What follows belongs to an exercise in optimizing a design on an open flow for small area and a short achievable clock period; a production flow would make more cautious choices. RTL that was checked went through simulation tests only; none was proved equivalent to the original. The series may have gaps, and a smaller design here may also do less where the tests do not look. No functional check of the RTL was part of runs 5 and 6. Power is estimated from default activity; no workload was simulated.

==> design/flow/run.sh <==
#!/bin/bash
# synth_recipe.tcl (not shown) runs the flow's synth.tcl, then flattens the netlist and writes it again
# the make line also repeats each setting of config.mk as NAME=value (left out here)
make -C /OpenROAD-flow-scripts/flow DESIGN_CONFIG=/design/flow/config.mk WORK_HOME=/design/flow/orfs CLKGATE_MAP_FILE= SYNTH_SCRIPT=/design/flow/synth_recipe.tcl finish
==> design/flow/config.mk <==
export PLATFORM = sky130hd
export DESIGN_NAME = DataPath16BitCpu_Clean
export DESIGN_NICKNAME = DataPath16BitCpu_Clean
export VERILOG_FILES = /design/flow/design.v
export SDC_FILE = /design/flow/constraint.sdc
export NUM_CORES = 4
export LEC_CHECK = 0
export CAP_MARGIN = 20
export CORE_MARGIN = 2
export CORE_UTILIZATION = 40
export PLACE_DENSITY = 0.6
export SLEW_MARGIN = 20
==> design/flow/constraint.sdc <==
create_clock -name core_clock -period 14.0 [get_ports {Clk}]
set_input_delay 2.8000 -clock core_clock [delete_from_list [all_inputs] [get_ports {Clk}]]
set_output_delay 2.8000 -clock core_clock [all_outputs]
set_load 0.01 [all_outputs]
==> design/flow/design.v <==
`timescale 1ns / 1ps
module D_FF(Clk  , reset, D    , Q);
    input D, Clk, reset;
    output reg Q;
    always @(posedge Clk or negedge reset)
        if (~reset)
            begin
                Q <= 1'b0;
            end 
        else
            begin
                Q <= D;
            end
endmodule 
`timescale 1ns / 1ps
module Register16b(Clk  ,     reset,      In,Out);
    input [15:0] In;
    input Clk, reset;
    output [15:0] Out;
    D_FF     DFF [15:0] (Clk  , reset, In    , Out);
endmodule
`timescale 1ns / 1ps
module Decoder_3to8(E     ,X        ,Z);
    input E;
    input [2:0] X;
    output [7:0] Z;
    and A0(Z[0],E,~X[2],~X[1],~X[0]);
    and A1(Z[1],E,~X[2],~X[1], X[0]);
    and A2(Z[2],E,~X[2], X[1],~X[0]);
    and A3(Z[3],E,~X[2], X[1], X[0]);
    and A4(Z[4],E, X[2],~X[1],~X[0]);
    and A5(Z[5],E, X[2],~X[1], X[0]);
    and A6(Z[6],E, X[2], X[1],~X[0]);
    and A7(Z[7],E, X[2], X[1], X[0]);
endmodule
`timescale 1ns / 1ps
module Decoder_4to16(E,X,Z);
    input E;
    input [3:0] X;
    output [15:0] Z;  
    not(X3not,X[3]);
    and(E1,X3not,E);
    and(E2,X[3],E);
    Decoder_3to8        DEC1        (E1     ,X[2:0]        ,Z[7:0]);
    Decoder_3to8        DEC2        (E2      ,X[2:0]        ,Z[15:8]);
endmodule
`timescale 1ns / 1ps
module Mux16bit_2to1(E     ,   S  , X1   , X0   , Z);
    input E, S;
    input [15:0] X1;
    input [15:0] X0;
    output [15:0] Z;
    wire Snot; 
    wire [15:0] A1;
    wire [15:0] A2; 
    not            n1(Snot,S);
    genvar i_a2;
    generate for (i_a2 = 0; i_a2 <= 15; i_a2 = i_a2 + 1) begin : a2
        and g (A2[i_a2], E, Snot, X0[i_a2]);
    end endgenerate
    genvar i_a1;
    generate for (i_a1 = 0; i_a1 <= 15; i_a1 = i_a1 + 1) begin : a1
        and g (A1[i_a1], E, S, X1[i_a1]);
    end endgenerate
    genvar i_o1;
    generate for (i_o1 = 0; i_o1 <= 15; i_o1 = i_o1 + 1) begin : o1
        or g (Z[i_o1], A1[i_o1], A2[i_o1]);
    end endgenerate
endmodule
`timescale 1ns / 1ps
module Mux16bit_8to1(E     ,   S  , X0,X1,X2,X3,X4,X5,X6,X7, Z);
    input E;
    input [2:0] S;
    input [15:0] X0,X1,X2,X3,X4,X5,X6,X7;
    output [15:0] Z;
    wire [15:0] Z0,Z1, Z2, Z3, Z4,Z5;
    Mux16bit_2to1       MUX4        (E     ,   S[0]  , X1   , X0   , Z0); 
    Mux16bit_2to1       MUX3        (E     ,   S[0]  , X3   , X2   , Z1);
    Mux16bit_2to1       MUX2        (E     ,   S[0]  , X5   , X4   , Z2);     
    Mux16bit_2to1       MUX1        (E     ,   S[0]  , X7   , X6   , Z3);
    Mux16bit_2to1       MUX6        (E     ,   S[1]  , Z1   , Z0   , Z4);
    Mux16bit_2to1       MUX5        (E     ,   S[1]  , Z3   , Z2   , Z5);
    Mux16bit_2to1       MUX7        (E     ,   S[2]  , Z5   , Z4   , Z);        
endmodule
`timescale 1ns / 1ps
module Mux16bit_16to1(E,S,X0,X1,X2,X3,X4,X5,X6,X7,X8,X9,X10,X11,X12,X13,X14,X15,Z);
    input E;
    input [3:0] S;
    input [15:0] X0,X1,X2,X3,X4,X5,X6,X7,X8,X9,X10,X11,X12,X13,X14,X15;
    output [15:0] Z;
    wire [15:0] Z1, Z2;
    Mux16bit_8to1       MUX1        (E,S[2:0],X0,X1,X2,X3,X4,X5,X6,X7,Z1);
    Mux16bit_8to1       MUX2        (E,S[2:0],X8,X9,X10,X11,X12,X13,X14,X15,Z2);
    Mux16bit_2to1       MUX3        (E     ,   S[3]  ,  Z2  , Z1   , Z);    
endmodule
`timescale 1ns / 1ps
module Reg_File16b(A,B,C,Aaddr,Baddr,Caddr,Load,Clear,Clk);
    output [15:0] A,B;
    input [15:0] C;
    input [3:0] Aaddr,Baddr,Caddr;
    input Load,Clear,Clk;
    wire [255:0] In, Out;  
    wire [15:0] Zdec;     
    Register16b         REG0            (Clk  ,Clear      ,In[15:0]     ,Out[15:0]);
    Register16b         REG1            (Clk  ,Clear      ,In[31:16]    ,Out[31:16]);
    Register16b         REG2            (Clk  ,Clear      ,In[47:32]    ,Out[47:32]);
    Register16b         REG3            (Clk  ,Clear      ,In[63:48]    ,Out[63:48]);
    Register16b         REG4            (Clk  ,Clear      ,In[79:64]    ,Out[79:64]);
    Register16b         REG5            (Clk  ,Clear      ,In[95:80]    ,Out[95:80]);
    Register16b         REG6            (Clk  ,Clear      ,In[111:96]   ,Out[111:96]);
    Register16b         REG7            (Clk  ,Clear      ,In[127:112]  ,Out[127:112] );
    Register16b         REG8            (Clk  ,Clear      ,In[143:128]  ,Out[143:128]);
    Register16b         REG9            (Clk  ,Clear      ,In[159:144]  ,Out[159:144]);
    Register16b         REG10           (Clk  ,Clear      ,In[175:160]  ,Out[175:160]);
    Register16b         REG11           (Clk  ,Clear      ,In[191:176]  ,Out[191:176]);
    Register16b         REG12           (Clk  ,Clear      ,In[207:192]  ,Out[207:192]);
    Register16b         REG13           (Clk  ,Clear      ,In[223:208]  ,Out[223:208]);
    Register16b         REG14           (Clk  ,Clear      ,In[239:224]  ,Out[239:224]);
    Register16b         REG15           (Clk  ,Clear      ,In[255:240]  ,Out[255:240]);
    Mux16bit_16to1       MUX1        (1'b1,Aaddr,Out[15:0],Out[31:16],Out[47:32],Out[63:48],Out[79:64],Out[95:80],Out[111:96],Out[127:112],Out[143:128],Out[159:144],Out[175:160],Out[191:176],Out[207:192],Out[223:208],Out[239:224],Out[255:240],A);
    Mux16bit_16to1       MUX2        (1'b1,Baddr,Out[15:0],Out[31:16],Out[47:32],Out[63:48],Out[79:64],Out[95:80],Out[111:96],Out[127:112],Out[143:128],Out[159:144],Out[175:160],Out[191:176],Out[207:192],Out[223:208],Out[239:224],Out[255:240],B);
    Decoder_4to16         DECODER1            (Load     ,Caddr        ,Zdec);
    Mux16bit_2to1          MUX_0                (1'b1      ,Zdec[0]  ,C      , Out[15:0]    , In[15:0]);
    Mux16bit_2to1          MUX_1                (1'b1      ,Zdec[1]  ,C      , Out[31:16]   , In[31:16]);
    Mux16bit_2to1          MUX_2                (1'b1      ,Zdec[2]  ,C      , Out[47:32]   , In[47:32]);
    Mux16bit_2to1          MUX_3                (1'b1      ,Zdec[3]  ,C      , Out[63:48]   , In[63:48]);
    Mux16bit_2to1          MUX_4                (1'b1      ,Zdec[4]  ,C      , Out[79:64]   , In[79:64]);
    Mux16bit_2to1          MUX_5                (1'b1      ,Zdec[5]  ,C      , Out[95:80]   , In[95:80]);
    Mux16bit_2to1          MUX_6                (1'b1      ,Zdec[6]  ,C      , Out[111:96]  , In[111:96]);
    Mux16bit_2to1          MUX_7                (1'b1      ,Zdec[7]  ,C      , Out[127:112] , In[127:112]);
    Mux16bit_2to1          MUX_8                (1'b1      ,Zdec[8]  ,C      , Out[143:128] , In[143:128]);
    Mux16bit_2to1          MUX_9                (1'b1      ,Zdec[9]  ,C      , Out[159:144] , In[159:144]);
    Mux16bit_2to1          MUX_10               (1'b1     ,Zdec[10]  ,C      , Out[175:160] , In[175:160]);
    Mux16bit_2to1          MUX_11               (1'b1     ,Zdec[11]  ,C      , Out[191:176] , In[191:176]);
    Mux16bit_2to1          MUX_12               (1'b1     ,Zdec[12]  ,C      , Out[207:192] , In[207:192]);
    Mux16bit_2to1          MUX_13               (1'b1     ,Zdec[13]  ,C      , Out[223:208] , In[223:208]);
    Mux16bit_2to1          MUX_14               (1'b1     ,Zdec[14]  ,C      , Out[239:224] , In[239:224]);
    Mux16bit_2to1          MUX_15               (1'b1     ,Zdec[15]  ,C      , Out[255:240] , In[255:240]);
endmodule
`timescale 1ns / 1ps
module FullAdder_1Bit(x     ,y     ,Cin    ,Cout    ,s);
    input x,y,Cin;
    output Cout, s;
    wire s1,c1,c2;
    xor(s1,x,y);
    and(c1,x,y);
    xor(s,s1,Cin);
    and(c2,s1,Cin);
    or(Cout,c1,c2);
endmodule
`timescale 1ns / 1ps
module FullAdder2s_16bit(x          , y         ,Cin    ,Cout    , Ov        , s);
    input [15:0] x,y;
    input Cin;
    output [15:0]s;
    output Ov;
    output Cout;
    wire [14:0]c;
    wire [15:0]a;
    xor(a[0], y[0],Cin);
    xor(a[1], y[1],Cin);
    xor(a[2], y[2],Cin);
    xor(a[3], y[3],Cin);
    xor(a[4], y[4],Cin);
    xor(a[5], y[5],Cin);
    xor(a[6], y[6],Cin);
    xor(a[7], y[7],Cin);
    xor(a[8], y[8],Cin);
    xor(a[9], y[9],Cin);
    xor(a[10], y[10],Cin);
    xor(a[11], y[11],Cin);
    xor(a[12], y[12],Cin);
    xor(a[13], y[13],Cin);
    xor(a[14], y[14],Cin);
    xor(a[15], y[15],Cin);
    FullAdder_1Bit f1(x[0] , a[0] , Cin   , c[0]   , s[0]);
    FullAdder_1Bit f2(x[1], a[1], c[0], c[1], s[1]);
    FullAdder_1Bit f3(x[2], a[2], c[1], c[2], s[2]);
    FullAdder_1Bit f4(x[3], a[3], c[2], c[3], s[3]);
    FullAdder_1Bit f5(x[4], a[4], c[3], c[4], s[4]);
    FullAdder_1Bit f6(x[5], a[5], c[4], c[5], s[5]);
    FullAdder_1Bit f7(x[6], a[6], c[5], c[6], s[6]);
    FullAdder_1Bit f8(x[7],a[7], c[6], c[7], s[7]);
    FullAdder_1Bit f9(x[8], a[8], c[7], c[8], s[8]);
    FullAdder_1Bit f10(x[9], a[9], c[8], c[9], s[9]);
    FullAdder_1Bit f11(x[10], a[10], c[9], c[10], s[10]);
    FullAdder_1Bit f12(x[11], a[11], c[10], c[11], s[11]);
    FullAdder_1Bit f13(x[12],a[12], c[11], c[12], s[12]);
    FullAdder_1Bit f14(x[13], a[13], c[12], c[13], s[13]);
    FullAdder_1Bit f15(x[14], a[14], c[13], c[14], s[14]);
    FullAdder_1Bit f16(x[15],a[15], c[14], Cout, s[15]);
    xor(Ov,c[14],Cout);
endmodule
`timescale 1ns / 1ps
module AND_Bitwise(X          ,Y          ,Z);
    input [15:0] X, Y;
    output [15:0] Z;
    genvar i_and1;
    generate for (i_and1 = 0; i_and1 <= 15; i_and1 = i_and1 + 1) begin : and1
        and g (Z[i_and1], X[i_and1], Y[i_and1]);
    end endgenerate
endmodule
`timescale 1ns / 1ps
module OR_Bitwise(X          ,Y          ,Z);
    input [15:0] X, Y;
    output [15:0] Z;
    genvar i_or1;
    generate for (i_or1 = 0; i_or1 <= 15; i_or1 = i_or1 + 1) begin : or1
        or g (Z[i_or1], X[i_or1], Y[i_or1]);
    end endgenerate
endmodule
`timescale 1ns / 1ps
module Lt(X          ,Y          ,Z);
    input [15:0] X,Y;
    output [15:0] Z;
    wire TmpLt, nEq, TmpZ,CoutLt,OvLt;
    wire [15:0] Zeq,ZLt;
    FullAdder2s_16bit       FA_Lt           (X          ,Y          ,1'b1    ,CoutLt     , OvLt        ,ZLt);    
    or(TmpLt,1'b0,ZLt[15]);
    genvar i_AND_16flag;
    generate for (i_AND_16flag = 0; i_AND_16flag <= 15; i_AND_16flag = i_AND_16flag + 1) begin : AND_16flag
        and g (Z[i_AND_16flag], 1'b1, TmpLt);
    end endgenerate
endmodule
`timescale 1ns / 1ps
module BNE(X          ,Y          ,Z1, nEq);
    input [15:0] X,Y;
    output [15:0] Z1;
    output nEq;
    wire Cout, Ov_adders;
    FullAdder2s_16bit       Subtract_2s           (X          ,Y          ,1'b1    , Cout    ,Ov_adders ,Z1);
    or(nEq,Z1[0],Z1[1],Z1[2],Z1[3],Z1[4],Z1[5],Z1[6],Z1[7],Z1[8],Z1[9],Z1[10],Z1[11],Z1[12],Z1[13],Z1[14],Z1[15]);
endmodule
`timescale 1ns / 1ps
module ALU(X          ,Y          ,Out            ,Cout    ,Lt      ,nEq     ,Gt         ,Ov      ,Opcode);
    input [15:0] X,Y;
    input [2:0] Opcode;
    output Cout,Lt,nEq,Gt,Ov;
    output [15:0] Out;
    wire [15:0] Z0,Z1,Z2,Z3,Z4,Z5,Zeq,ZLt;  
    wire C1;  
    wire nSignBit, CoutLt,OvLt, TmpGt, TmpLt;
    wire [1:0] Ov_adders;  
    FullAdder2s_16bit         Add_2s         (X          ,Y          ,1'b0    ,C1      , Ov_adders[0] ,Z0);
    FullAdder2s_16bit       Sub_2s           (X          ,Y          ,1'b1    ,Cout     , Ov_adders[1],Z1);             
    AND_Bitwise             AND_B1          (X          ,Y          ,Z2);
    OR_Bitwise              OR_B1           (X          ,Y          ,Z3);
    Lt                      LT1             (X          ,Y          ,Z4);
    BNE                     BNE1            (X          ,Y          ,Z5, nEq);
    Mux16bit_8to1            MUX1           (1'b1,Opcode,Z0,Z1,Z2,Z3,Z4,Z5,16'b0,16'b0,Out);
endmodule
`timescale 1ns / 1ps
module Mux4bit_2to1(E     ,   S  , X1   , X0   , Z);
    input E, S;
    input [3:0] X1;
    input [3:0] X0;
    output [3:0] Z;
    wire Snot; 
    wire [3:0] A1;
    wire [3:0] A2; 
    not            n1(Snot,S);
    genvar i_a2;
    generate for (i_a2 = 0; i_a2 <= 3; i_a2 = i_a2 + 1) begin : a2
        and g (A2[i_a2], E, Snot, X0[i_a2]);
    end endgenerate
    genvar i_a1;
    generate for (i_a1 = 0; i_a1 <= 3; i_a1 = i_a1 + 1) begin : a1
        and g (A1[i_a1], E, S, X1[i_a1]);
    end endgenerate
    genvar i_o1;
    generate for (i_o1 = 0; i_o1 <= 3; i_o1 = i_o1 + 1) begin : o1
        or g (Z[i_o1], A1[i_o1], A2[i_o1]);
    end endgenerate
endmodule
`timescale 1ns / 1ps
module SignExtend_4to16(Data_In, Data_Out);
    input signed [3:0] Data_In;
    output signed [15:0] Data_Out;
    assign Data_Out = Data_In;
endmodule
`timescale 1ns / 1ps
module ControlUnit4bit(OPCODE, Control);
    input [3:0] OPCODE;
    output reg [10:0] Control;
    always @(*)
    case(OPCODE)
        0 :  Control = 11'b010_0010_0101;
        1 :  Control = 11'b010_0011_0101;
        2 :  Control = 11'b010_0000_0101;
        6 :  Control = 11'b010_0001_0101;
        7 :  Control = 11'b010_0100_0101;
        8 :  Control = 11'b011_0000_1100;
        10 :  Control = 11'b001_1000_1100;
        14 :  Control = 11'b000_0101_1110;
        15 :  Control = 11'b101_0001_1111;
        default : Control = 11'b000_0000_0000;
      endcase
endmodule
`timescale 1ns / 1ps
module DataPath16BitCpu_Clean(Clk,Reset,Restart,Ins,Mem_Out,PC,A,ALU_Out,B,MemWrite);
    input Clk;                           
    input Reset;                         
    input Restart;                       
    input [15:0] Ins;                    
    input [15:0] Mem_Out;                
    output [15:0] PC;                    
    output [15:0] A;                     
    output [15:0] ALU_Out;               
    output [15:0] B;                     
    output MemWrite;                     
    wire [15:0] PC;                          
    wire [3:0] Caddr;                        
    wire [15:0] A, B;                        
    wire [15:0] Offset;                      
    wire [15:0] ALUsrc_Out;                  
    wire [15:0] ALU_Out;                     
    wire [15:0] MemToReg_Out;                
    wire [15:0] PC_PlusONE_Out;              
    wire [15:0] PC_PlusOnePlusOFFSET_Out;    
    wire [15:0] PC_Branch_Out;               
    wire [15:0] PC_Next;                     
    wire [10:0] Control;                     
    assign MemWrite = Control[7];            
    wire BranchSelect;                       
    wire nEq;                                
    wire PlusONE_Cout,PlusONE_Ov,OFFSET_Cout,OFFSET_Ov,ALU_Cout,ALU_Lt,ALU_Gt,ALU_Ov;  
    Register16b             ProgramCounter          (Clk,Restart,PC_Next,PC);
    Mux4bit_2to1            RegDst_MUX   (1'b1,Control[0],Ins[3:0],Ins[7:4],Caddr);
    Reg_File16b             REG_FILE     (A,B,MemToReg_Out,Ins[11:8],Ins[7:4],Caddr,Control[9],Reset,Clk);
    ControlUnit4bit         ControlUnit    (Ins[15:12], Control);
    SignExtend_4to16        SIGN_EXTEND     (Ins[3:0], Offset);
    Mux16bit_2to1           ALUsrc_MUX   (1'b1,Control[8],Offset,B,ALUsrc_Out);
    ALU                     ALU1    (A ,ALUsrc_Out,ALU_Out,ALU_Cout,ALU_Lt ,nEq ,ALU_Gt ,ALU_Ov ,Control[6:4]);
    Mux16bit_2to1           MemToReg_MUX   (1'b1,Control[3],Mem_Out,ALU_Out,MemToReg_Out);
    FullAdder2s_16bit         PC_PlusONE         (PC  , 16'b0000_0000_0000_0001   ,1'b0  ,PlusONE_Cout,PlusONE_Ov , PC_PlusONE_Out);
    FullAdder2s_16bit         PC_OFFSET         (PC_PlusONE_Out  , Offset ,1'b0    ,OFFSET_Cout,OFFSET_Ov , PC_PlusOnePlusOFFSET_Out);
    and(BranchSelect,Control[1],nEq);
    Mux16bit_2to1           Branch_MUX   (1'b1,BranchSelect,PC_PlusOnePlusOFFSET_Out,PC_PlusONE_Out,PC_Branch_Out);
    Mux16bit_2to1           Jump_MUX   (1'b1,Control[10],Ins,PC_Branch_Out,PC_Next);
endmodule
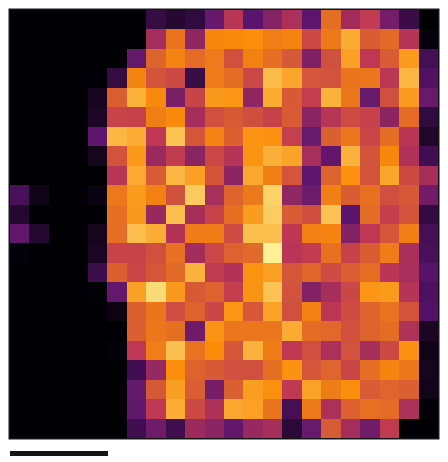
(run_1/util_map.png)
Scale bar: 50 um. The die is cut into 22 by 22 equal tiles; black is low, pale yellow is high, 0 to 100% covered.
tiles over 75% full = 14%
mean over tiles = 43%
densest ninth of the die = centre
fullest tile = 97%
nearly empty tiles = 23%
final core utilization: 0.464
core region area: 45200 um2
effective utilization at floorplan: 0.404

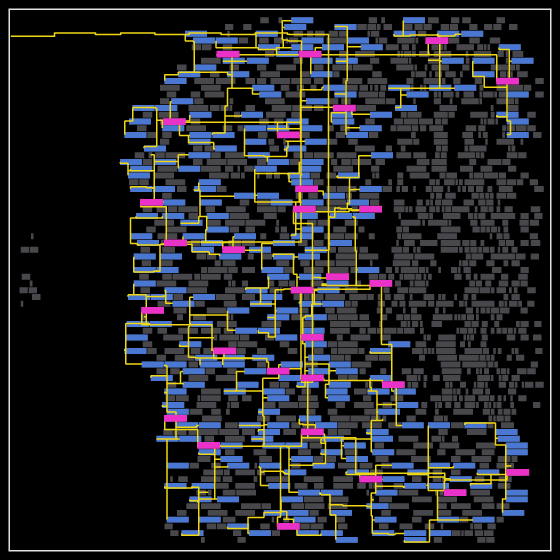
(run_1/clock_wires.png)
magenta -> clock-net drivers  # count 29
blue -> flip-flops  # count 272
yellow -> clock wires  # length 3640 um
routed clock nets = 30

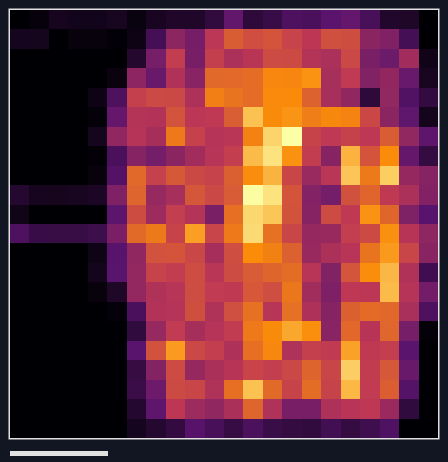
(run_1/route_heat.png)
Scale bar: 50 um. The die is cut into 22 by 22 equal tiles; black is low, pale yellow is high, scaled to the fullest tile. Values are wire area over tile area, all layers added.
densest ninth of the die = centre
mean over tiles = 0.17
nearly empty tiles = 22%
tiles over half the peak = 36%
emptiest ninth of the die = south-west
fullest tile = 0.47

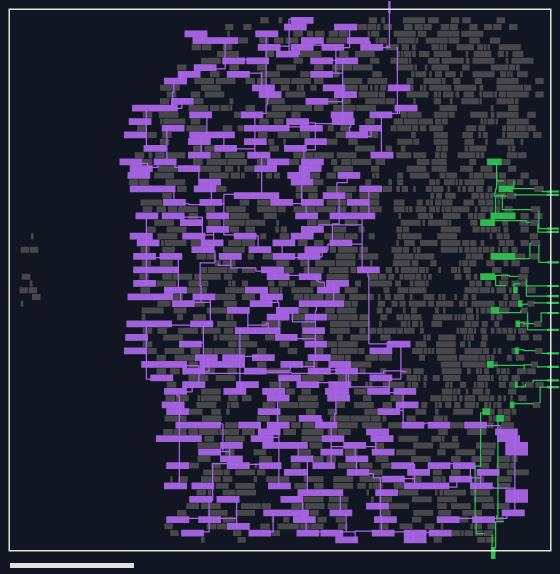
(run_1/port_trees.png)
Scale bar: 50 um.
green -> ALU_Out  # bits 16, direction output, end cells 16, buffers 16, wire 445 um
purple -> Reset  # bits 1, direction input, end cells 256, buffers 3, wire 2090 um

==> results.yml, run 1 <==
outcome:
  status: "finished clean"
cells_and_area:
  n_fill_cell: 3952
  layoutNonFillerInstCount: 2025
  multi_input_area_um2: 10500
power:
  finalPower_uw: 4750
  leakagePower_uw: 0.00891
  combPwrFrac: 0.541
  pwr-share-clk: 0.154
  vdd_ir_drop_max_mv: 0.137
  switching_share: 0.377
sta:
  worst_pin_slew_ps: 1070
  clock_skew_ps: 17.3
  slew_viol_final: 0
  setup_viol: 0
  fmax_mhz: 72.9
  fin_crit_ps: 13710
  slew_headroom: 0.285
  period_share: 0.979
routing:
  vias: 11700
  ant_nets: 0
  routed_wl_um: 50700
  vias_per_cell: 5.76
setup_path:
  required_ps: 11200
  end_kind: "output port"
  rrSetupSlack_ps: 4900
  cp_cell_sequence: "buf_4 -> mux4_2 -> mux4_2 -> ha_1 -> fa_1 -> fa_2 -> fa_2 -> fa_2 -> fa_2 -> fa_1 -> fa_1 -> fa_2 -> fa_1 -> fa_1 -> fa_2 -> fa_2 -> fa_2 -> fa_1 -> inv_1 -> o22ai_1 -> a221oi_2 -> a21oi_2 -> clkdlybuf4s15_2"
  worst-setup-path-type: "in -> out"
  cp_slowest_cell: "fa_1"
clocking:
  clkTransAtPathRegs_ps: 60
  cts.sinks: 272
  worst_skew_pair.late_latency_ps: 560
  cts_buffer_depth: 3
  hold_buffers: 0
  root_buffer: "clkbuf_16"
synthesis:
  synth_commonest_cells: "272 x dfrtp_1, 176 x mux2_2, 144 x mux4_2, 72 x mux2_4, 59 x inv_1"
  synth_top_flop_cell: "dfrtp_1"
  synth-seq-area-share: 0.373
  syn-num-nets: 1442
  yosysMostFrequentCell: "dfrtp_1"
  yosysWarnings: 5
  synth_enable_flop_cells: 0
place:
  hpwlAfterDp_um: 34900
die:
  ios: 100
  die_h_um: 218
  num_rows: 78
global_routing:
  grt_overflow: 0
  track_usage: 0.220
  grt_pass1_vias: 12400
  grt_pass1_wl_um: 79200
  antenna_found_initial: 1
[run 1: what timing repair did]
item | 4_1_cts | 5_1_grt
gates resized for setup | 50 | 11
cloned | 0 | 0
pin swaps | 5 | 3
endpoints found under the setup margin | 16 | 16
buffers inserted | 0 | 1
[run 1: per-stage QoR]
step                      utilization  TNS (ps)  setup WS, ps  instance area, um2
final                           0.464         0           291               21000
after global routing            0.464         0          12.4               21000
after CTS                       0.463         0          30.9               20900
after detailed placement        0.441     -9020          -667               19900
after global placement          0.441     -7870          -604               19900
after floorplan                     -     -10.6         -9.60               18300
[run 1: final timing paths]
| path | startpoint | depth (start not counted) | endpoint |
|---|---|---|---|
| worst max-delay path | Ins[8] | 23 | ALU_Out[14] |
| worst min-delay path | flop | 1 | flop |
| worst max register to register | flop | 26 | ProgramCounter.DFF[0].Q |
| worst min register to register | flop | 1 | flop |
| max in group asynchronous | Reset | 2 | async pin |
| min in group asynchronous | Reset | 1 | async pin |
[run 1: area by class of cell]
| class | count | share of cell area |
|---|---|---|
| flip-flops and latches | 272 | 0.325 |
| inverters | 59 | 0.0106 |
| diodes | 1 | 0.000119 |
| repair buffers | 202 | 0.0844 |
| clock buffers | 38 | 0.0377 |
| well taps | 600 | 0.0358 |
| clock inverters | 12 | 0.00466 |
| multi-input cells | 841 | 0.502 |
[run 1: cell families (layout without fill, tap and decap cells)]
kind of cell	after synthesis	in the layout	synth area share
muxes	447	447	0.380
DFF	272	272	0.373
buffers and inverters	204	311	0.0604
AOI/OAI and AO/OA	160	160	0.0597
and+or+nand+nor	139	139	0.0455
adders and majority gates	90	90	0.0789
xor gates and xnor gates	5	5	0.00281
other	0	1	0
[run 1: power by group through the flow]
| stage | registers, uW | clock network [uW] | logic (uW) |
|---|---|---|---|
| after floorplan | 1340 | 0 | 1760 |
| after global placement | 1440 | 0 | 2480 |
| after detailed placement | 1450 | 0 | 2530 |
| after CTS | 1440 | 748 | 2550 |
| after global routing | 1500 | 786 | 2790 |
| final | 1450 | 734 | 2570 |
[run 1: metal layers]
layer,up-vias,track usage,routed length (um)
li1,5071,-,-
met1,6194,0.319,23000
met2,335,0.354,23900
met3,63,0.0294,2710
met4,0,0.0498,1080
met5,-,0,0
[run 1: worst max-delay path: cells and delay by family]
| kind | cells | cell delay, ps |
|---|---|---|
| compound gates | 3 | 530 |
| fa+ha+maj | 15 | 6030 |
| buf+inv | 3 | 500 |
| mux | 2 | 1050 |
[run 1: cells in the final DEF (no fill, tap or decap), types with 10 or more instances in the layout]
cell type and n:
clkbuf_16 29, mux2_1 34, o21a_1 17, mux2_2 176, nor2_1 39, clkdlybuf4s50_1 76, buf_4 100, inv_1 59
mux2i_1 18, mux2_4 72, nand3_1 12, a21oi_1 36, dfrtp_1 272, o21ai_0 35, o22ai_1 13, o311ai_0 10
ha_1 48, fa_2 16, fa_1 26, mux4_2 144, nand2_1 35
--- run 2 (changed files replaced; the others as in run 1) ---
==> design/flow/design.v <==
`timescale 1ns / 1ps
module DataPath16BitCpu_Clean(Clk,Reset,Restart,Ins,Mem_Out,PC,A,ALU_Out,B,MemWrite);
    input Clk;                           
    input Reset;                         
    input Restart;                       
    input [15:0] Ins;                    
    input [15:0] Mem_Out;                
    output [15:0] PC;                    
    output [15:0] A;                     
    output [15:0] ALU_Out;               
    output [15:0] B;                     
    output MemWrite;                     
    wire [3:0] op = Ins[15:12];
    wire [3:0] rs = Ins[11:8];
    wire [3:0] rt = Ins[7:4];
    wire [3:0] rd = Ins[3:0];
    wire [15:0] off = {{12{Ins[3]}}, Ins[3:0]};
    wire is_lw  = (op == 4'd8);
    wire is_sw  = (op == 4'd10);
    wire is_bne = (op == 4'd14);
    wire is_jmp = (op == 4'd15);
    wire is_r   = (op == 4'd0) | (op == 4'd1) | (op == 4'd2) | (op == 4'd6) | (op == 4'd7);
    wire we     = is_r | is_lw;
    wire [3:0] wa = op[3] ? rt : rd;     
    wire use_off = op[3] & ~op[2];       
    wire sub     = op[2];                
    assign MemWrite = is_sw;
    wire [15:0] C;                       
    wire [255:0] Rf;
    reg  [15:0] V;                       
    genvar i;
    generate
        for (i = 0; i < 16; i = i + 1) begin : rf
            reg [15:0] q;
            always @(posedge Clk)
                if (we && wa == i) q <= C;
            assign Rf[i*16 +: 16] = q;
        end
    endgenerate
    always @(posedge Clk or negedge Reset)
        if (~Reset) V <= 16'd0;
        else if (we) V <= V | (16'd1 << wa);
    assign A = Rf[rs*16 +: 16] & {16{V[rs]}};
    assign B = Rf[rt*16 +: 16] & {16{V[rt]}};
    wire [15:0] Y = use_off ? off : (B ^ {16{sub}});
    wire [15:0] sum = A + Y + {15'd0, sub};
    assign ALU_Out = sum;
    reg [15:0] res;
    always @(*)
        case (op[2:0])
            3'd0: res = A & B;
            3'd1: res = A | B;
            3'd7: res = {16{sum[15]}};
            default: res = sum;          
        endcase
    assign C = op[3] ? Mem_Out : res;
    reg [15:0] PCr;
    wire ne = |sum;                      
    wire [15:0] inc = (is_bne & ne) ? off + 16'd1 : 16'd1;
    wire [15:0] PC_Next = is_jmp ? Ins : PCr + inc;
    always @(posedge Clk or negedge Restart)
        if (~Restart) PCr <= 16'd0;
        else PCr <= PC_Next;
    assign PC = PCr;
endmodule
==> design/flow/config.mk <==
export PLATFORM = sky130hd
export DESIGN_NAME = DataPath16BitCpu_Clean
export DESIGN_NICKNAME = DataPath16BitCpu_Clean
export VERILOG_FILES = /design/flow/design.v
export SDC_FILE = /design/flow/constraint.sdc
export NUM_CORES = 4
export LEC_CHECK = 0
export ABC_CLOCK_PERIOD_IN_PS = 2500
export CAP_MARGIN = 20
export CORE_MARGIN = 2
export CORE_UTILIZATION = 40
export PLACE_DENSITY = 0.6
export SETUP_SLACK_MARGIN = 5
export SLEW_MARGIN = 20
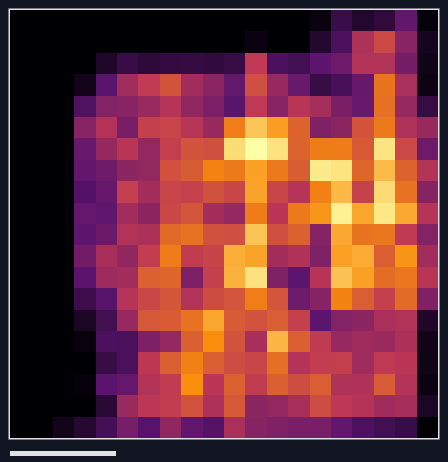
(run_2/route_heat.png)
Scale bar: 50 um. The die is cut into 20 by 20 equal tiles; black is low, pale yellow is high, scaled to the fullest tile. Values are wire area over tile area, all layers added.
tiles over half the peak = 34%
nearly empty tiles = 22%
emptiest ninth of the die = north-west
Post-Route WL: 48200 um
DR WL/cell: 27.7 um
vias post-DR: 10800
Total GRT Usage: 0.233

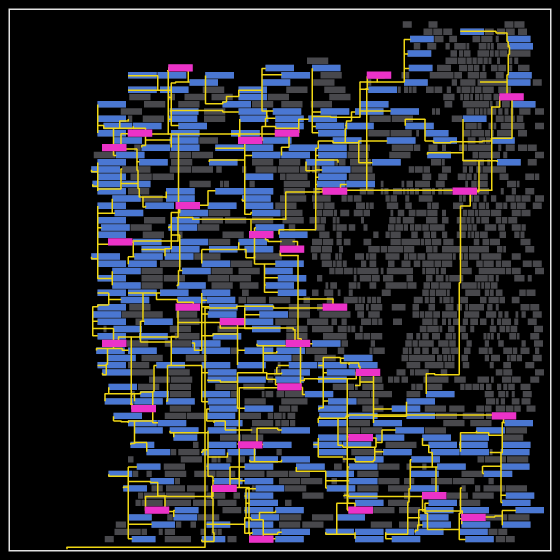
(run_2/clock_wires.png)
blue -> flip-flops  # count 288
magenta -> clock-net drivers  # count 30
yellow -> clock wires  # length 3650 um
routed clock nets = 31

==> results.yml, run 2 <==
outcome:
  status: "finished clean"
setup_path:
  timing.rr.start: "V[7]"
  crit_start: "Ins[4]"
  required_ps: 11200
synthesis:
  yosysMostFrequentCell: "edfxtp_1"
  synth_top_flop_cell: "edfxtp_1"
  syn-num-nets: 1087
  synth_commonest_cells: "256 x edfxtp_1, 168 x mux4_2, 58 x nor2_1, 46 x nand2_1, 44 x clkbuf_1"
global_routing:
  antenna_found_initial: 1
  met1_usage: 0.341
  grt_overflow: 0
  grt_pass1_wl_um: 70800
  grt_use_met3: 0.0417
sta:
  worst_pin_slew_ps: 978
  setup_tns_ps: 0
  setup_viol: 0
  fmax_mhz: 107
  slew_headroom: 0.347
  clock_skew_ps: 19.6
  period_share: 0.666
clocking:
  worst_skew_pair.late_latency_ps: 580
  cts.sinks: 288
  root_buffer: "clkbuf_16"
  clkTransAtPathRegs_ps: 60
cells_and_area:
  n_fill_cell: 3139
  fin_util: 0.518
  mostFrequentLayoutCells: "256 x edfxtp_1, 168 x mux4_2, 79 x buf_4, 78 x clkdlybuf4s50_1, 42 x nand2_1"
  layout_commonest_cell: "edfxtp_1"
die:
  coreArea_um2: 38800
  die_h_um: 203
  ios: 100
power:
  leakagePower_uw: 0.00689
min_path:
  worstHoldStart: "V[6]"
routing:
  vias_per_cell: 6.18
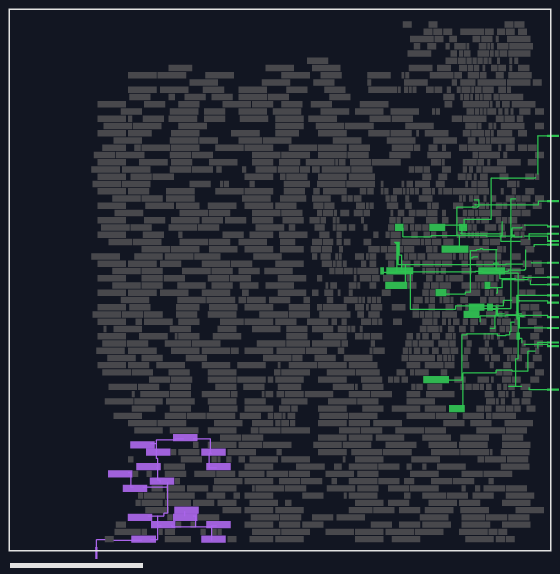
(run_2/port_trees.png)
Scale bar: 50 um.
green -> ALU_Out  # bits 16, direction output, end cells 16, buffers 16, wire 903 um
purple -> Reset  # bits 1, direction input, end cells 16, buffers 1, wire 149 um

-- run 2: power by group --
group	total, uW	switching (uW)	internal (uW)
sequential	1070	32.7	1040
combinational	1220	621	595
clock	807	342	465
total	3100	995	2100
-- run 2: logic make-up (layout without fill, tap and decap cells) --
| family | Yosys count | after routing | synth area share |
|---|---|---|---|
| adder cells (fa/ha/maj) | 49 | 49 | 0.0377 |
| AND/OR/NAND/NOR | 238 | 238 | 0.0775 |
| XOR/XNOR | 20 | 20 | 0.0125 |
| AO/OA/AOI/OAI | 160 | 160 | 0.0672 |
| buffers and inverters | 91 | 294 | 0.0238 |
| multiplexers | 173 | 173 | 0.243 |
| flip-flops | 288 | 288 | 0.538 |
-- run 2: per-stage QoR --
step	setup slack [ps]	cells	instance area, um2	hold WS, ps	total power [uW]
after floorplan	4660	1019	15900	452	1640
after global placement	3010	1595	17500	467	2020
after detailed placement	2900	1595	17500	470	2020
after CTS	4640	1723	19700	485	3000
after global routing	4550	1740	20100	502	3220
final	4670	1740	20100	479	3100
-- run 2: final timing paths --
kind / end / slack, ps / cells past startpoint
max reg2reg: PCr[14] / 7040 / 34
min reg2reg: V[6] / 480 / 1
min in group asynchronous: V[1] / 2670 / 1
max: ALU_Out[14] / 4670 / 16
min: V[6] / 480 / 1
max in group asynchronous: PCr[11] / 10830 / 1
-- run 2: layout make-up --
| cell class | count | share of cell area |
|---|---|---|
| sequential | 288 | 0.422 |
| clock buffer | 32 | 0.0377 |
| clock inverter | 23 | 0.0113 |
| tap | 518 | 0.0322 |
| multi-input combinational | 640 | 0.377 |
| inverter | 22 | 0.00423 |
| timing repair buffer | 217 | 0.116 |
-- run 2: worst max-delay path: stages --
cell and delay [ps]:
buf_16 110, mux4_2 500, mux4_2 500, buf_12 160
and2_4 160, mux2_4 260, o21ai_2 130, fa_2 240
inv_2 50, fa_2 370, a21o_4 250, a221o_1 360
a31oi_2 190, or4b_4 160, nand4_1 110, buf_2 170
-- run 2: routing by layer --
metal	share of wire	wire length (um)	up-vias
met1	0.41	19800	5569
met5	0	0	-
met2	0.47	22700	562
met4	0.020	982	0
met3	0.098	4710	79
li1	-	-	4541
-- run 2: timing repair --
item,CTS,global route
gates cloned,8,2
resized for setup,144,69
pin swaps,44,32
endpoints found under the setup margin,30,23
buffers inserted,65,15
==> run 3, diff against run 2 <==
--- a/design/flow/config.mk
+++ b/design/flow/config.mk
@@ -5,7 +5,6 @@
 export SDC_FILE = /design/flow/constraint.sdc
 export NUM_CORES = 4
 export LEC_CHECK = 0
-export ABC_CLOCK_PERIOD_IN_PS = 2500
 export CAP_MARGIN = 20
 export CORE_MARGIN = 2
 export CORE_UTILIZATION = 40
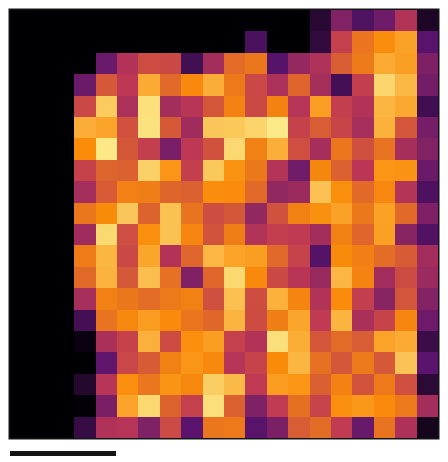
(run_3/util_map.png)
Scale bar: 50 um. The die is cut into 20 by 20 equal tiles; black is low, pale yellow is high, 0 to 100% covered.
nearly empty tiles = 21%
fullest tile = 95%
mean over tiles = 47%
tiles over 75% full = 20%

==> results.yml, run 3 <==
global_routing:
  grt_pass1_wl_um: 70800
  grt_overflow: 0
  antenna_found_initial: 1
setup_path:
  required_ps: 11200
  r2r-end: "PCr[14]"
  cp-endpoint: "ALU_Out[14]"
  crit_start: "Ins[4]"
  rrSetupSlack_ps: 7040
  timing.rr.start: "V[7]"
synthesis:
  synth_adder_area_share: 0.0377
  synth_top_flop_cell: "edfxtp_1"
  synth_compound_gate_area_share: 0.0672
  synth-xor-area-share: 0.0125
  synth_commonest_cells: "256 x edfxtp_1, 168 x mux4_2, 58 x nor2_1, 46 x nand2_1, 44 x clkbuf_1"
  syn-num-nets: 1087
  yosysMostFrequentCell: "edfxtp_1"
  synthSimpleGateAreaFrac: 0.0775
die:
  coreArea_um2: 38800
  die_h_um: 203
  ios: 100
place:
  placed_area_um2: 17500
cells_and_area:
  layout_commonest_cell: "edfxtp_1"
  fin_util: 0.518
  final_area_um2: 20100
  layoutNonFillerInstCount: 1740
power:
  internal_power_uw: 2100
  seqPwrFrac: 0.347
  leakagePower_uw: 0.00689
  pwr-share-clk: 0.260
  power.switching_uw: 995
outcome:
  status: "finished clean"
routing:
  vias: 10800
  routed_wl_um: 48200
sta:
  clock_skew_ps: 19.6
  setup_tns_ps: 0
  slew_headroom: 0.347
  fmax_mhz: 107
  setup_viol: 0
clocking:
  root_buffer: "clkbuf_16"
min_path:
  worstHoldStart: "V[6]"
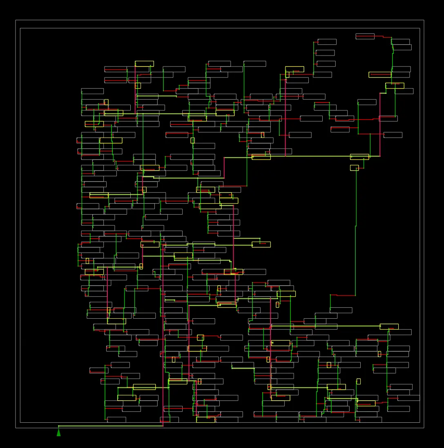
(run_3/clock_nets.png)
Worst-Skew Late Latency: 580 ps
seq_cells: 288

==> run 3: cell counts after synthesis <==
No cell type changed its count.
==> run 3: kinds of logic after synthesis <==
logic type | Yosys count
XOR/XNOR | 20
multiplexers | 173
AO/OA/AOI/OAI | 160
flip-flops | 288
buffers and inverters | 91
adder cells (fa/ha/maj) | 49
AND/OR/NAND/NOR | 238
==> run 3: through the flow <==
step                power [uW]  setup slack, ps
finish                    3100             4670
global route              3220             4550
CTS                       3000             4640
detailed placement        2020             2900
global placement          2020             3010
floorplan                 1640             4660
==> run 3: metal layers <==
metal,vias to the layer above,part of all wire,track usage
met3,79,0.098,0.0417
met4,0,0.020,0.0487
met1,5569,0.41,0.341
li1,4541,-,-
met2,562,0.47,0.368
met5,-,0,0
==> run 3: power by group through the flow <==
stage,clock network [uW],logic [uW],registers [uW]
2_1_floorplan,0,545,1090
3_3_place_gp,0,927,1090
3_5_place_dp,0,930,1090
4_1_cts,817,1110,1070
5_1_grt,849,1290,1080
6_report,807,1220,1070
==> run 3: cell type report <==
cell class / count / area (um2) / share of cell area
Sequential cell: 288 / 8490 / 0.422
Multi-Input combinational cell: 640 / 7580 / 0.377
Timing Repair Buffer: 217 / 2330 / 0.116
Clock buffer: 32 / 758 / 0.0377
Tap cell: 518 / 648 / 0.0322
Clock inverter: 23 / 228 / 0.0113
Inverter: 22 / 85.1 / 0.00423
==> run 3: worst min-delay path by stage <==
stage / to / slack [ps] / depth (start not counted)
3_5_place_dp: V[6] / 470 / 1
4_1_cts: V[6] / 480 / 1
6_report: V[6] / 480 / 1
2_1_floorplan: V[10] / 450 / 1
5_1_grt: V[15] / 500 / 1
3_3_place_gp: V[3] / 470 / 1
==> run 3: repair_timing <==
action | in CTS | in global routing
endpoints found under the setup margin | 30 | 23
setup buffers | 65 | 15
pin swaps | 44 | 32
gates cloned | 8 | 2
resized for setup | 144 | 69
==> run 3: worst max-delay path, stage by stage <==
cell	delay [ps]
buf_16	110
mux4_2	500
mux4_2	500
buf_12	160
and2_4	160
mux2_4	260
o21ai_2	130
fa_2	240
inv_2	50
fa_2	370
a21o_4	250
a221o_1	360
a31oi_2	190
or4b_4	160
nand4_1	110
buf_2	170
==> run 4, diff against run 3 <==
--- a/design/flow/config.mk
+++ b/design/flow/config.mk
@@ -9,5 +9,4 @@
 export CORE_MARGIN = 2
 export CORE_UTILIZATION = 40
 export PLACE_DENSITY = 0.6
-export SETUP_SLACK_MARGIN = 5
 export SLEW_MARGIN = 20
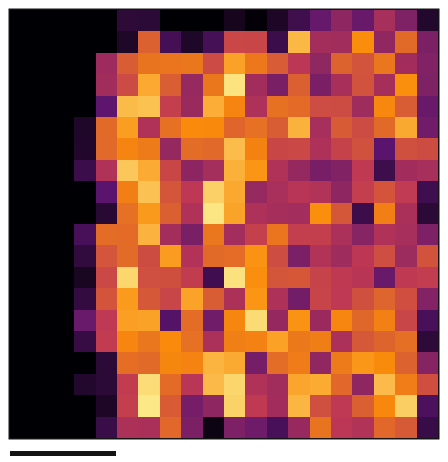
(run_4/util_map.png)
Scale bar: 50 um. The die is cut into 20 by 20 equal tiles; black is low, pale yellow is high, 0 to 100% covered.
emptiest ninth of the die = north-west
tiles over 75% full = 13%
mean over tiles = 43%
fullest tile = 95%
nearly empty tiles = 19%
final core utilization: 0.472
core region area: 38800 um2

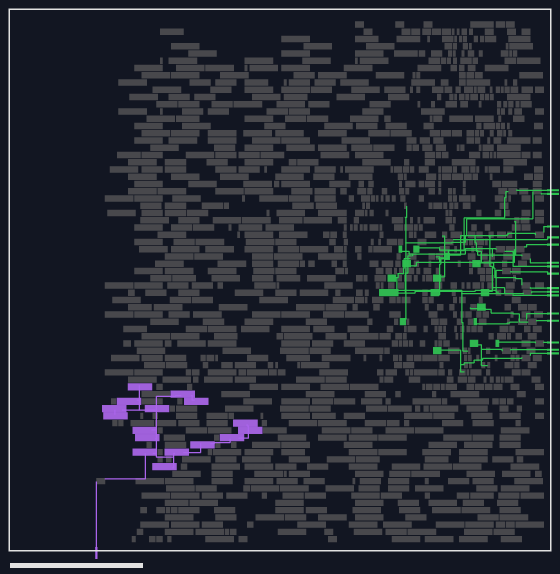
(run_4/port_trees.png)
Scale bar: 50 um.
purple -> Reset  # bits 1, direction input, end cells 16, buffers 1, wire 154 um
green -> ALU_Out  # bits 16, direction output, end cells 16, buffers 16, wire 902 um

==> results.yml, run 4 <==
outcome:
  status: "finished clean"
global_routing:
  grt_overflow: 0
place:
  dpl_worst_slack_ps: 2670
  placed_area_um2: 17400
sta:
  setup_tns_ps: 0
  clock_skew_ps: 14.7
  slew_headroom: 0.311
  fmax_mhz: 88.5
  fin_ws_ps: 2690
  setup_viol: 0
routing:
  vias: 10100
die:
  ios: 100
  die_h_um: 203
cells_and_area:
  layoutNonFillerInstCount: 1649
  final_area_um2: 18300
  layout_commonest_cell: "edfxtp_1"
synthesis:
  synth_top_flop_cell: "edfxtp_1"
  syn-num-nets: 1087
  synth_commonest_cells: "256 x edfxtp_1, 168 x mux4_2, 58 x nor2_1, 46 x nand2_1, 44 x clkbuf_1"
  yosysMostFrequentCell: "edfxtp_1"
setup_path:
  crit_start: "Ins[4]"
  timing.rr.start: "V[15]"
  required_ps: 11200
clocking:
  root_buffer: "clkbuf_16"
  post-cts-setup-buffers: 0
min_path:
  worstHoldStart: "V[6]"
  holdPathStages: 1
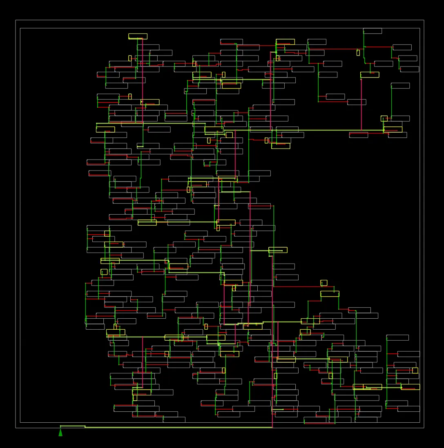
(run_4/clock_nets.png)
Worst-Skew Late Latency: 570 ps
Clock Sinks: 288

-- run 4: cell families (layout without fill, tap and decap cells) --
logic type	count (synthesis)	in the layout	share of synthesized area
AND/OR/NAND/NOR	238	238	0.0775
multiplexers	173	173	0.243
AO/OA/AOI/OAI	160	160	0.0672
buffers and inverters	91	203	0.0238
flip-flops	288	288	0.538
XOR/XNOR	20	20	0.0125
adder cells (fa/ha/maj)	49	49	0.0377
-- run 4: power breakdown --
| part | switching, uW | internal [uW] | total, uW | leakage [uW] |
|---|---|---|---|---|
| clock network | 341 | 419 | 760 | 0.000446 |
| registers | 29.6 | 1040 | 1070 | 0.00266 |
| logic | 510 | 412 | 922 | 0.00296 |
| total | 881 | 1870 | 2750 | 0.00607 |
-- run 4: worst max-delay path: stages --
cell	delay, ps
buf_4	610
mux4_2	600
mux4_2	710
and2_1	290
mux2_2	270
o21ai_0	200
fa_1	240
inv_1	70
fa_1	460
a21o_1	220
a221oi_1	540
a21oi_1	200
o311ai_0	610
clkdlybuf4s50_1	650
-- run 4: cell type report --
class	count	area [um2]	area share
clock buffer	42	837	0.0456
clock inverter	15	87.6	0.00477
inverter	22	82.6	0.00450
multi-input combinational	640	7040	0.384
sequential	288	8490	0.463
tap	518	648	0.0353
timing repair buffer	124	1160	0.0630
-- run 4: worst paths after layout --
path | slack, ps | endpoint
worst max-delay path | 2690 | ALU_Out[10]
worst min-delay path | 480 | V[6]
worst max register to register | 5960 | PCr[13]
worst min register to register | 480 | V[6]
max in group asynchronous | 10830 | PCr[2]
min in group asynchronous | 2680 | PCr[13]
-- run 4: through the flow --
step	power (uW)	hold WS (ps)
floorplan	1620	452
global placement	1990	476
detailed placement	2000	468
CTS	2760	483
global route	2880	505
finish	2750	485
-- run 4: metal layers --
layer,wire [um],global-route usage,vias to the layer above,part of all wire
met5,10,0,-,0.00022
met4,1180,0.0623,2,0.026
met3,4100,0.0478,61,0.091
met2,20800,0.354,459,0.46
met1,18900,0.313,5237,0.42
li1,-,-,4328,-
==> run 5, diff against run 4 <==
--- a/design/flow/design.v
+++ b/design/flow/design.v
@@ -22,7 +22,6 @@
     wire is_r   = (op == 4'd0) | (op == 4'd1) | (op == 4'd2) | (op == 4'd6) | (op == 4'd7);
     wire we     = is_r | is_lw;
     wire [3:0] wa = op[3] ? rt : rd;     
-    wire use_off = op[3] & ~op[2];       
     wire sub     = op[2];                
     assign MemWrite = is_sw;
     wire [15:0] C;                       
@@ -40,11 +39,30 @@
     always @(posedge Clk or negedge Reset)
         if (~Reset) V <= 16'd0;
         else if (we) V <= V | (16'd1 << wa);
-    assign A = Rf[rs*16 +: 16] & {16{V[rs]}};
-    assign B = Rf[rt*16 +: 16] & {16{V[rt]}};
-    wire [15:0] Y = use_off ? off : (B ^ {16{sub}});
-    wire [15:0] sum = A + Y + {15'd0, sub};
-    assign ALU_Out = sum;
+    wire [15:0] sA, sB;
+    generate
+        for (i = 0; i < 16; i = i + 1) begin : dec
+            assign sA[i] = (rs == i) & V[i];
+            assign sB[i] = (rt == i) & V[i];
+        end
+    endgenerate
+    RdMux16 rdA (.s(sA), .d(Rf), .y(A));
+    RdMux16 rdB (.s(sB), .d(Rf), .y(B));
+    wire [4:0] lo = {1'b0, A[3:0]} + {1'b0, Ins[3:0]};
+    wire c4 = lo[4];
+    wire incr = c4 & ~Ins[3];
+    wire decr = ~c4 & Ins[3];
+    wire [15:4] ones, zeros;             
+    assign ones[4] = 1'b1;
+    assign zeros[4] = 1'b1;
+    generate
+        for (i = 5; i < 16; i = i + 1) begin : pfx
+            assign ones[i]  = &A[i-1:4];
+            assign zeros[i] = ~|A[i-1:4];
+        end
+    endgenerate
+    assign ALU_Out = {A[15:4] ^ (({12{incr}} & ones) | ({12{decr}} & zeros)), lo[3:0]};
+    wire [15:0] sum = A + (B ^ {16{sub}}) + {15'd0, sub};
     reg [15:0] res;
     always @(*)
         case (op[2:0])
@@ -63,3 +81,18 @@
         else PCr <= PC_Next;
     assign PC = PCr;
 endmodule
+module RdMux16(s, d, y);
+    input [15:0] s;
+    input [255:0] d;
+    output [15:0] y;
+    genvar b, k;
+    generate
+        for (b = 0; b < 16; b = b + 1) begin : bit_
+            wire [7:0] p;
+            for (k = 0; k < 8; k = k + 1) begin : pair
+                assign p[k] = (s[2*k] & d[(2*k)*16 + b]) | (s[2*k+1] & d[(2*k+1)*16 + b]);
+            end
+            assign y[b] = (p[0] | p[1] | p[2] | p[3]) | (p[4] | p[5] | p[6] | p[7]);
+        end
+    endgenerate
+endmodule
--- a/design/flow/config.mk
+++ b/design/flow/config.mk
@@ -9,4 +9,5 @@
 export CORE_MARGIN = 2
 export CORE_UTILIZATION = 40
 export PLACE_DENSITY = 0.6
+export SETUP_SLACK_MARGIN = 5
 export SLEW_MARGIN = 20
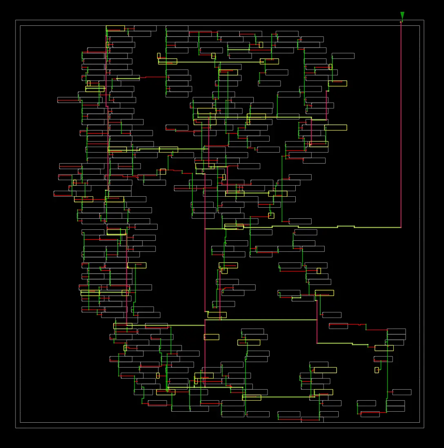
(run_5/clock_nets.png)
Post-Route Skew: 15.3 ps
count of clock buffers in the final design: 33
Worst-Skew Late Latency: 580 ps

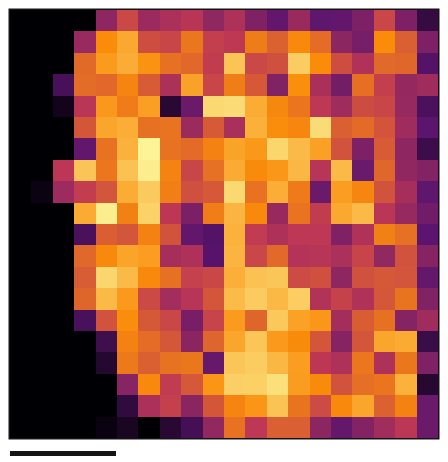
(run_5/util_map.png)
Scale bar: 50 um. The die is cut into 20 by 20 equal tiles; black is low, pale yellow is high, 0 to 100% covered.
emptiest ninth of the die = south-west
tiles over 75% full = 21%
fullest tile = 98%
nearly empty tiles = 16%
mean over tiles = 49%
effective utilization at floorplan: 0.404
core region area: 38600 um2
final core utilization: 0.532

==> results.yml, run 5 <==
place:
  dpl_worst_slack_ps: 2120
sta:
  fmax_mhz: 105
  slew_headroom: 0.289
  setup_viol: 0
  fin_ws_ps: 4460
  setup_tns_ps: 0
power:
  internal_power_uw: 1910
  switching_share: 0.333
  seqPwrFrac: 0.394
  combPwrFrac: 0.331
  power.switching_uw: 954
  pwr-share-clk: 0.275
synthesis:
  synth-xor-area-share: 0.0301
  syn-num-nets: 1481
  synth_adder_area_share: 0.0411
  synthSimpleGateAreaFrac: 0.171
  synth_commonest_cells: "256 x edfxtp_1, 196 x a22oi_1, 147 x nand2_1, 75 x clkbuf_1, 73 x nand3_1"
  synth_compound_gate_area_share: 0.171
  synth_top_family_by_area: "simple AND/OR/NAND/NOR gates"
  avgSynthCellArea_um2: 11.1
setup_path:
  required_ps: 11200
  cp_cell_sequence: "bufbuf_16 -> buf_4 -> nor4bb_4 -> and2_4 -> a22oi_2 -> nand2_1 -> or4_4 -> fa_2 -> a21o_1 -> a21o_1 -> inv_1 -> ha_2 -> and2_4 -> or4b_4 -> nor3_4 -> nand3_2 -> nor3_2 -> mux2i_1 -> xnor2_1 -> buf_2"
  cpPeakStageDelay_ps: 580
  cp_slowest_cell: "or4_4"
cells_and_area:
  syn_to_final_growth_pct: 31.8
routing:
  vias: 14300
die:
  die_h_um: 201
outcome:
  status: "finished clean"
global_routing:
  grt_overflow: 0
clocking:
  root_buffer: "clkbuf_16"
  cts.sinks: 288
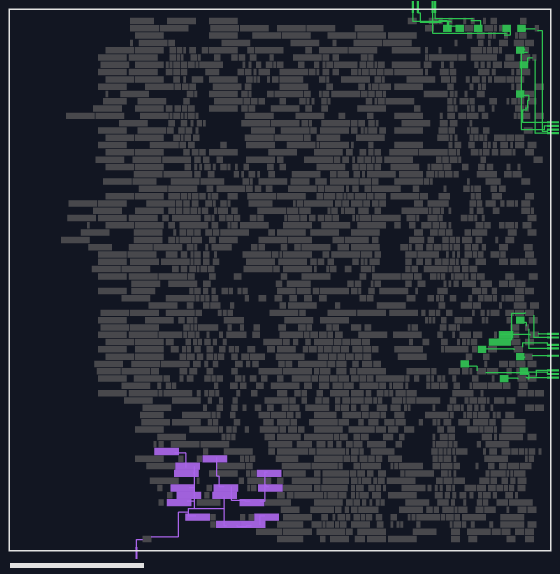
(run_5/port_trees.png)
Scale bar: 50 um.
purple -> Reset  # bits 1, direction input, end cells 16, buffers 1, wire 143 um
green -> ALU_Out  # bits 16, direction output, end cells 16, buffers 16, wire 407 um
IO Port Bufs: 99
I/O pins: 100

-- run 5: worst paths after layout --
check,cells after the start,slack [ps],endpoint,from
worst max-delay path,20,4460,ALU_Out[15],Ins[10]
worst min-delay path,2,700,PCr[0],PCr[0]
worst max register to register,34,6540,PCr[14],V[2]
worst min register to register,2,700,PCr[0],PCr[0]
max in group asynchronous,1,10850,PCr[5],Restart
min in group asynchronous,1,2670,V[2],Reset
-- run 5: area by class of cell --
cell class / instances / area (um2) / area share
Clock buffer: 33 / 741 / 0.0361
Clock inverter: 19 / 214 / 0.0104
Inverter: 48 / 183 / 0.00890
Multi-Input combinational cell: 982 / 7370 / 0.359
Sequential cell: 288 / 8490 / 0.414
Tap cell: 518 / 648 / 0.0316
Timing Repair Buffer: 298 / 2880 / 0.140
-- run 5: cell families (layout without fill, tap and decap cells) --
group / count (synthesis) / after routing
adders and majority gates: 52 / 52
xor gates and xnor gates: 52 / 52
DFF: 288 / 288
AOI/OAI and AO/OA: 366 / 366
muxes: 10 / 10
buffers and inverters: 137 / 398
and+or+nand+nor: 502 / 502
-- run 5: critical path, delay by kind of cell --
family,cells,cell delay [ps]
compound gates,3,520
xor+xnor,1,150
fa+ha+maj,2,530
buf+inv,4,560
mux,1,120
simple gates,9,2050
-- run 5: timing repair --
action                                  4_1_cts  5_1_grt
buffers inserted                            121       38
gates cloned                                  6        2
pin swaps                                    57       21
gates resized for setup                     260       32
endpoints found under the setup margin      230       18
-- run 5: power by group through the flow --
stage	Clock, uW	Sequential (uW)	Combinational [uW]
after floorplan	0	1090	492
after global placement	0	1140	805
after detailed placement	0	1140	809
after CTS	794	1120	891
after global routing	826	1130	1000
final	788	1130	949
-- run 5: routing by layer --
metal,global-route usage,vias up,routed length (um)
met5,0,-,0
met4,0.154,0,4150
met3,0.0849,310,8660
met2,0.470,1270,27800
met1,0.419,6814,24800
li1,-,5945,-
-- run 5: per-stage QoR --
stage          std cells  total power (uW)  hold WS, ps  instance area, um2  utilization
2_1_floorplan       1407              1580          553               15800            -
3_3_place_gp        1967              1940          702               17300        0.449
3_5_place_dp        1967              1950          711               17300        0.449
4_1_cts             2146              2810          715               20000        0.520
5_1_grt             2186              2960          719               20500        0.532
6_report            2186              2870          695               20500        0.532
==> run 6, diff against run 5 <==
--- a/design/flow/config.mk
+++ b/design/flow/config.mk
@@ -5,6 +5,7 @@
 export SDC_FILE = /design/flow/constraint.sdc
 export NUM_CORES = 4
 export LEC_CHECK = 0
+export ABC_AREA = 1
 export CAP_MARGIN = 20
 export CORE_MARGIN = 2
 export CORE_UTILIZATION = 40
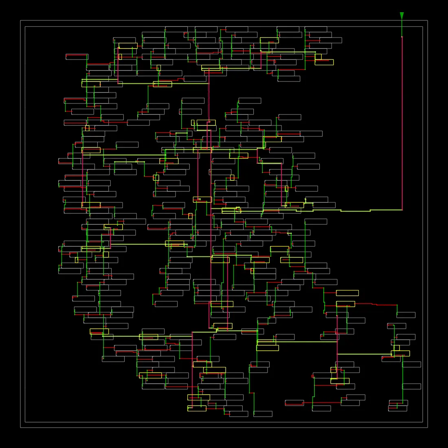
(run_6/clock_nets.png)
count of clock buffers in the final design: 34
Clk power: 878 uW
Post-Route Skew: 13.2 ps
CTS buffer count: 31

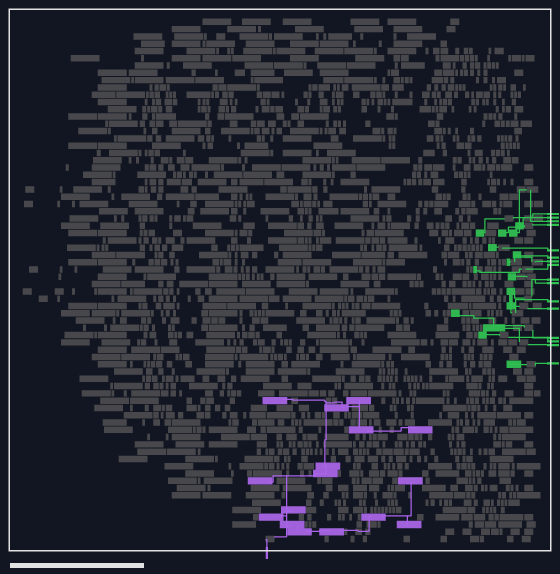
(run_6/port_trees.png)
Scale bar: 50 um.
purple -> Reset  # bits 1, direction input, end cells 16, buffers 1, wire 211 um
green -> ALU_Out  # bits 16, direction output, end cells 16, buffers 16, wire 319 um

==> results.yml, run 6 <==
setup_path:
  critPathArrivalTime_ps: 6210
  required_ps: 11200
cells_and_area:
  largest_register_ffs: 256
  fin_util: 0.505
  syn_to_final_growth_pct: 24.7
  n_antenna_cell: 0
  layout_commonest_cell: "nand2_1"
  top_register: "rf.q"
  layoutNonFillerInstCount: 2392
synthesis:
  synth_commonest_cells: "327 x nand2_1, 256 x edfxtp_1, 242 x inv_1, 134 x nor2_1, 99 x nand3_1"
  syn-num-nets: 1748
  synth-seq-area-share: 0.543
  synth-seq-cells: 288
  avgSynthCellArea_um2: 9.33
  synth_top_flop_cell: "edfxtp_1"
  synthArstFlopShare: 0.111
routing:
  ant_nets: 0
  dr.pass1.iters: 7
die:
  ios: 100
  die_h_um: 202
  dieArea_um2: 40700
  coreArea_um2: 38600
  initial_utilization: 0.405
sta:
  fin_hold_ws_ps: 486
  fin_ws_ps: 4990
  fmax_mhz: 111
  setup_tns_ps: 0
  slew_headroom: 0.235
  setup_viol: 0
clocking:
  cts.sinks: 288
  clkTransAtPathRegs_ps: 60
  root_buffer: "clkbuf_16"
  worst_skew_pair.late_latency_ps: 580
  cts_buffer_depth: 3
place:
  placed_cells: 2281
  dpl_worst_slack_ps: 3420
  portBuffers: 99
run:
  max_cap_violations: 0
outcome:
  status: "finished clean"
global_routing:
  grt_overflow: 0
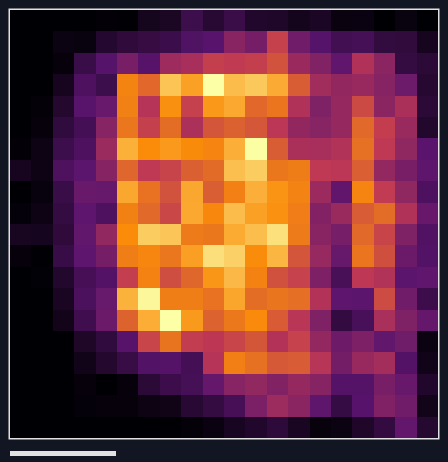
(run_6/route_heat.png)
Scale bar: 50 um. The die is cut into 20 by 20 equal tiles; black is low, pale yellow is high, scaled to the fullest tile. Values are wire area over tile area, all layers added.
mean over tiles = 0.29
emptiest ninth of the die = south-west
fullest tile = 0.80
vias post-DR: 14400
Total GRT Usage: 0.317
DR WL/cell: 27.5 um
Post-Route WL: 65700 um

[run 6: power by group]
part	total [uW]	internal, uW	switching (uW)
Clock	878	531	348
Combinational	715	262	453
Sequential	1060	1030	38.1
[run 6: through the flow]
stage | area (um2) | power, uW
detailed placement | 17400 | 1730
CTS | 19100 | 2620
global route | 19500 | 2750
floorplan | 15600 | 1430
finish | 19500 | 2660
global placement | 17400 | 1730
[run 6: what timing repair did]
action / 4_1_cts / 5_1_grt
hold buffers: 0 / 0
gates resized for setup: 115 / 58
pin swaps: 6 / 13
setup buffers: 36 / 21
setup endpoints to repair: 40 / 20
cloned: 0 / 0
[run 6: path summary, 6_finish.rpt]
check,startpoint,to,slack (ps),cells past startpoint
worst max-delay path,Ins[9],ALU_Out[7],4990,18
worst min register to register,V[14],V[14],490,2
worst max register to register,V[12],PCr[14],7490,41
max in group asynchronous,Reset,V[13],10730,1
min in group asynchronous,Restart,PCr[1],2650,1
worst min-delay path,V[14],V[14],490,2
[run 6: kinds of logic (layout without fill, tap and decap cells)]
logic type / Yosys count / count (layout) / synth area share
simple gates: 678 / 678 / 0.194
buf+inv: 294 / 494 / 0.0724
fa+ha+maj: 39 / 39 / 0.0327
xor+xnor: 40 / 40 / 0.0224
flops: 288 / 288 / 0.543
compound gates: 335 / 335 / 0.136
[run 6: cell type report]
class                   count  area, um2
flip-flops and latches    288       8490
multi-input cells        1092       6590
clock inverters            19        280
well taps                 518        648
clock buffers              34        787
inverters                 265       1060
repair buffers            176       1620
fillers                  3562      19100
[run 6: per-layer routing]
metal | vias to the layer above | GRT usage | share of wire
met4 | 2 | 0.181 | 0.066
met5 | - | 0 | 0.00014
li1 | 6244 | - | -
met1 | 6780 | 0.403 | 0.37
met3 | 272 | 0.0888 | 0.13
met2 | 1097 | 0.488 | 0.43
[run 6: critical path, stage by stage]
cell and delay (ps):
clkbuf_4 190, nand2_4 90, nor2_2 380, nand2_4 210, inv_4 290, a22oi_1 110, nand3_1 160, nor4_4 80
inv_2 140, ha_4 150, a21o_1 160, a31oi_4 50, inv_1 100, ha_4 180, nand3_1 100, o21ai_0 230
xor2_1 180, clkdlybuf4s50_1 560
==> run 7, diff against run 6 <==
--- a/design/flow/design.v
+++ b/design/flow/design.v
@@ -62,7 +62,9 @@
         end
     endgenerate
     assign ALU_Out = {A[15:4] ^ (({12{incr}} & ones) | ({12{decr}} & zeros)), lo[3:0]};
-    wire [15:0] sum = A + (B ^ {16{sub}}) + {15'd0, sub};
+    wire [15:0] y = B ^ {16{sub}};
+    wire [15:0] sum = A + y + {15'd0, sub};
+    wire ne = ~&(A ^ y);                 
     reg [15:0] res;
     always @(*)
         case (op[2:0])
@@ -73,9 +75,9 @@
         endcase
     assign C = op[3] ? Mem_Out : res;
     reg [15:0] PCr;
-    wire ne = |sum;                      
-    wire [15:0] inc = (is_bne & ne) ? off + 16'd1 : 16'd1;
-    wire [15:0] PC_Next = is_jmp ? Ins : PCr + inc;
+    wire [15:0] pc1 = PCr + 16'd1;
+    wire [15:0] pcb = pc1 + off;
+    wire [15:0] PC_Next = is_jmp ? Ins : (is_bne & ne) ? pcb : pc1;
     always @(posedge Clk or negedge Restart)
         if (~Restart) PCr <= 16'd0;
         else PCr <= PC_Next;
--- a/design/flow/config.mk
+++ b/design/flow/config.mk
@@ -5,7 +5,6 @@
 export SDC_FILE = /design/flow/constraint.sdc
 export NUM_CORES = 4
 export LEC_CHECK = 0
-export ABC_AREA = 1
 export CAP_MARGIN = 20
 export CORE_MARGIN = 2
 export CORE_UTILIZATION = 40
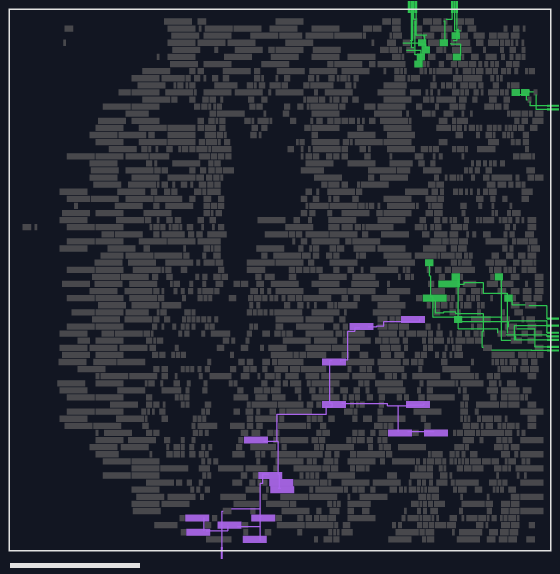
(run_7/port_trees.png)
Scale bar: 50 um.
purple -> Reset  # bits 1, direction input, end cells 16, buffers 1, wire 255 um
green -> ALU_Out  # bits 16, direction output, end cells 16, buffers 16, wire 508 um

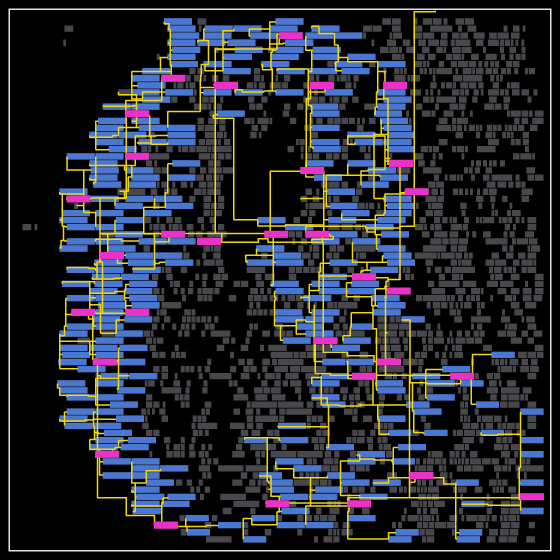
(run_7/clock_wires.png)
yellow -> clock wires  # length 3740 um
blue -> flip-flops  # count 288
magenta -> clock-net drivers  # count 31
routed clock nets = 32

==> results.yml, run 7 <==
setup_path:
  critPathArrivalTime_ps: 6290
  rrSetupSlack_ps: 7490
  required_ps: 11200
  r2r-end: "rf[3].q[5]"
  reg2regPathDepth: 18
  timing.rr.start: "V[9]"
power:
  switching_share: 0.351
  power.switching_uw: 1050
  pwr-share-clk: 0.274
  combPwrFrac: 0.361
  seqPwrFrac: 0.365
  internal_power_uw: 1950
routing:
  dr.pass1.iters: 9
  wl_per_cell_um: 31.3
  wl_met2_um: 29900
  highest_layer: "met4"
  ant_nets: 0
  wl_met3_um: 8260
  wl_met1_um: 27500
  routed_wl_um: 70000
  vias: 14900
place:
  portBuffers: 99
synthesis:
  synth-seq-area-share: 0.515
  ys_types: 104
  synthTopCellsByArea: "edfxtp_1 47%, a22oi_1 7.9%, dfrtp_1 4.9%"
  synth-seq-cells: 288
  synthArstFlopShare: 0.111
  synth_enable_flop_cells: 256
  synth_commonest_cells: "256 x edfxtp_1, 173 x a22oi_1, 144 x nand2_1, 138 x nand3_1"
  syn-num-nets: 1598
  synth_top_flop_cell: "edfxtp_1"
clocking:
  clkTransAtPathRegs_ps: 60
  cts.sinks: 288
  cts_buffer_depth: 3
  cts_made_buffers: 31
  hold_buffers: 0
cells_and_area:
  n_antenna_cell: 0
  largest_register_ffs: 256
  top_register: "rf.q"
  layout_commonest_cell: "edfxtp_1"
  syn_to_final_growth_pct: 23.7
  fin_util: 0.501
sta:
  setup_tns_ps: 0
  setup_viol: 0
  fmax_mhz: 110
die:
  initial_utilization: 0.405
  dieArea_um2: 42900
  ios: 100
  die_h_um: 207
  coreArea_um2: 40700
run:
  max_cap_violations: 0
min_path:
  worstHoldStart: "V[0]"
  holdPathStages: 1
  holdPathEnd: "V[0]"
outcome:
  status: "finished clean"
global_routing:
  track_usage: 0.315
  grt_overflow: 0
  grt_start_max_net_pins: 30
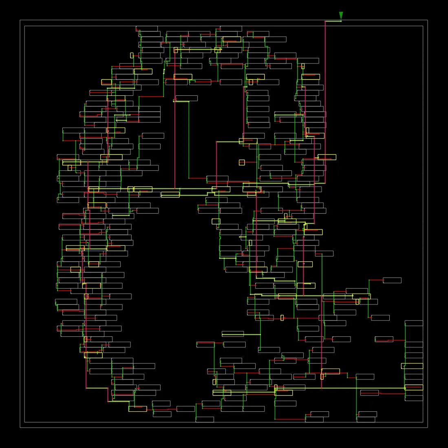
(run_7/clock_nets.png)
Clk power: 822 uW
count of clock buffers in the final design: 43
Worst-Skew Late Latency: 600 ps
Post-Route Skew: 31.4 ps

run 7: changes by cell type after synthesis, sizes merged, moves of 31 or more:
cell	previous run	this run
nor2	146	66
inv	261	46
o21ai	109	41
xnor2	5	46
a22oi	17	173
o22ai	80	3
and2	0	36
and3	1	32
nand2	337	145
clkbuf	15	65
nand3	107	138
run 7: what timing repair did:
action | 4_1_cts | 5_1_grt
endpoints found under the setup margin | 140 | 54
pin swaps | 36 | 16
resized for setup | 155 | 19
cloned | 6 | 0
setup buffers | 56 | 10
run 7: layout make-up:
class,instances,area [um2]
multi-input combinational,1086,7930
sequential,288,8490
clock inverter,15,149
fill,3647,20300
tap,532,666
inverter,48,183
timing repair buffer,223,2120
clock buffer,43,861
run 7: power groups by stage:
| stage | registers [uW] | logic, uW | clock network, uW |
|---|---|---|---|
| 2_1_floorplan | 1090 | 627 | 0 |
| 3_3_place_gp | 1110 | 1000 | 0 |
| 3_5_place_dp | 1110 | 1020 | 0 |
| 4_1_cts | 1090 | 1060 | 825 |
| 5_1_grt | 1100 | 1160 | 860 |
| 6_report | 1100 | 1080 | 822 |
run 7: routing by layer:
metal / vias to the layer above / track usage
met5: - / 0
met4: 0 / 0.153
met3: 300 / 0.0782
met2: 1164 / 0.473
met1: 7247 / 0.427
li1: 6212 / -
run 7: cell families after synthesis:
family | share of synthesized area
AOI/OAI and AO/OA | 0.167
and+or+nand+nor | 0.201
buffers and inverters | 0.0398
DFF | 0.515
muxes | 0.00759
adders and majority gates | 0.0370
xor gates and xnor gates | 0.0331
run 7: critical path, stage by stage:
cell	delay, ps
buf_16	120
and4b_2	270
and2_4	190
buf_4	160
a22oi_1	140
nand2_1	110
nor4_4	290
inv_2	120
ha_4	280
a21o_1	130
a21o_1	150
ha_2	190
nor4b_4	320
nor4b_4	300
buf_4	160
and3_4	190
a31oi_4	40
xnor2_1	170
buf_2	150
run 7: how the worst max path moves through the flow:
stage	end	depth (start not counted)	from	slack, ps
3_5_place_dp	ALU_Out[15]	16	Ins[10]	2210
2_1_floorplan	ALU_Out[15]	19	Ins[9]	5010
6_report	ALU_Out[13]	19	Ins[9]	4910
5_1_grt	ALU_Out[12]	20	Ins[11]	4820
4_1_cts	ALU_Out[13]	19	Ins[8]	4980
3_3_place_gp	ALU_Out[15]	16	Ins[10]	2530
run 7: per-stage QoR:
step                instance area [um2]  hold WS, ps  worst slack, ps  cells  total power (uW)
floorplan                         16500          468             5010   1524              1720
global placement                  18300          522             2530   2105              2110
detailed placement                18300          539             2210   2105              2130
CTS                               20300          551             4980   2225              2970
global route                      20400          588             4820   2235              3130
finish                            20400          561             4910   2235              3000
==> run 8, diff against run 7 <==
--- a/design/flow/config.mk
+++ b/design/flow/config.mk
@@ -5,6 +5,7 @@
 export SDC_FILE = /design/flow/constraint.sdc
 export NUM_CORES = 4
 export LEC_CHECK = 0
+export ABC_AREA = 1
 export CAP_MARGIN = 20
 export CORE_MARGIN = 2
 export CORE_UTILIZATION = 40
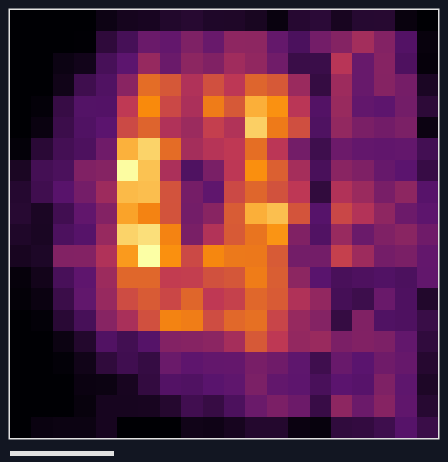
(run_8/route_heat.png)
Scale bar: 50 um. The die is cut into 20 by 20 equal tiles; black is low, pale yellow is high, scaled to the fullest tile. Values are wire area over tile area, all layers added.
densest ninth of the die = centre
tiles over half the peak = 20%
nearly empty tiles = 9.2%
emptiest ninth of the die = south-west
fullest tile = 0.89

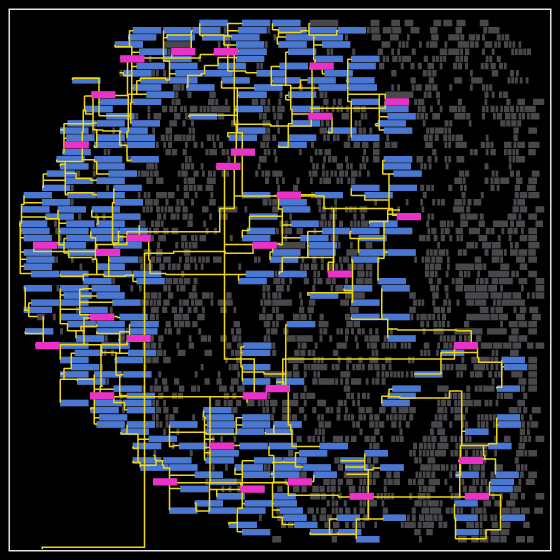
(run_8/clock_wires.png)
magenta -> clock-net drivers  # count 31
blue -> flip-flops  # count 288
yellow -> clock wires  # length 3670 um
routed clock nets = 32
Clk power: 907 uW
Post-Route Skew: 29.2 ps

==> results.yml, run 8 <==
clocking:
  cts_buffer_depth: 3
  cts_made_buffers: 31
  cts.sinks: 288
  clkTransAtPathRegs_ps: 60
  worst_skew_pair.late_latency_ps: 590
die:
  die_h_um: 205
  ios: 100
  initial_utilization: 0.405
  dieArea_um2: 42000
routing:
  vias: 14700
  ant_nets: 0
  wl_per_cell_um: 26.7
  routed_wl_um: 66100
  dr.pass1.iters: 6
power:
  seqPwrFrac: 0.384
  internal_power_uw: 1870
  combPwrFrac: 0.289
  pwr-share-clk: 0.327
  power.switching_uw: 901
  switching_share: 0.325
sta:
  fmax_mhz: 112
  fin_hold_ws_ps: 528
  slew_headroom: 0.284
  setup_viol: 0
  setup_tns_ps: 0
place:
  portBuffers: 99
synthesis:
  synth_top_area_share: 0.476
  syn-num-nets: 1856
  ys_types: 51
  synth_top_flop_cell: "edfxtp_1"
  synthArstFlopShare: 0.111
  synth-seq-area-share: 0.526
  synthTopCellsByArea: "edfxtp_1 48%, nand2_1 9.7%, inv_1 5.5%"
global_routing:
  grt_start_max_net_pins: 28
  grt_overflow: 0
  met1_usage: 0.411
  track_usage: 0.314
  gr-max-usage-layer: "met2"
setup_path:
  critPathArrivalTime_ps: 6160
  required_ps: 11200
cells_and_area:
  fin_util: 0.487
  layout_commonest_cell: "nand2_1"
  largest_register_ffs: 256
  n_fill_cell: 3756
  top_register: "rf.q"
  syn_to_final_growth_pct: 20.1
run:
  max_cap_violations: 0
outcome:
  status: "finished clean"
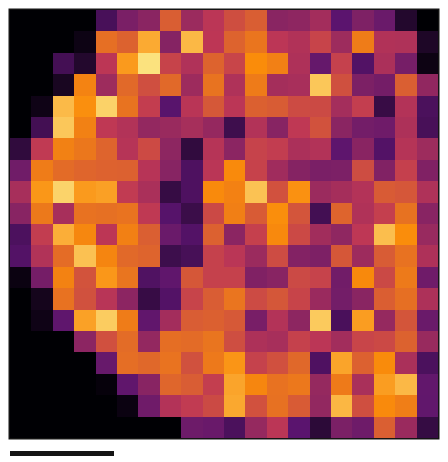
(run_8/util_map.png)
Scale bar: 50 um. The die is cut into 20 by 20 equal tiles; black is low, pale yellow is high, 0 to 100% covered.
tiles over 75% full = 8.0%
mean over tiles = 45%
fullest tile = 94%

## run 8: cell types whose count changed in the layout (fill, tap and decap cells not counted), moves of 25 or more
cell	delta
o21ai_0	+66
buf_4	-60
inv_1	+190
a22oi_1	-139
xor2_1	+31
xnor2_1	-33
a221oi_1	+27
and3_1	-25
nand3_1	-62
nor2_1	+59
o22ai_1	+57
nand2_1	+273
## run 8: per-layer routing
metal  share of wire  wire (um)
met1            0.39      25700
met2            0.44      28900
met3            0.11       7410
met4           0.063       4140
met5               0          0
## run 8: metrics by stage
step / worst slack [ps] / total power [uW] / instances / area (um2)
finish: 5040 / 2770 / 2475 / 19400
global route: 5010 / 2900 / 2474 / 19400
CTS: 5000 / 2760 / 2465 / 19200
detailed placement: 3430 / 1850 / 2395 / 17900
global placement: 3530 / 1850 / 2395 / 17900
floorplan: 5410 / 1550 / 1782 / 16100
## run 8: kinds of logic after synthesis
logic type      share of synthesized area
simple gates                        0.209
compound gates                      0.130
buf+inv                            0.0728
flops                               0.526
xor+xnor                           0.0298
fa+ha+maj                          0.0316
## run 8: critical path, cell delays in order
cell and delay (ps):
clkdlybuf4s50_1 730, nor2_2 210, nand2_1 530, clkinvlp_4 210, buf_4 220, a22oi_1 150, o2111ai_1 170, nor2_1 520
inv_1 100, clkdlybuf4s50_1 500
## run 8: path summary, 6_finish.rpt
| check | cells past startpoint | end | from | slack, ps |
|---|---|---|---|---|
| max | 10 | B[10] | Ins[4] | 5040 |
| min | 2 | V[13] | V[13] | 530 |
| max reg2reg | 21 | rf[1].q[14] | V[12] | 8520 |
| min reg2reg | 2 | V[13] | V[13] | 530 |
| max in group asynchronous | 1 | PCr[15] | Restart | 10870 |
| min in group asynchronous | 1 | PCr[9] | Restart | 2660 |
## run 8: final cells by class
cell class	instances	area, um2	area share
well taps	525	657	0.0339
clock inverters	23	333	0.0172
multi-input cells	1196	6760	0.349
flip-flops and latches	288	8490	0.438
clock buffers	35	791	0.0408
inverters	257	986	0.0509
repair buffers	150	1370	0.0705
diodes	1	2.50	0.000129
## run 8: repair_timing
action | CTS | global route
endpoints found under the setup margin | 20 | 25
resized for setup | 58 | 28
setup buffers | 12 | 9
pin swaps | 5 | 3
cloned | 0 | 0
hold buffers | 0 | 0
## run 8: power by group through the flow
stage	combinational, uW	clock (uW)	sequential, uW
after CTS	786	912	1060
after global routing	885	946	1070
after floorplan	477	0	1070
after detailed placement	774	0	1080
after global placement	766	0	1080
final	802	907	1060
==> run 9, diff against run 8 <==
--- a/design/flow/config.mk
+++ b/design/flow/config.mk
@@ -8,7 +8,7 @@
 export ABC_AREA = 1
 export CAP_MARGIN = 20
 export CORE_MARGIN = 2
-export CORE_UTILIZATION = 40
-export PLACE_DENSITY = 0.6
+export CORE_UTILIZATION = 65
+export PLACE_DENSITY = 0.8
 export SETUP_SLACK_MARGIN = 5
 export SLEW_MARGIN = 20
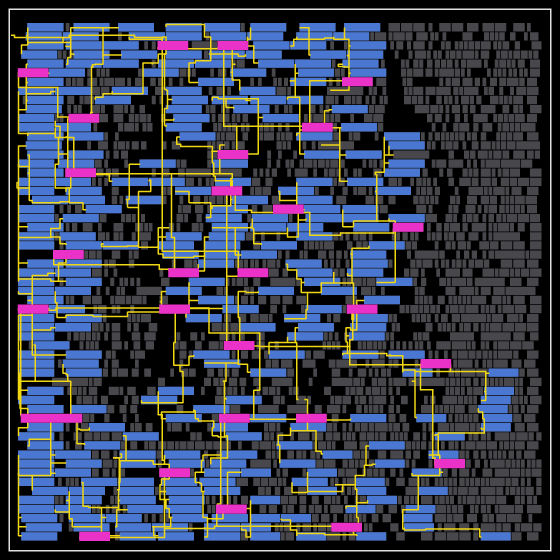
(run_9/clock_wires.png)
blue -> flip-flops  # count 288
yellow -> clock wires  # length 3320 um
magenta -> clock-net drivers  # count 28
routed clock nets = 29

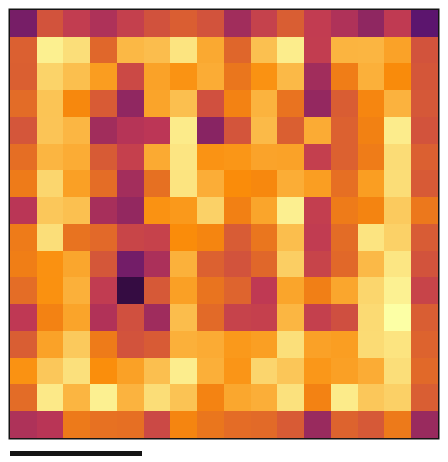
(run_9/util_map.png)
Scale bar: 50 um. The die is cut into 16 by 16 equal tiles; black is low, pale yellow is high, 0 to 100% covered.
mean over tiles = 71%
fullest tile = 100%
tiles over 75% full = 46%
final core utilization: 0.777
effective utilization at floorplan: 0.664
core region area: 24300 um2

==> results.yml, run 9 <==
clocking:
  hold_buffers: 0
  clkTransAtPathRegs_ps: 60
  cts_buffer_depth: 3
  cts.sinks: 288
synthesis:
  synthTopCellsByArea: "edfxtp_1 48%, nand2_1 9.7%, inv_1 5.5%"
  ys_types: 51
  synth_top_flop_cell: "edfxtp_1"
  syn-num-nets: 1856
  synth-seq-area-share: 0.526
  synthArstFlopShare: 0.111
  synth_top_area_share: 0.476
  synth_area_um2: 16100
setup_path:
  critPathArrivalTime_ps: 6280
  cp_top_family: "buffers and inverters"
  cp_max_fo: 11
  required_ps: 11200
  cpPeakStageDelay_ps: 600
  cp_common_cell: "nand2_1"
  cp_slowest_cell: "clkdlybuf4s50_1"
  cp_num_buf_inv: 4
  cp_cell_sequence: "clkdlybuf4s50_1 -> nand2_1 -> nor2_1 -> nand2_1 -> clkinvlp_4 -> nand2_1 -> o21ai_0 -> a211oi_1 -> and3_1 -> inv_1 -> clkdlybuf4s50_1"
routing:
  highest_layer: "met5"
  wl_met1_um: 20400
  drc: 0
  wl_per_cell_um: 28.3
  wl_met3_um: 10800
  ant_nets: 0
  routed_wl_um: 63900
  vias: 15700
die:
  ios: 100
  dieArea_um2: 26100
  chipWidth_um: 162
sta:
  clock_skew_ps: 22.7
  slew_headroom: 0.256
  setup_viol: 0
  setup_tns_ps: 0
  hold_viol: 0
global_routing:
  track_usage: 0.485
  grt_overflow: 0
  grt_start_max_net_pins: 28
cells_and_area:
  top_register: "rf.q"
  layoutNonFillerInstCount: 2256
  largest_register_ffs: 256
  layout_commonest_cell: "nand2_1"
  n_fill_cell: 1623
power:
  power_density_nw_per_um2: 142
run:
  max_cap_violations: 0
place:
  placed_cells: 2191
  finalWeightedCongestion: 1.02
  portBuffers: 99
outcome:
  status: "finished clean"
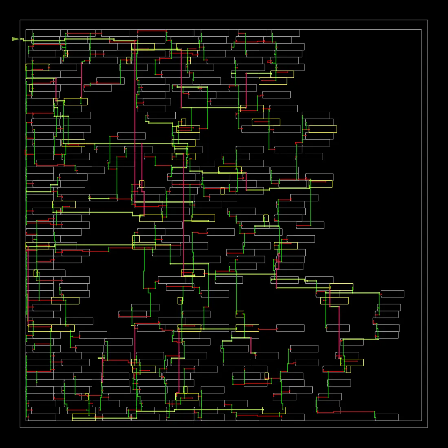
(run_9/clock_nets.png)
CTS buffer count: 28
Worst-Skew Late Latency: 570 ps

run 9: cell counts after synthesis:
Identical to the previous run, type by type.
run 9: per-stage QoR:
stage / cell area [um2] / worst slack, ps / total power [uW] / hold slack, ps / utilization
3_5_place_dp: 17600 / 3250 / 1840 / 505 / 0.723
5_1_grt: 18900 / 4870 / 2770 / 529 / 0.777
4_1_cts: 18800 / 4990 / 2630 / 520 / 0.772
6_report: 18900 / 4920 / 2690 / 521 / 0.777
3_3_place_gp: 17600 / 3550 / 1810 / 482 / 0.723
2_1_floorplan: 16100 / 5410 / 1550 / 440 / -
run 9: power breakdown:
| part | internal [uW] | total [uW] | switching (uW) |
|---|---|---|---|
| sequential | 1020 | 1060 | 45.5 |
| clock | 470 | 802 | 333 |
| combinational | 301 | 821 | 521 |
| total | 1790 | 2690 | 899 |
run 9: layer usage:
layer | GRT usage | up-vias
met1 | 0.596 | 7194
met5 | 0 | -
met2 | 0.729 | 1557
met4 | 0.317 | 2
li1 | - | 6456
met3 | 0.172 | 489
run 9: tightest hold or removal path, cell delays in order, from the launching register on:
cell and delay (ps):
dfrtp_1 330, inv_1 70, o21ai_0 80
run 9: cells by family (layout without fill, tap and decap cells):
kind of cell	after synthesis	in the layout	share of synthesized area
compound gates	335	335	0.130
xor+xnor	55	55	0.0298
fa+ha+maj	39	39	0.0316
buf+inv	298	447	0.0728
flops	288	288	0.526
other cells	0	1	0
simple gates	767	767	0.209
run 9: final cells by class:
class                      instances  area (um2)  area share
clock buffer                      35         748      0.0396
clock inverter                    17         210      0.0111
antenna                            1        2.50    0.000132
timing repair buffer             138        1280      0.0677
tap                              324         405      0.0215
inverter                         257         993      0.0526
multi-input combinational       1196        6770       0.358
sequential                       288        8490       0.449
run 9: timing repair:
action / 4_1_cts / 5_1_grt
gates cloned: 0 / 0
gates resized for setup: 70 / 19
pin swaps: 7 / 3
buffers inserted: 9 / 3
endpoints found under the setup margin: 21 / 21
endpoints found under the hold margin: 0 / 0
run 9: worst paths after layout:
kind | slack [ps] | start | cells past startpoint | to
max in group asynchronous | 10860 | Restart | 1 | PCr[2]
setup reg to reg | 8370 | V[15] | 21 | rf[10].q[14]
min in group asynchronous | 2670 | Restart | 1 | PCr[14]
hold reg to reg | 520 | V[13] | 2 | V[13]
setup / recovery | 4920 | Ins[6] | 11 | B[9]
hold / removal | 520 | V[13] | 2 | V[13]
==> run 10, diff against run 9 <==
==> design/flow/flow/run.sh (new file) <==
#!/bin/bash
# Layout: the standard flow, with plain buffers on the ports instead of the
# default pick, and a tighter setup repair target. Synthesis is the standard one.
set -euo pipefail
bash standard.sh synth > synth.log 2>&1
bash standard.sh "BUFFER_PORTS_ARGS=-buffer_cell sky130_fd_sc_hd__buf_4" finish > layout.log 2>&1
==> design/flow/standard.sh (new file) <==
#!/bin/bash
# synth_recipe.tcl (not shown) runs the flow's synth.tcl, then flattens the netlist and writes it again
# the make line also repeats each setting of config.mk as NAME=value (left out here)
make -C /OpenROAD-flow-scripts/flow DESIGN_CONFIG=/design/flow/config.mk WORK_HOME=/design/flow/orfs CLKGATE_MAP_FILE= SYNTH_SCRIPT=/design/flow/synth_recipe.tcl "${@:-finish}"
--- a/design/flow/config.mk
+++ b/design/flow/config.mk
@@ -8,7 +8,7 @@
 export ABC_AREA = 1
 export CAP_MARGIN = 20
 export CORE_MARGIN = 2
-export CORE_UTILIZATION = 65
-export PLACE_DENSITY = 0.8
+export CORE_UTILIZATION = 40
+export PLACE_DENSITY = 0.6
 export SETUP_SLACK_MARGIN = 5
 export SLEW_MARGIN = 20
removed: design/flow/run.sh
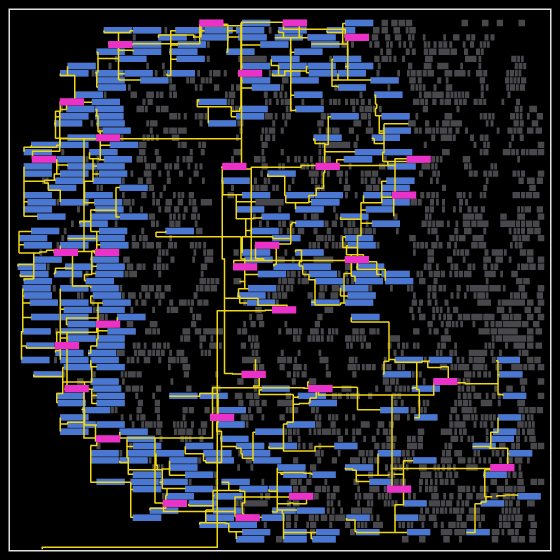
(run_10/clock_wires.png)
blue -> flip-flops  # count 288
yellow -> clock wires  # length 3620 um
magenta -> clock-net drivers  # count 31
routed clock nets = 32
flops lie = spread over the die
Post-Route Skew: 11.0 ps
clock share of power: 0.315

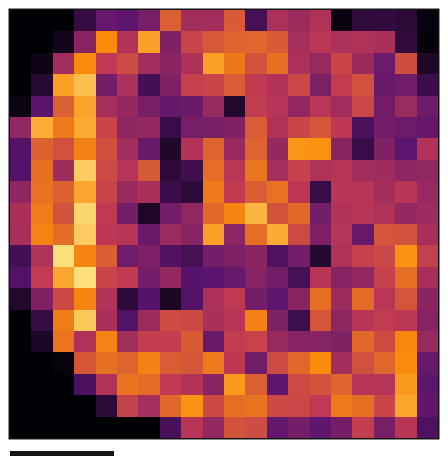
(run_10/util_map.png)
Scale bar: 50 um. The die is cut into 20 by 20 equal tiles; black is low, pale yellow is high, 0 to 100% covered.
fullest tile = 93%
emptiest ninth of the die = south-west
nearly empty tiles = 6.8%
tiles over 75% full = 6.2%
mean over tiles = 43%
effective utilization at floorplan: 0.405
core region area: 39800 um2
final core utilization: 0.472

==> results.yml, run 10 <==
global_routing:
  gr-max-usage-layer: "met2"
  grt_use_met3: 0.0507
  grt_overflow: 0
  track_usage: 0.319
  grt_start_max_net_pins: 28
clocking:
  clkTransAtPathRegs_ps: 60
  cts.sinks: 288
cells_and_area:
  layout_commonest_cell: "nand2_1"
setup_path:
  cp_max_fo: 9
  cp_cell_sequence: "buf_4 -> inv_1 -> nor2_2 -> nand3_2 -> inv_2 -> nand2_1 -> o2111ai_1 -> nor4_4 -> inv_1 -> ha_2 -> a21o_1 -> a31oi_4 -> inv_1 -> ha_4 -> inv_1 -> o21ai_0 -> xor2_1 -> buf_4"
  crit_start: "Ins[8]"
  reg2regPathDepth: 21
  r2r-end: "rf[2].q[14]"
  cp_common_cell: "inv_1"
  cp_slowest_cell: "nor4_4"
synthesis:
  synth-seq-area-share: 0.526
  synth_top_area_share: 0.476
  synth_top_flop_cell: "edfxtp_1"
  synth_area_um2: 16100
  syn-num-nets: 1856
routing:
  wl_per_cell_um: 27.4
  drc: 0
  ant_nets: 0
power:
  combPwrFrac: 0.288
  switching_share: 0.337
  power.switching_uw: 902
place:
  finalWeightedCongestion: 0.990
  portBuffers: 99
die:
  chipWidth_um: 205
  ios: 100
  dieArea_um2: 42000
outcome:
  status: "finished clean"
min_path:
  holdPathStages: 2
sta:
  setup_tns_ps: 0
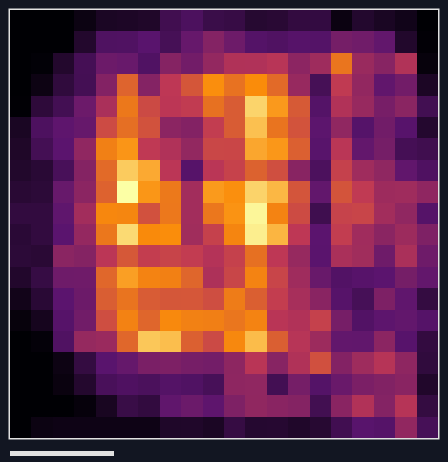
(run_10/route_heat.png)
Scale bar: 50 um. The die is cut into 20 by 20 equal tiles; black is low, pale yellow is high, scaled to the fullest tile. Values are wire area over tile area, all layers added.
densest ninth of the die = centre
emptiest ninth of the die = south-west
fullest tile = 0.75
tiles over half the peak = 28%

## run 10: layout make-up
type | count | area [um2]
multi-input combinational | 1196 | 6650
inverter | 257 | 972
fill | 3868 | 21000
timing repair buffer | 129 | 972
sequential | 288 | 8490
clock inverter | 23 | 258
clock buffer | 35 | 791
tap | 525 | 657
## run 10: power groups by stage
stage	logic (uW)	clock network (uW)	registers, uW
after floorplan	477	0	1070
after global placement	748	0	1080
after detailed placement	753	0	1080
after CTS	760	855	1060
after global routing	852	884	1070
final	772	844	1060
## run 10: cell families (layout without fill, tap and decap cells)
kind of cell	Yosys count	in the layout	synth area share
AO/OA/AOI/OAI	335	335	0.130
XOR/XNOR	55	55	0.0298
adder cells (fa/ha/maj)	39	39	0.0316
buffers and inverters	298	444	0.0728
flip-flops	288	288	0.526
AND/OR/NAND/NOR	767	767	0.209
## run 10: metal layers
metal | vias up | wire [um]
met4 | 2 | 4030
li1 | 6433 | -
met3 | 240 | 6280
met5 | - | 13
met2 | 890 | 29500
met1 | 6968 | 27300
## run 10: timing repair
item                       CTS  global route
gates resized for setup      9            14
pin swaps                    1             2
setup buffers                2             1
setup endpoints to repair   12            11
## run 10: worst min path at each step
stage | from | endpoint | slack [ps]
floorplan | V[12] | V[12] | 440
global placement | V[12] | V[12] | 500
detailed placement | V[12] | V[12] | 500
CTS | V[12] | V[12] | 520
global route | V[13] | V[13] | 550
finish | V[12] | V[12] | 510
## run 10: metrics by stage
| stage | power, uW | std cells | area, um2 | hold slack (ps) | utilization |
|---|---|---|---|---|---|
| after floorplan | 1550 | 1782 | 16100 | 440 | - |
| after global placement | 1830 | 2392 | 17600 | 498 | 0.442 |
| after detailed placement | 1830 | 2392 | 17600 | 503 | 0.442 |
| after CTS | 2680 | 2452 | 18700 | 517 | 0.470 |
| after global routing | 2800 | 2453 | 18800 | 551 | 0.472 |
| final | 2680 | 2453 | 18800 | 515 | 0.472 |
## run 10: critical path, delay by kind of cell
kind / cells / cell delay (ps)
simple gates: 4 / 860
xor+xnor: 1 / 170
compound gates: 4 / 640
buf+inv: 7 / 950
fa+ha+maj: 2 / 620
==> run 11, diff against run 10 <==
==> design/flow/flow/run.sh (replaced) <==
#!/bin/bash
# Layout flow: the standard flow (standard.sh) with three changes:
#  - synthesis is the standard flow's synthesis script with an area-oriented ABC mapping
#    script (flow/area.abc) in place of ORFS's; registers are unchanged;
#  - port buffers are plain buf_4 cells;
#  - setup repair aims for a larger slack margin.
# Each step's full output goes to its own log file here.
set -euo pipefail
F=$(pwd)/flow
MY_ABC_SCRIPT=$F/area.abc bash standard.sh SYNTH_SCRIPT=$F/synth.tcl synth > synth.log 2>&1
bash standard.sh "BUFFER_PORTS_ARGS=-buffer_cell sky130_fd_sc_hd__buf_4" SETUP_SLACK_MARGIN=6  finish > layout.log 2>&1
==> design/flow/flow/area.abc (new file) <==
strash; dc2; &get -n; &dch -f; &nf -R 1000; &put
==> design/flow/flow/synth.tcl (new file) <==
proc synth {args} { yosys synth -nofsm -noshare {*}$args }
proc abc {args} {
  set i [lsearch -exact $args -script]
  if { $i >= 0 && [info exists ::env(MY_ABC_SCRIPT)] } { lset args [expr {$i + 1}] $::env(MY_ABC_SCRIPT) }
  yosys abc {*}$args
}
source $::env(SCRIPTS_DIR)/synth.tcl
# left out here: clear keep_hierarchy, flatten, clean up, hide names made inside functions, write 1_2_yosys.v
--- a/design/flow/config.mk
+++ b/design/flow/config.mk
@@ -5,10 +5,8 @@
 export SDC_FILE = /design/flow/constraint.sdc
 export NUM_CORES = 4
 export LEC_CHECK = 0
-export ABC_AREA = 1
 export CAP_MARGIN = 20
 export CORE_MARGIN = 2
 export CORE_UTILIZATION = 40
 export PLACE_DENSITY = 0.6
-export SETUP_SLACK_MARGIN = 5
 export SLEW_MARGIN = 20
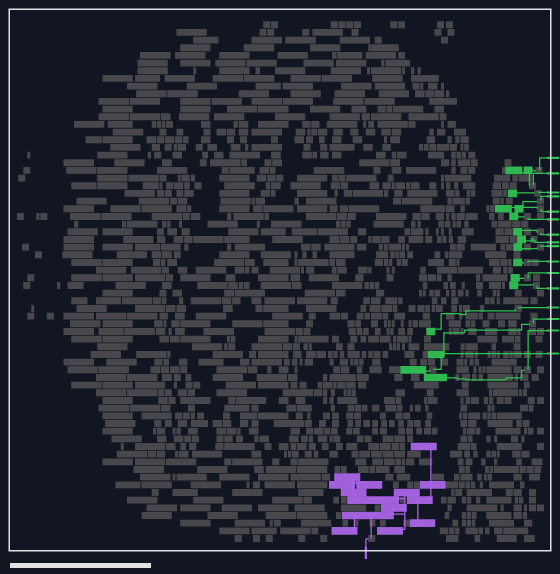
(run_11/port_trees.png)
Scale bar: 50 um.
purple -> Reset  # bits 1, direction input, end cells 16, buffers 1, wire 102 um
green -> ALU_Out  # bits 16, direction output, end cells 16, buffers 16, wire 335 um

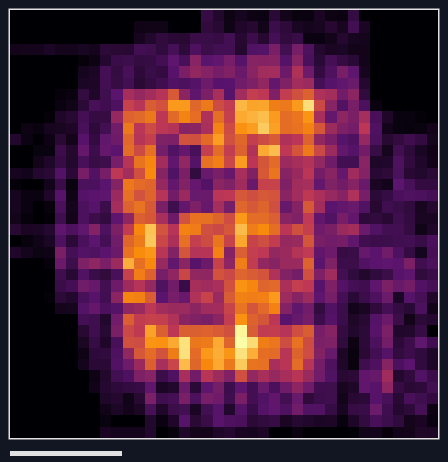
(run_11/route_heat.png)
Scale bar: 50 um. The die is cut into 38 by 38 equal tiles; black is low, pale yellow is high, scaled to the fullest tile. Values are wire area over tile area, all layers added.
mean over tiles = 0.28
fullest tile = 1.1
nearly empty tiles = 18%
Total GRT Usage: 0.294
vias post-DR: 12100

==> results.yml, run 11 <==
routing:
  wl_per_cell_um: 31.0
  drc: 0
  ant_nets: 0
  dr.pass1.iters: 11
setup_path:
  required_ps: 11200
  critPathArrivalTime_ps: 6790
  cp_max_fo: 5
synthesis:
  synth-seq-area-share: 0.603
  synth_area_leader_cell: "edfxtp_1"
  synth_top_area_share: 0.546
  synth_top_flop_cell: "edfxtp_1"
  syn-num-nets: 1172
  synth_area_um2: 14100
  ys_types: 42
cells_and_area:
  drive_gt1_frac: 0.240
  layout_commonest_cell: "edfxtp_1"
clocking:
  cts_tree: "yes"
  cts.htree.levels: 1
  cts.sinks: 288
  clkTransAtPathRegs_ps: 60
die:
  chipWidth_um: 192
  ios: 100
  initial_utilization: 0.406
  dieArea_um2: 36700
outcome:
  status: "finished clean"
sta:
  clock_skew_ps: 19.1
  setup_tns_ps: 0
global_routing:
  grt_overflow: 0
  grt_start_max_net_pins: 33
power:
  power.switching_uw: 853
  switching_share: 0.314
  combPwrFrac: 0.301
place:
  portBuffers: 99
  finalWeightedCongestion: 0.903
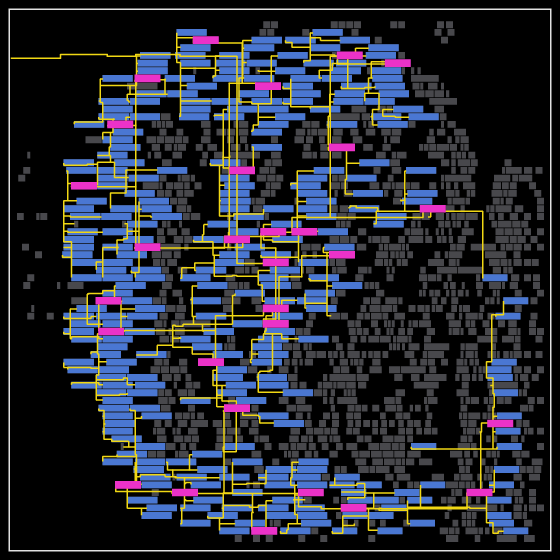
(run_11/clock_wires.png)
yellow -> clock wires  # length 3280 um
blue -> flip-flops  # count 288
magenta -> clock-net drivers  # count 29
routed clock nets = 30
Worst-Skew Late Latency: 550 ps
clock share of power: 0.302

run 11: changes by cell type after synthesis, moves of 23 or more:
cell      before  now
nand2_1      418   78
inv_1        235    0
a222oi_1       0  111
nor2_1       129   64
o22ai_1       59    0
o21ai_0      103   56
nand3_1       82   37
and3_1         3   46
a22oi_1       25   50
nor2b_1        0   23
run 11: worst max-delay path, stage by stage:
cell and delay (ps):
buf_6 110, and2_4 160, and3_4 210, a222oi_1 310, nand4_1 170, a211o_4 350, ha_4 180, fa_2 350
a21o_1 190, a21o_1 190, clkinv_2 70, ha_4 130, clkinv_4 50, nor4_4 140, nor2b_4 200, nor2b_4 170
nand2b_1 80, or3_4 360, nor3_4 140, mux2i_2 110, xnor2_1 140, buf_4 160
run 11: cell families (layout without fill, tap and decap cells):
group | Yosys count | after routing | share of synthesized area
flip-flops | 288 | 288 | 0.603
multiplexers | 7 | 7 | 0.00516
XOR/XNOR | 57 | 57 | 0.0355
adder cells (fa/ha/maj) | 46 | 46 | 0.0413
AO/OA/AOI/OAI | 350 | 351 | 0.189
AND/OR/NAND/NOR | 327 | 327 | 0.120
buffers and inverters | 23 | 254 | 0.00614
run 11: area by class of cell:
type | count | area (um2)
Fill cell | 2905 | 17000
Sequential cell | 288 | 8490
Multi-Input combinational cell | 788 | 6080
Timing Repair Buffer | 179 | 1380
Clock buffer | 31 | 733
Tap cell | 455 | 569
Clock inverter | 21 | 273
Inverter | 23 | 92.6
run 11: per-layer routing:
layer | vias up | GRT usage | part of all wire
li1 | 5021 | - | -
met1 | 5772 | 0.372 | 0.36
met2 | 1044 | 0.436 | 0.42
met3 | 296 | 0.0964 | 0.15
met4 | 0 | 0.180 | 0.074
met5 | - | 0 | 0
run 11: repair_timing:
action | in CTS | in global routing
hold buffers | 0 | 0
gates resized for setup | 48 | 34
setup buffers | 36 | 13
setup endpoints to repair | 274 | 272
pin swaps | 18 | 19
gates cloned | 0 | 1
hold endpoints to repair | 0 | 0
run 11: metrics by stage:
stage	area, um2	power [uW]	std cells	utilization	hold slack, ps
floorplan	14200	1540	1098	-	449
global placement	15900	1810	1682	0.458	501
detailed placement	15900	1820	1683	0.458	508
CTS	17300	2660	1771	0.500	523
global route	17600	2830	1785	0.509	538
finish	17600	2720	1785	0.509	520
run 11: worst paths after layout:
| check | end | startpoint | cells past startpoint |
|---|---|---|---|
| min reg2reg | V[1] | V[1] | 1 |
| max in group asynchronous | V[3] | Reset | 1 |
| min in group asynchronous | PCr[9] | Restart | 1 |
| min | V[1] | V[1] | 1 |
| max reg2reg | rf[8].q[5] | V[9] | 24 |
| max | ALU_Out[15] | Ins[8] | 22 |
run 11: power groups by stage:
stage | registers, uW | clock network (uW) | logic (uW)
2_1_floorplan | 1090 | 0 | 448
3_3_place_gp | 1100 | 0 | 716
3_5_place_dp | 1100 | 0 | 726
4_1_cts | 1080 | 825 | 762
5_1_grt | 1090 | 859 | 890
6_report | 1080 | 822 | 818
==> run 12, diff against run 11 <==
--- a/design/flow/flow/run.sh
+++ b/design/flow/flow/run.sh
@@ -8,4 +8,4 @@
 set -euo pipefail
 F=$(pwd)/flow
 MY_ABC_SCRIPT=$F/area.abc bash standard.sh SYNTH_SCRIPT=$F/synth.tcl synth > synth.log 2>&1
-bash standard.sh "BUFFER_PORTS_ARGS=-buffer_cell sky130_fd_sc_hd__buf_4" SETUP_SLACK_MARGIN=6  finish > layout.log 2>&1
+bash standard.sh "BUFFER_PORTS_ARGS=-buffer_cell sky130_fd_sc_hd__buf_4" SETUP_SLACK_MARGIN=7  finish > layout.log 2>&1
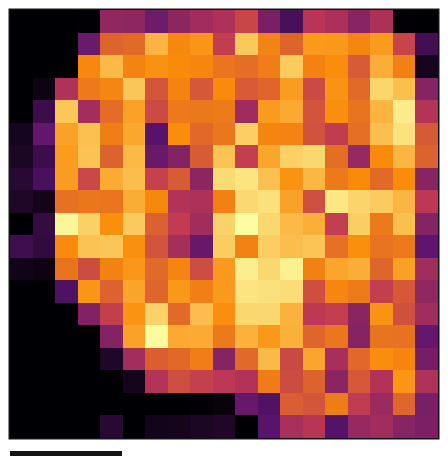
(run_12/util_map.png)
Scale bar: 50 um. The die is cut into 19 by 19 equal tiles; black is low, pale yellow is high, 0 to 100% covered.
emptiest ninth of the die = south-west
mean over tiles = 54%
fullest tile = 100%
effective utilization at floorplan: 0.406
core region area: 34600 um2
final core utilization: 0.584

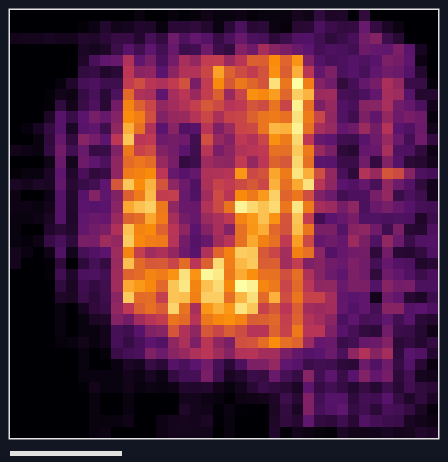
(run_12/route_heat.png)
Scale bar: 50 um. The die is cut into 38 by 38 equal tiles; black is low, pale yellow is high, scaled to the fullest tile. Values are wire area over tile area, all layers added.
tiles over half the peak = 21%
nearly empty tiles = 15%
emptiest ninth of the die = south-west
fullest tile = 1.1
DR WL/cell: 31.9 um
vias post-DR: 13300
Total GRT Usage: 0.321
Post-Route WL: 61700 um

==> results.yml, run 12 <==
outcome:
  status: "finished clean"
synthesis:
  synth_top_flop_cell: "edfxtp_1"
  synth_area_um2: 14100
  synth_top_area_share: 0.546
  syn-num-nets: 1172
  synth_area_leader_cell: "edfxtp_1"
  synth-seq-area-share: 0.603
setup_path:
  critPathArrivalTime_ps: 6820
  cp-endpoint: "ALU_Out[15]"
  crit_start: "Ins[8]"
  required_ps: 11200
  reg2regPathDepth: 28
  timing.rr.start: "V[5]"
  cp_max_fo: 7
  cp_cell_sequence: "buf_12 -> and2_4 -> and3_4 -> buf_6 -> buf_8 -> a222oi_1 -> and4_1 -> nand3_4 -> fa_2 -> a21o_1 -> a21o_1 -> clkinv_2 -> ha_4 -> clkinv_4 -> nor4_4 -> nor2b_4 -> nor2b_4 -> nand2b_4 -> or3_4 -> nor3_4 -> mux2i_1 -> xnor2_1 -> buf_4"
  cp_slowest_cell: "fa_2"
  cp_num_buf_inv: 6
  cp_num_cells: 23
  r2r-end: "rf[12].q[4]"
cells_and_area:
  drive_gt1_frac: 0.368
  layoutNonFillerInstCount: 1934
  final_area_um2: 20200
  n_fill_cell: 2683
die:
  chipWidth_um: 192
  dieArea_um2: 36700
  ios: 100
global_routing:
  grt_use_met3: 0.124
  grt_use_met2: 0.479
  grt_overflow: 0
  met1_usage: 0.409
  grt_start_max_net_pins: 34
  gr-max-usage-layer: "met2"
place:
  portBuffers: 99
  finalWeightedCongestion: 0.898
  placed_cells: 1669
clocking:
  clkTransAtPathRegs_ps: 60
  cts.sinks: 288
  cts.htree.levels: 1
  cts_tree: "yes"
  hold_buffers: 0
routing:
  dr.pass1.iters: 15
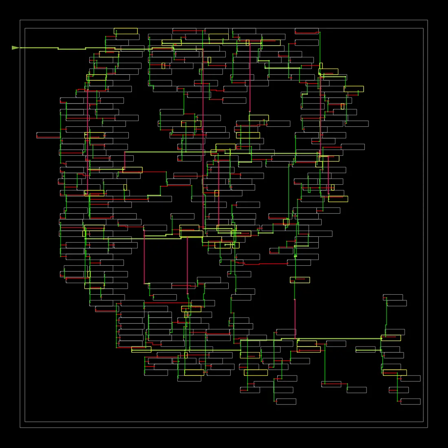
(run_12/clock_nets.png)
Clk power: 827 uW
Worst-Skew Late Latency: 570 ps
Post-Route Skew: 19.9 ps

run 12: cell types whose count changed in the layout (fill, tap and decap cells not counted), sizes merged, moves of 2 or more:
cell,before,now
a22o,13,16
buf,179,316
clkbuf,31,36
a21oi,61,63
inv,3,1
and3,46,49
run 12: power breakdown:
group / leakage, uW / switching, uW / internal (uW)
clock: 0.000480 / 336 / 491
sequential: 0.00267 / 54.2 / 1030
combinational: 0.00426 / 562 / 495
total: 0.00741 / 952 / 2020
run 12: worst min path at each step:
stage,startpoint,end,slack (ps),depth (start not counted)
3_5_place_dp,V[1],V[1],490,1
2_1_floorplan,V[0],V[0],450,1
5_1_grt,V[14],V[14],560,1
4_1_cts,V[13],V[13],530,1
3_3_place_gp,V[8],V[8],500,1
6_report,V[13],V[13],550,1
run 12: final cells by class:
class                           instances  area [um2]  area share
Clock buffer                           34         744      0.0368
Clock inverter                         17         253      0.0125
Inverter                               23        92.6     0.00458
Multi-Input combinational cell        798        6920       0.342
Sequential cell                       288        8490       0.420
Tap cell                              455         569      0.0282
Timing Repair Buffer                  319        3150       0.156
run 12: routing by layer:
layer	up-vias	part of all wire
li1	5347	-
met1	6277	0.36
met2	1314	0.42
met3	366	0.15
met4	0	0.065
met5	-	0
run 12: timing repair:
| item | 4_1_cts | 5_1_grt |
|---|---|---|
| resized for setup | 183 | 79 |
| setup endpoints to repair | 309 | 305 |
| pin swaps | 87 | 65 |
| gates cloned | 6 | 8 |
| endpoints found under the hold margin | 0 | 0 |
| setup buffers | 161 | 39 |
run 12: kinds of logic (layout without fill, tap and decap cells):
| group | after synthesis | count (layout) | synth area share |
|---|---|---|---|
| AND/OR/NAND/NOR | 327 | 331 | 0.120 |
| multiplexers | 7 | 7 | 0.00516 |
| AO/OA/AOI/OAI | 350 | 357 | 0.189 |
| flip-flops | 288 | 288 | 0.603 |
| adder cells (fa/ha/maj) | 46 | 46 | 0.0413 |
| buffers and inverters | 23 | 393 | 0.00614 |
| XOR/XNOR | 57 | 57 | 0.0355 |
run 12: worst reg2reg max path: cells and delay by family, from the launching register on:
| family | cells | cell delay [ps] |
|---|---|---|
| AO/OA/AOI/OAI | 11 | 2100 |
| XOR/XNOR | 2 | 310 |
| adder cells (fa/ha/maj) | 1 | 360 |
| buffers and inverters | 4 | 540 |
| flip-flops | 1 | 410 |
| AND/OR/NAND/NOR | 10 | 1240 |
run 12: per-stage QoR:
stage | power [uW] | utilization | setup slack, ps | hold WS, ps
2_1_floorplan | 1570 | - | 4790 | 449
3_3_place_gp | 1840 | 0.464 | 4120 | 498
5_1_grt | 3080 | 0.584 | 4310 | 564
6_report | 2970 | 0.584 | 4380 | 548
3_5_place_dp | 1850 | 0.464 | 4010 | 492
4_1_cts | 2840 | 0.559 | 4400 | 531
## Run 13: large edit since run 12, in outline
design/flow/design.v: 100 -> 133 lines; modules unchanged: 0
  DataPath16BitCpu_Clean: edited, 84 -> 60 lines
  RdPort: new, 20 lines
  AddrGen: new, 24 lines
  ALU16: new, 19 lines
  PCNext: new, 9 lines
  removed: RdMux16
==> module ALU16 as of run 13 <==
module ALU16(op, A, B, Mem_Out, C, ne);
    input [3:0] op;
    input [15:0] A, B, Mem_Out;
    output [15:0] C;
    output ne;
    wire sub = op[2];                    
    wire [15:0] y = B ^ {16{sub}};
    wire [15:0] sum = A + y + {15'd0, sub};
    assign ne = ~&(A ^ y);               
    reg [15:0] res;
    always @(*)
        case (op[2:0])
            3'd0: res = A & B;
            3'd1: res = A | B;
            3'd7: res = {16{sum[15]}};
            default: res = sum;          
        endcase
    assign C = op[3] ? Mem_Out : res;    
endmodule
==> module DataPath16BitCpu_Clean as of run 13 <==
module DataPath16BitCpu_Clean(Clk,Reset,Restart,Ins,Mem_Out,PC,A,ALU_Out,B,MemWrite);
    input Clk;                           
    input Reset;                         
    input Restart;                       
    input [15:0] Ins;                    
    input [15:0] Mem_Out;                
    output [15:0] PC;                    
    output [15:0] A;                     
    output [15:0] ALU_Out;               
    output [15:0] B;                     
    output MemWrite;                     
    wire [3:0] op = Ins[15:12];
    wire [3:0] rs = Ins[11:8];
    wire [3:0] rt = Ins[7:4];
    wire [3:0] rd = Ins[3:0];
    wire is_lw  = (op == 4'd8);
    wire is_sw  = (op == 4'd10);
    wire is_bne = (op == 4'd14);
    wire is_jmp = (op == 4'd15);
    wire is_r   = (op == 4'd0) | (op == 4'd1) | (op == 4'd2) | (op == 4'd6) | (op == 4'd7);
    wire we     = is_r | is_lw;
    wire [3:0] wa = op[3] ? rt : rd;     
    assign MemWrite = is_sw;
    wire [15:0] C;                       
    wire [15:0] wsel;                    
    wire [15:0] V;                       
    wire [255:0] Rf;
    genvar i;
    generate
        for (i = 0; i < 16; i = i + 1) begin : dec
            assign wsel[i] = we & (wa == i);
        end
    endgenerate
    genvar j;
    generate
        for (j = 0; j < 16; j = j + 1) begin : rf
            reg [15:0] q;
            always @(posedge Clk)
                if (wsel[j]) q <= C;
            assign Rf[j*16 +: 16] = q;
        end
    endgenerate
    reg [15:0] Vr;
    always @(posedge Clk or negedge Reset)
        if (~Reset) Vr <= 16'd0;
        else Vr <= Vr | wsel;
    assign V = Vr;
    RdPort    rdA  (.a(rs), .V(V), .Rf(Rf), .y(A));
    RdPort    rdB  (.a(rt), .V(V), .Rf(Rf), .y(B));
    AddrGen   agen (.A(A), .off(Ins[3:0]), .y(ALU_Out));
    wire ne;
    ALU16     alu  (.op(op), .A(A), .B(B), .Mem_Out(Mem_Out), .C(C), .ne(ne));
    reg [15:0] PCr;
    wire [15:0] PC_Next;
    PCNext    pcn  (.PC(PCr), .Ins(Ins), .taken(is_bne & ne), .jmp(is_jmp), .nxt(PC_Next));
    always @(posedge Clk or negedge Restart)
        if (~Restart) PCr <= 16'd0;
        else PCr <= PC_Next;
    assign PC = PCr;
endmodule
==> module PCNext as of run 13 <==
module PCNext(PC, Ins, taken, jmp, nxt);
    input [15:0] PC;
    input [15:0] Ins;
    input taken, jmp;
    output [15:0] nxt;
    wire [15:0] pc1 = PC + 16'd1;
    wire [15:0] pcb = pc1 + {{12{Ins[3]}}, Ins[3:0]};
    assign nxt = jmp ? Ins : taken ? pcb : pc1;
endmodule
==> design/flow/flow/run.sh (replaced) <==
#!/bin/bash
# Layout flow: the standard flow (standard.sh) with these changes:
#  - synthesis is the standard flow's synthesis script (flow/synth.tcl) with other ABC
#    mapping scripts: modules on the input-to-output paths (RdPort AddrGen) are mapped
#    for delay (flow/fast.abc), the rest for area (flow/area.abc); the
#    half/full-adder extraction is off. Registers are unchanged.
#  - port buffers are plain buf_4 cells;
#  - setup repair aims for a slack margin of 6 ns.
# Each step's full output goes to its own log file here.
set -euo pipefail
F=$(pwd)/flow
MY_ABC_SCRIPT=$F/area.abc MY_ABC_FAST_SCRIPT=$F/fast.abc MY_ABC_FAST_MODULES="RdPort AddrGen" \
  bash standard.sh SYNTH_SCRIPT=$F/synth.tcl ADDER_MAP_FILE= SYNTH_HIERARCHICAL=1 SYNTH_MINIMUM_KEEP_SIZE=0 synth > synth.log 2>&1
bash standard.sh "BUFFER_PORTS_ARGS=-buffer_cell sky130_fd_sc_hd__buf_4" SETUP_SLACK_MARGIN=6  finish > layout.log 2>&1
==> design/flow/flow/fast.abc (new file) <==
&get -n; &st; &dch; &nf; &put
==> design/flow/flow/synth.tcl (replaced) <==
# The standard flow's synthesis script (synth_recipe.tcl) with one change: the ABC mapping
# script. MY_ABC_SCRIPT replaces ORFS's script; with SYNTH_HIERARCHICAL 1, the
# modules named in MY_ABC_FAST_MODULES are mapped with MY_ABC_FAST_SCRIPT
# instead. Registers are not touched by ABC.
proc synth {args} { yosys synth -nofsm -noshare {*}$args }
proc abc {args} {
  set i [lsearch -exact $args -script]
  if { $i < 0 || ![info exists ::env(MY_ABC_SCRIPT)] } {
    yosys abc {*}$args
    return
  }
  set fast {}
  if { [info exists ::env(MY_ABC_FAST_MODULES)] } { set fast $::env(MY_ABC_FAST_MODULES) }
  if { [llength $fast] > 0 } {
    set fargs $args
    lset fargs [expr {$i + 1}] $::env(MY_ABC_FAST_SCRIPT)
    yosys abc {*}$fargs {*}$fast
    # the rest: ABC leaves the cells mapped above alone
    lset args [expr {$i + 1}] $::env(MY_ABC_SCRIPT)
    yosys abc {*}$args
  } else {
    lset args [expr {$i + 1}] $::env(MY_ABC_SCRIPT)
    yosys abc {*}$args
  }
}
source $::env(SCRIPTS_DIR)/synth.tcl
# left out here: clear keep_hierarchy, flatten, clean up, hide names made inside functions, write 1_2_yosys.v
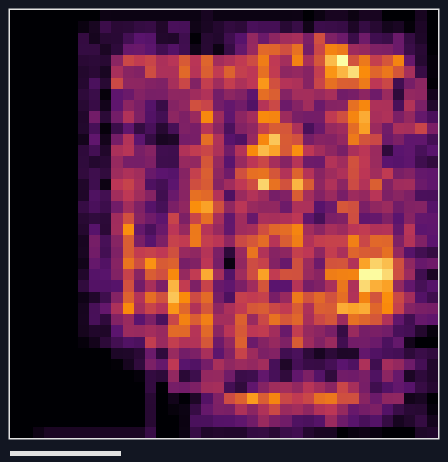
(run_13/route_heat.png)
Scale bar: 50 um. The die is cut into 38 by 38 equal tiles; black is low, pale yellow is high, scaled to the fullest tile. Values are wire area over tile area, all layers added.
nearly empty tiles = 21%
emptiest ninth of the die = south-west
tiles over half the peak = 20%
fullest tile = 0.81
mean over tiles = 0.23
Total GRT Usage: 0.270
Post-Route WL: 51000 um

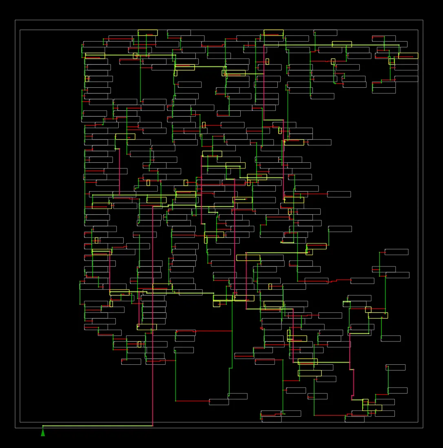
(run_13/clock_nets.png)
count of clock buffers in the final design: 37
Clk power: 747 uW

==> results.yml, run 13 <==
outcome:
  status: "finished clean"
sta:
  clock_skew_ps: 24.5
  fin_ws_ps: 5730
  slew_viol_final: 0
synthesis:
  avgSynthCellArea_um2: 12.5
  synth-seq-area-share: 0.598
  synth-xor-area-share: 0.0500
  syn-num-nets: 1170
  synth_adder_area_share: 0.00635
  synth_top_family_by_area: "compound AO/OA/AOI/OAI gates"
  synth_top_flop_cell: "edfxtp_1"
  synth_area_leader_cell: "edfxtp_1"
  synth_commonest_cells: "256 x edfxtp_1, 202 x a22oi_1, 74 x nor2_1, 63 x nand2_1, 44 x xnor2_1"
  synthSimpleGateAreaFrac: 0.131
  yosys-mux-area-fraction: 0.00661
  synth_top_area_share: 0.542
  synth_area_um2: 14200
cells_and_area:
  drive_gt1_frac: 0.295
  seq_area_um2: 8490
  n_fill_cell: 2846
  multi_input_area_um2: 6600
setup_path:
  critPathArrivalTime_ps: 5470
  cp_num_buf_inv: 6
  cp_cell_sequence: "buf_6 -> nor2b_4 -> and3_4 -> buf_6 -> a22oi_1 -> and4_1 -> nand4_1 -> buf_6 -> xor2_4 -> nand4_1 -> a31oi_4 -> buf_12 -> buf_16 -> o22ai_4 -> xnor2_1 -> buf_4"
  required_ps: 11200
  cp_slowest_cell: "a31oi_4"
clocking:
  cts.sinks: 288
  hold_buffers: 0
  cts_tree: "yes"
  cts.htree.levels: 1
  clkTransAtPathRegs_ps: 60
  root_buffer: "clkbuf_16"
global_routing:
  grt_start_max_net_pins: 43
  grt_pass1_vias: 11800
  grt_overflow: 0
place:
  portBuffers: 99
  dpl_worst_slack_ps: 4380
  finalWeightedCongestion: 0.896
die:
  initial_utilization: 0.409
  dieArea_um2: 37000
  chipWidth_um: 192
  coreArea_um2: 34700
  ios: 100
routing:
  vias: 12200
  wl_per_cell_um: 26.8
  dr.pass1.iters: 7
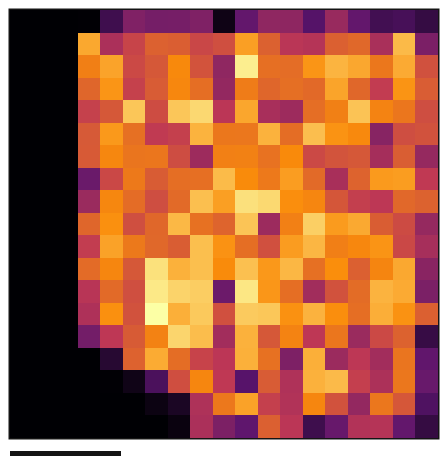
(run_13/util_map.png)
Scale bar: 50 um. The die is cut into 19 by 19 equal tiles; black is low, pale yellow is high, 0 to 100% covered.
tiles over 75% full = 22%
densest ninth of the die = centre
mean over tiles = 50%
emptiest ninth of the die = south-west
nearly empty tiles = 19%

## run 13: cell type report
cell class / count / area share
clock buffers: 37 / 0.0412
clock inverters: 18 / 0.00769
flip-flops and latches: 288 / 0.450
inverters: 13 / 0.00259
multi-input cells: 841 / 0.350
well taps: 455 / 0.0302
repair buffers: 253 / 0.119
## run 13: timing repair
action / CTS / global route
gates cloned: 5 / 3
setup buffers: 106 / 20
pin swaps: 71 / 48
endpoints found under the setup margin: 272 / 269
resized for setup: 129 / 71
## run 13: power breakdown
| group | internal [uW] | leakage (uW) | switching [uW] |
|---|---|---|---|
| Clock | 414 | 0.000436 | 334 |
| Combinational | 394 | 0.00334 | 527 |
| Sequential | 1030 | 0.00267 | 42.1 |
| Total | 1840 | 0.00645 | 903 |
## run 13: final timing paths
check / start / endpoint / depth (start not counted)
hold reg to reg: Vr[6] / Vr[6] / 1
setup / recovery: Ins[8] / ALU_Out[6] / 16
hold / removal: Vr[6] / Vr[6] / 1
setup reg to reg: Vr[11] / rf[14].q[7] / 27
max in group asynchronous: Restart / PCr[15] / 1
min in group asynchronous: Reset / Vr[12] / 1
## run 13: worst reg2reg max path, delay by kind of cell, from the launching register on
| family | cells | cell delay, ps |
|---|---|---|
| buffers and inverters | 1 | 150 |
| xor gates and xnor gates | 3 | 640 |
| DFF | 1 | 420 |
| and+or+nand+nor | 11 | 1980 |
| AOI/OAI and AO/OA | 12 | 2260 |
## run 13: per-stage QoR
| stage | instance area [um2] | total power [uW] | utilization | instances | hold WS (ps) |
|---|---|---|---|---|---|
| floorplan | 14300 | 1530 | - | 1135 | 449 |
| global placement | 15800 | 1800 | 0.456 | 1716 | 491 |
| detailed placement | 15800 | 1800 | 0.456 | 1716 | 486 |
| CTS | 18300 | 2650 | 0.526 | 1882 | 503 |
| global route | 18900 | 2860 | 0.543 | 1905 | 535 |
| finish | 18900 | 2740 | 0.543 | 1905 | 506 |
## run 13: modules after synthesis (local to each module, per instance)
module | cells | area, um2 | times used | flip-flops and latches
PCNext | 152 | 901 | 1 | 0
RdPort | 184 | 1390 | 2 | 0
AddrGen | 65 | 453 | 1 | 0
DataPath16BitCpu_Clean | 348 | 8830 | 1 | 288
ALU16 | 202 | 1220 | 1 | 0
## run 13: metal layers
layer,up-vias,global-route usage,part of all wire
li1,5320,-,-
met1,5992,0.361,0.40
met2,755,0.432,0.45
met3,172,0.0611,0.11
met4,0,0.0995,0.041
met5,-,0,0

==> layout pictures side by side <==
The clock network.
image #1
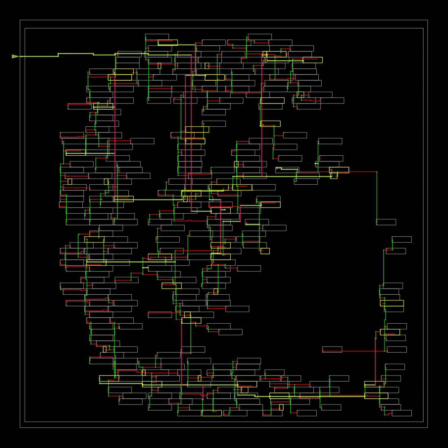
image #2
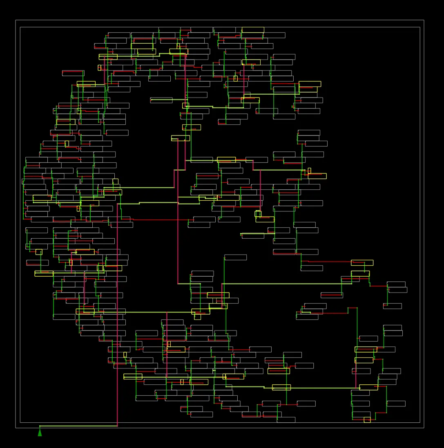
image #3
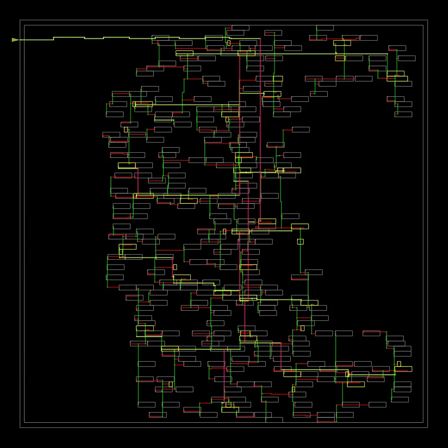
image #3 -> run 1
image #2 -> run 8
image #1 -> run 11


==> screenshots <==
Wire density map.
picture 1
Scale bar: 50 um. The die is cut into 21 by 21 equal tiles; black is low, pale yellow is high, scaled to the fullest tile. Values are wire area over tile area, all layers added.
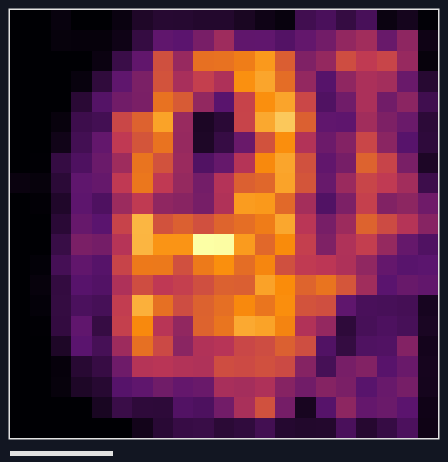
picture 2
Scale bar: 50 um. The die is cut into 32 by 32 equal tiles; black is low, pale yellow is high, scaled to the fullest tile. Values are wire area over tile area, all layers added.
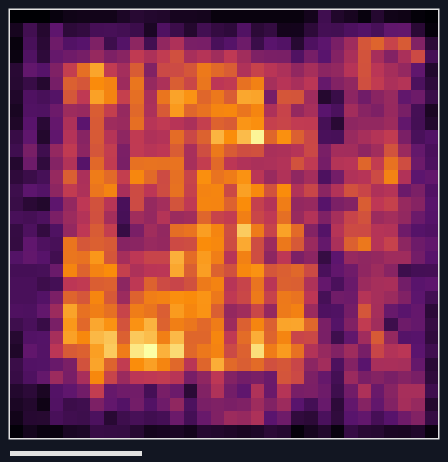
picture 3
Scale bar: 50 um. The die is cut into 20 by 20 equal tiles; black is low, pale yellow is high, scaled to the fullest tile. Values are wire area over tile area, all layers added.
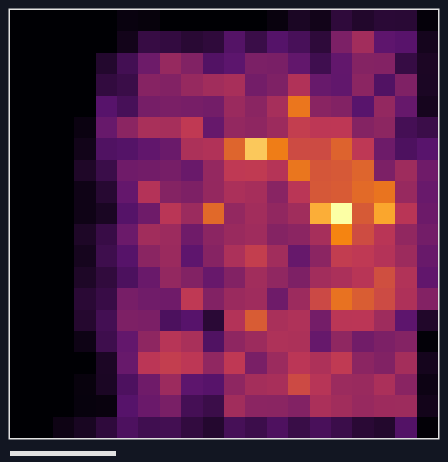
run 9: picture 2
run 7: picture 1
run 4: picture 3
- smallest die: picture 2

==> what the ideal ports hide <==
In the flow no input, the clock included, has a driving cell. The finished layouts below were timed again as built, in two steps. Step 1: set_driving_cell puts a clkbuf_16 on Clk and a buf_2 on each other input, an assumption about the parent block. Step 2 also shifts input and output timing later by t, the mid clock arrival at the registers, as if the neighbouring blocks saw the same clock. Slacks: ideal ports / drivers / drivers and shift; pairs: ideal ports / drivers.
run | t, ns | setup WS [ns] | worst setup path after step 2 | slew at the worst register clock pin (ns) | pins driven straight from the clock port
run 1 | 0.615 | 0.291 / 0.202 / 0.202 | input to output | 0.06 / 0.06 | 1
run 2 | 0.621 | 4.673 / 4.436 / 4.249 | input to register | 0.07 / 0.07 | 1
run 3 | 0.621 | 4.673 / 4.436 / 4.249 | input to register | 0.07 / 0.07 | 1
run 4 | 0.617 | 2.694 / 2.664 / 2.664 | input to output | 0.07 / 0.07 | 1
run 5 | 0.635 | 4.456 / 4.250 / 3.885 | input to register | 0.07 / 0.07 | 1
run 6 | 0.633 | 4.990 / 4.920 / 4.749 | input to register | 0.07 / 0.07 | 1
run 7 | 0.635 | 4.913 / 4.703 / 4.581 | input to register | 0.07 / 0.07 | 1
run 8 | 0.633 | 5.042 / 5.014 / 5.014 | input to output | 0.07 / 0.07 | 1
run 9 | 0.606 | 4.920 / 4.890 / 4.890 | input to output | 0.07 / 0.07 | 1
run 10 | 0.639 | 5.122 / 5.078 / 5.078 | input to output | 0.07 / 0.07 | 1
run 11 | 0.587 | 4.412 / 4.358 / 4.358 | input to output | 0.07 / 0.07 | 1
run 12 | 0.617 | 4.378 / 4.329 / 4.329 | input to output | 0.07 / 0.07 | 1
run 13 | 0.619 | 5.735 / 5.700 / 5.590 | input to register | 0.06 / 0.06 | 1
After both steps every run listed still meets setup and hold. The setup slack of run 5, which loses most, moves by -0.206 ns with the drivers and by -0.571 ns with both steps.
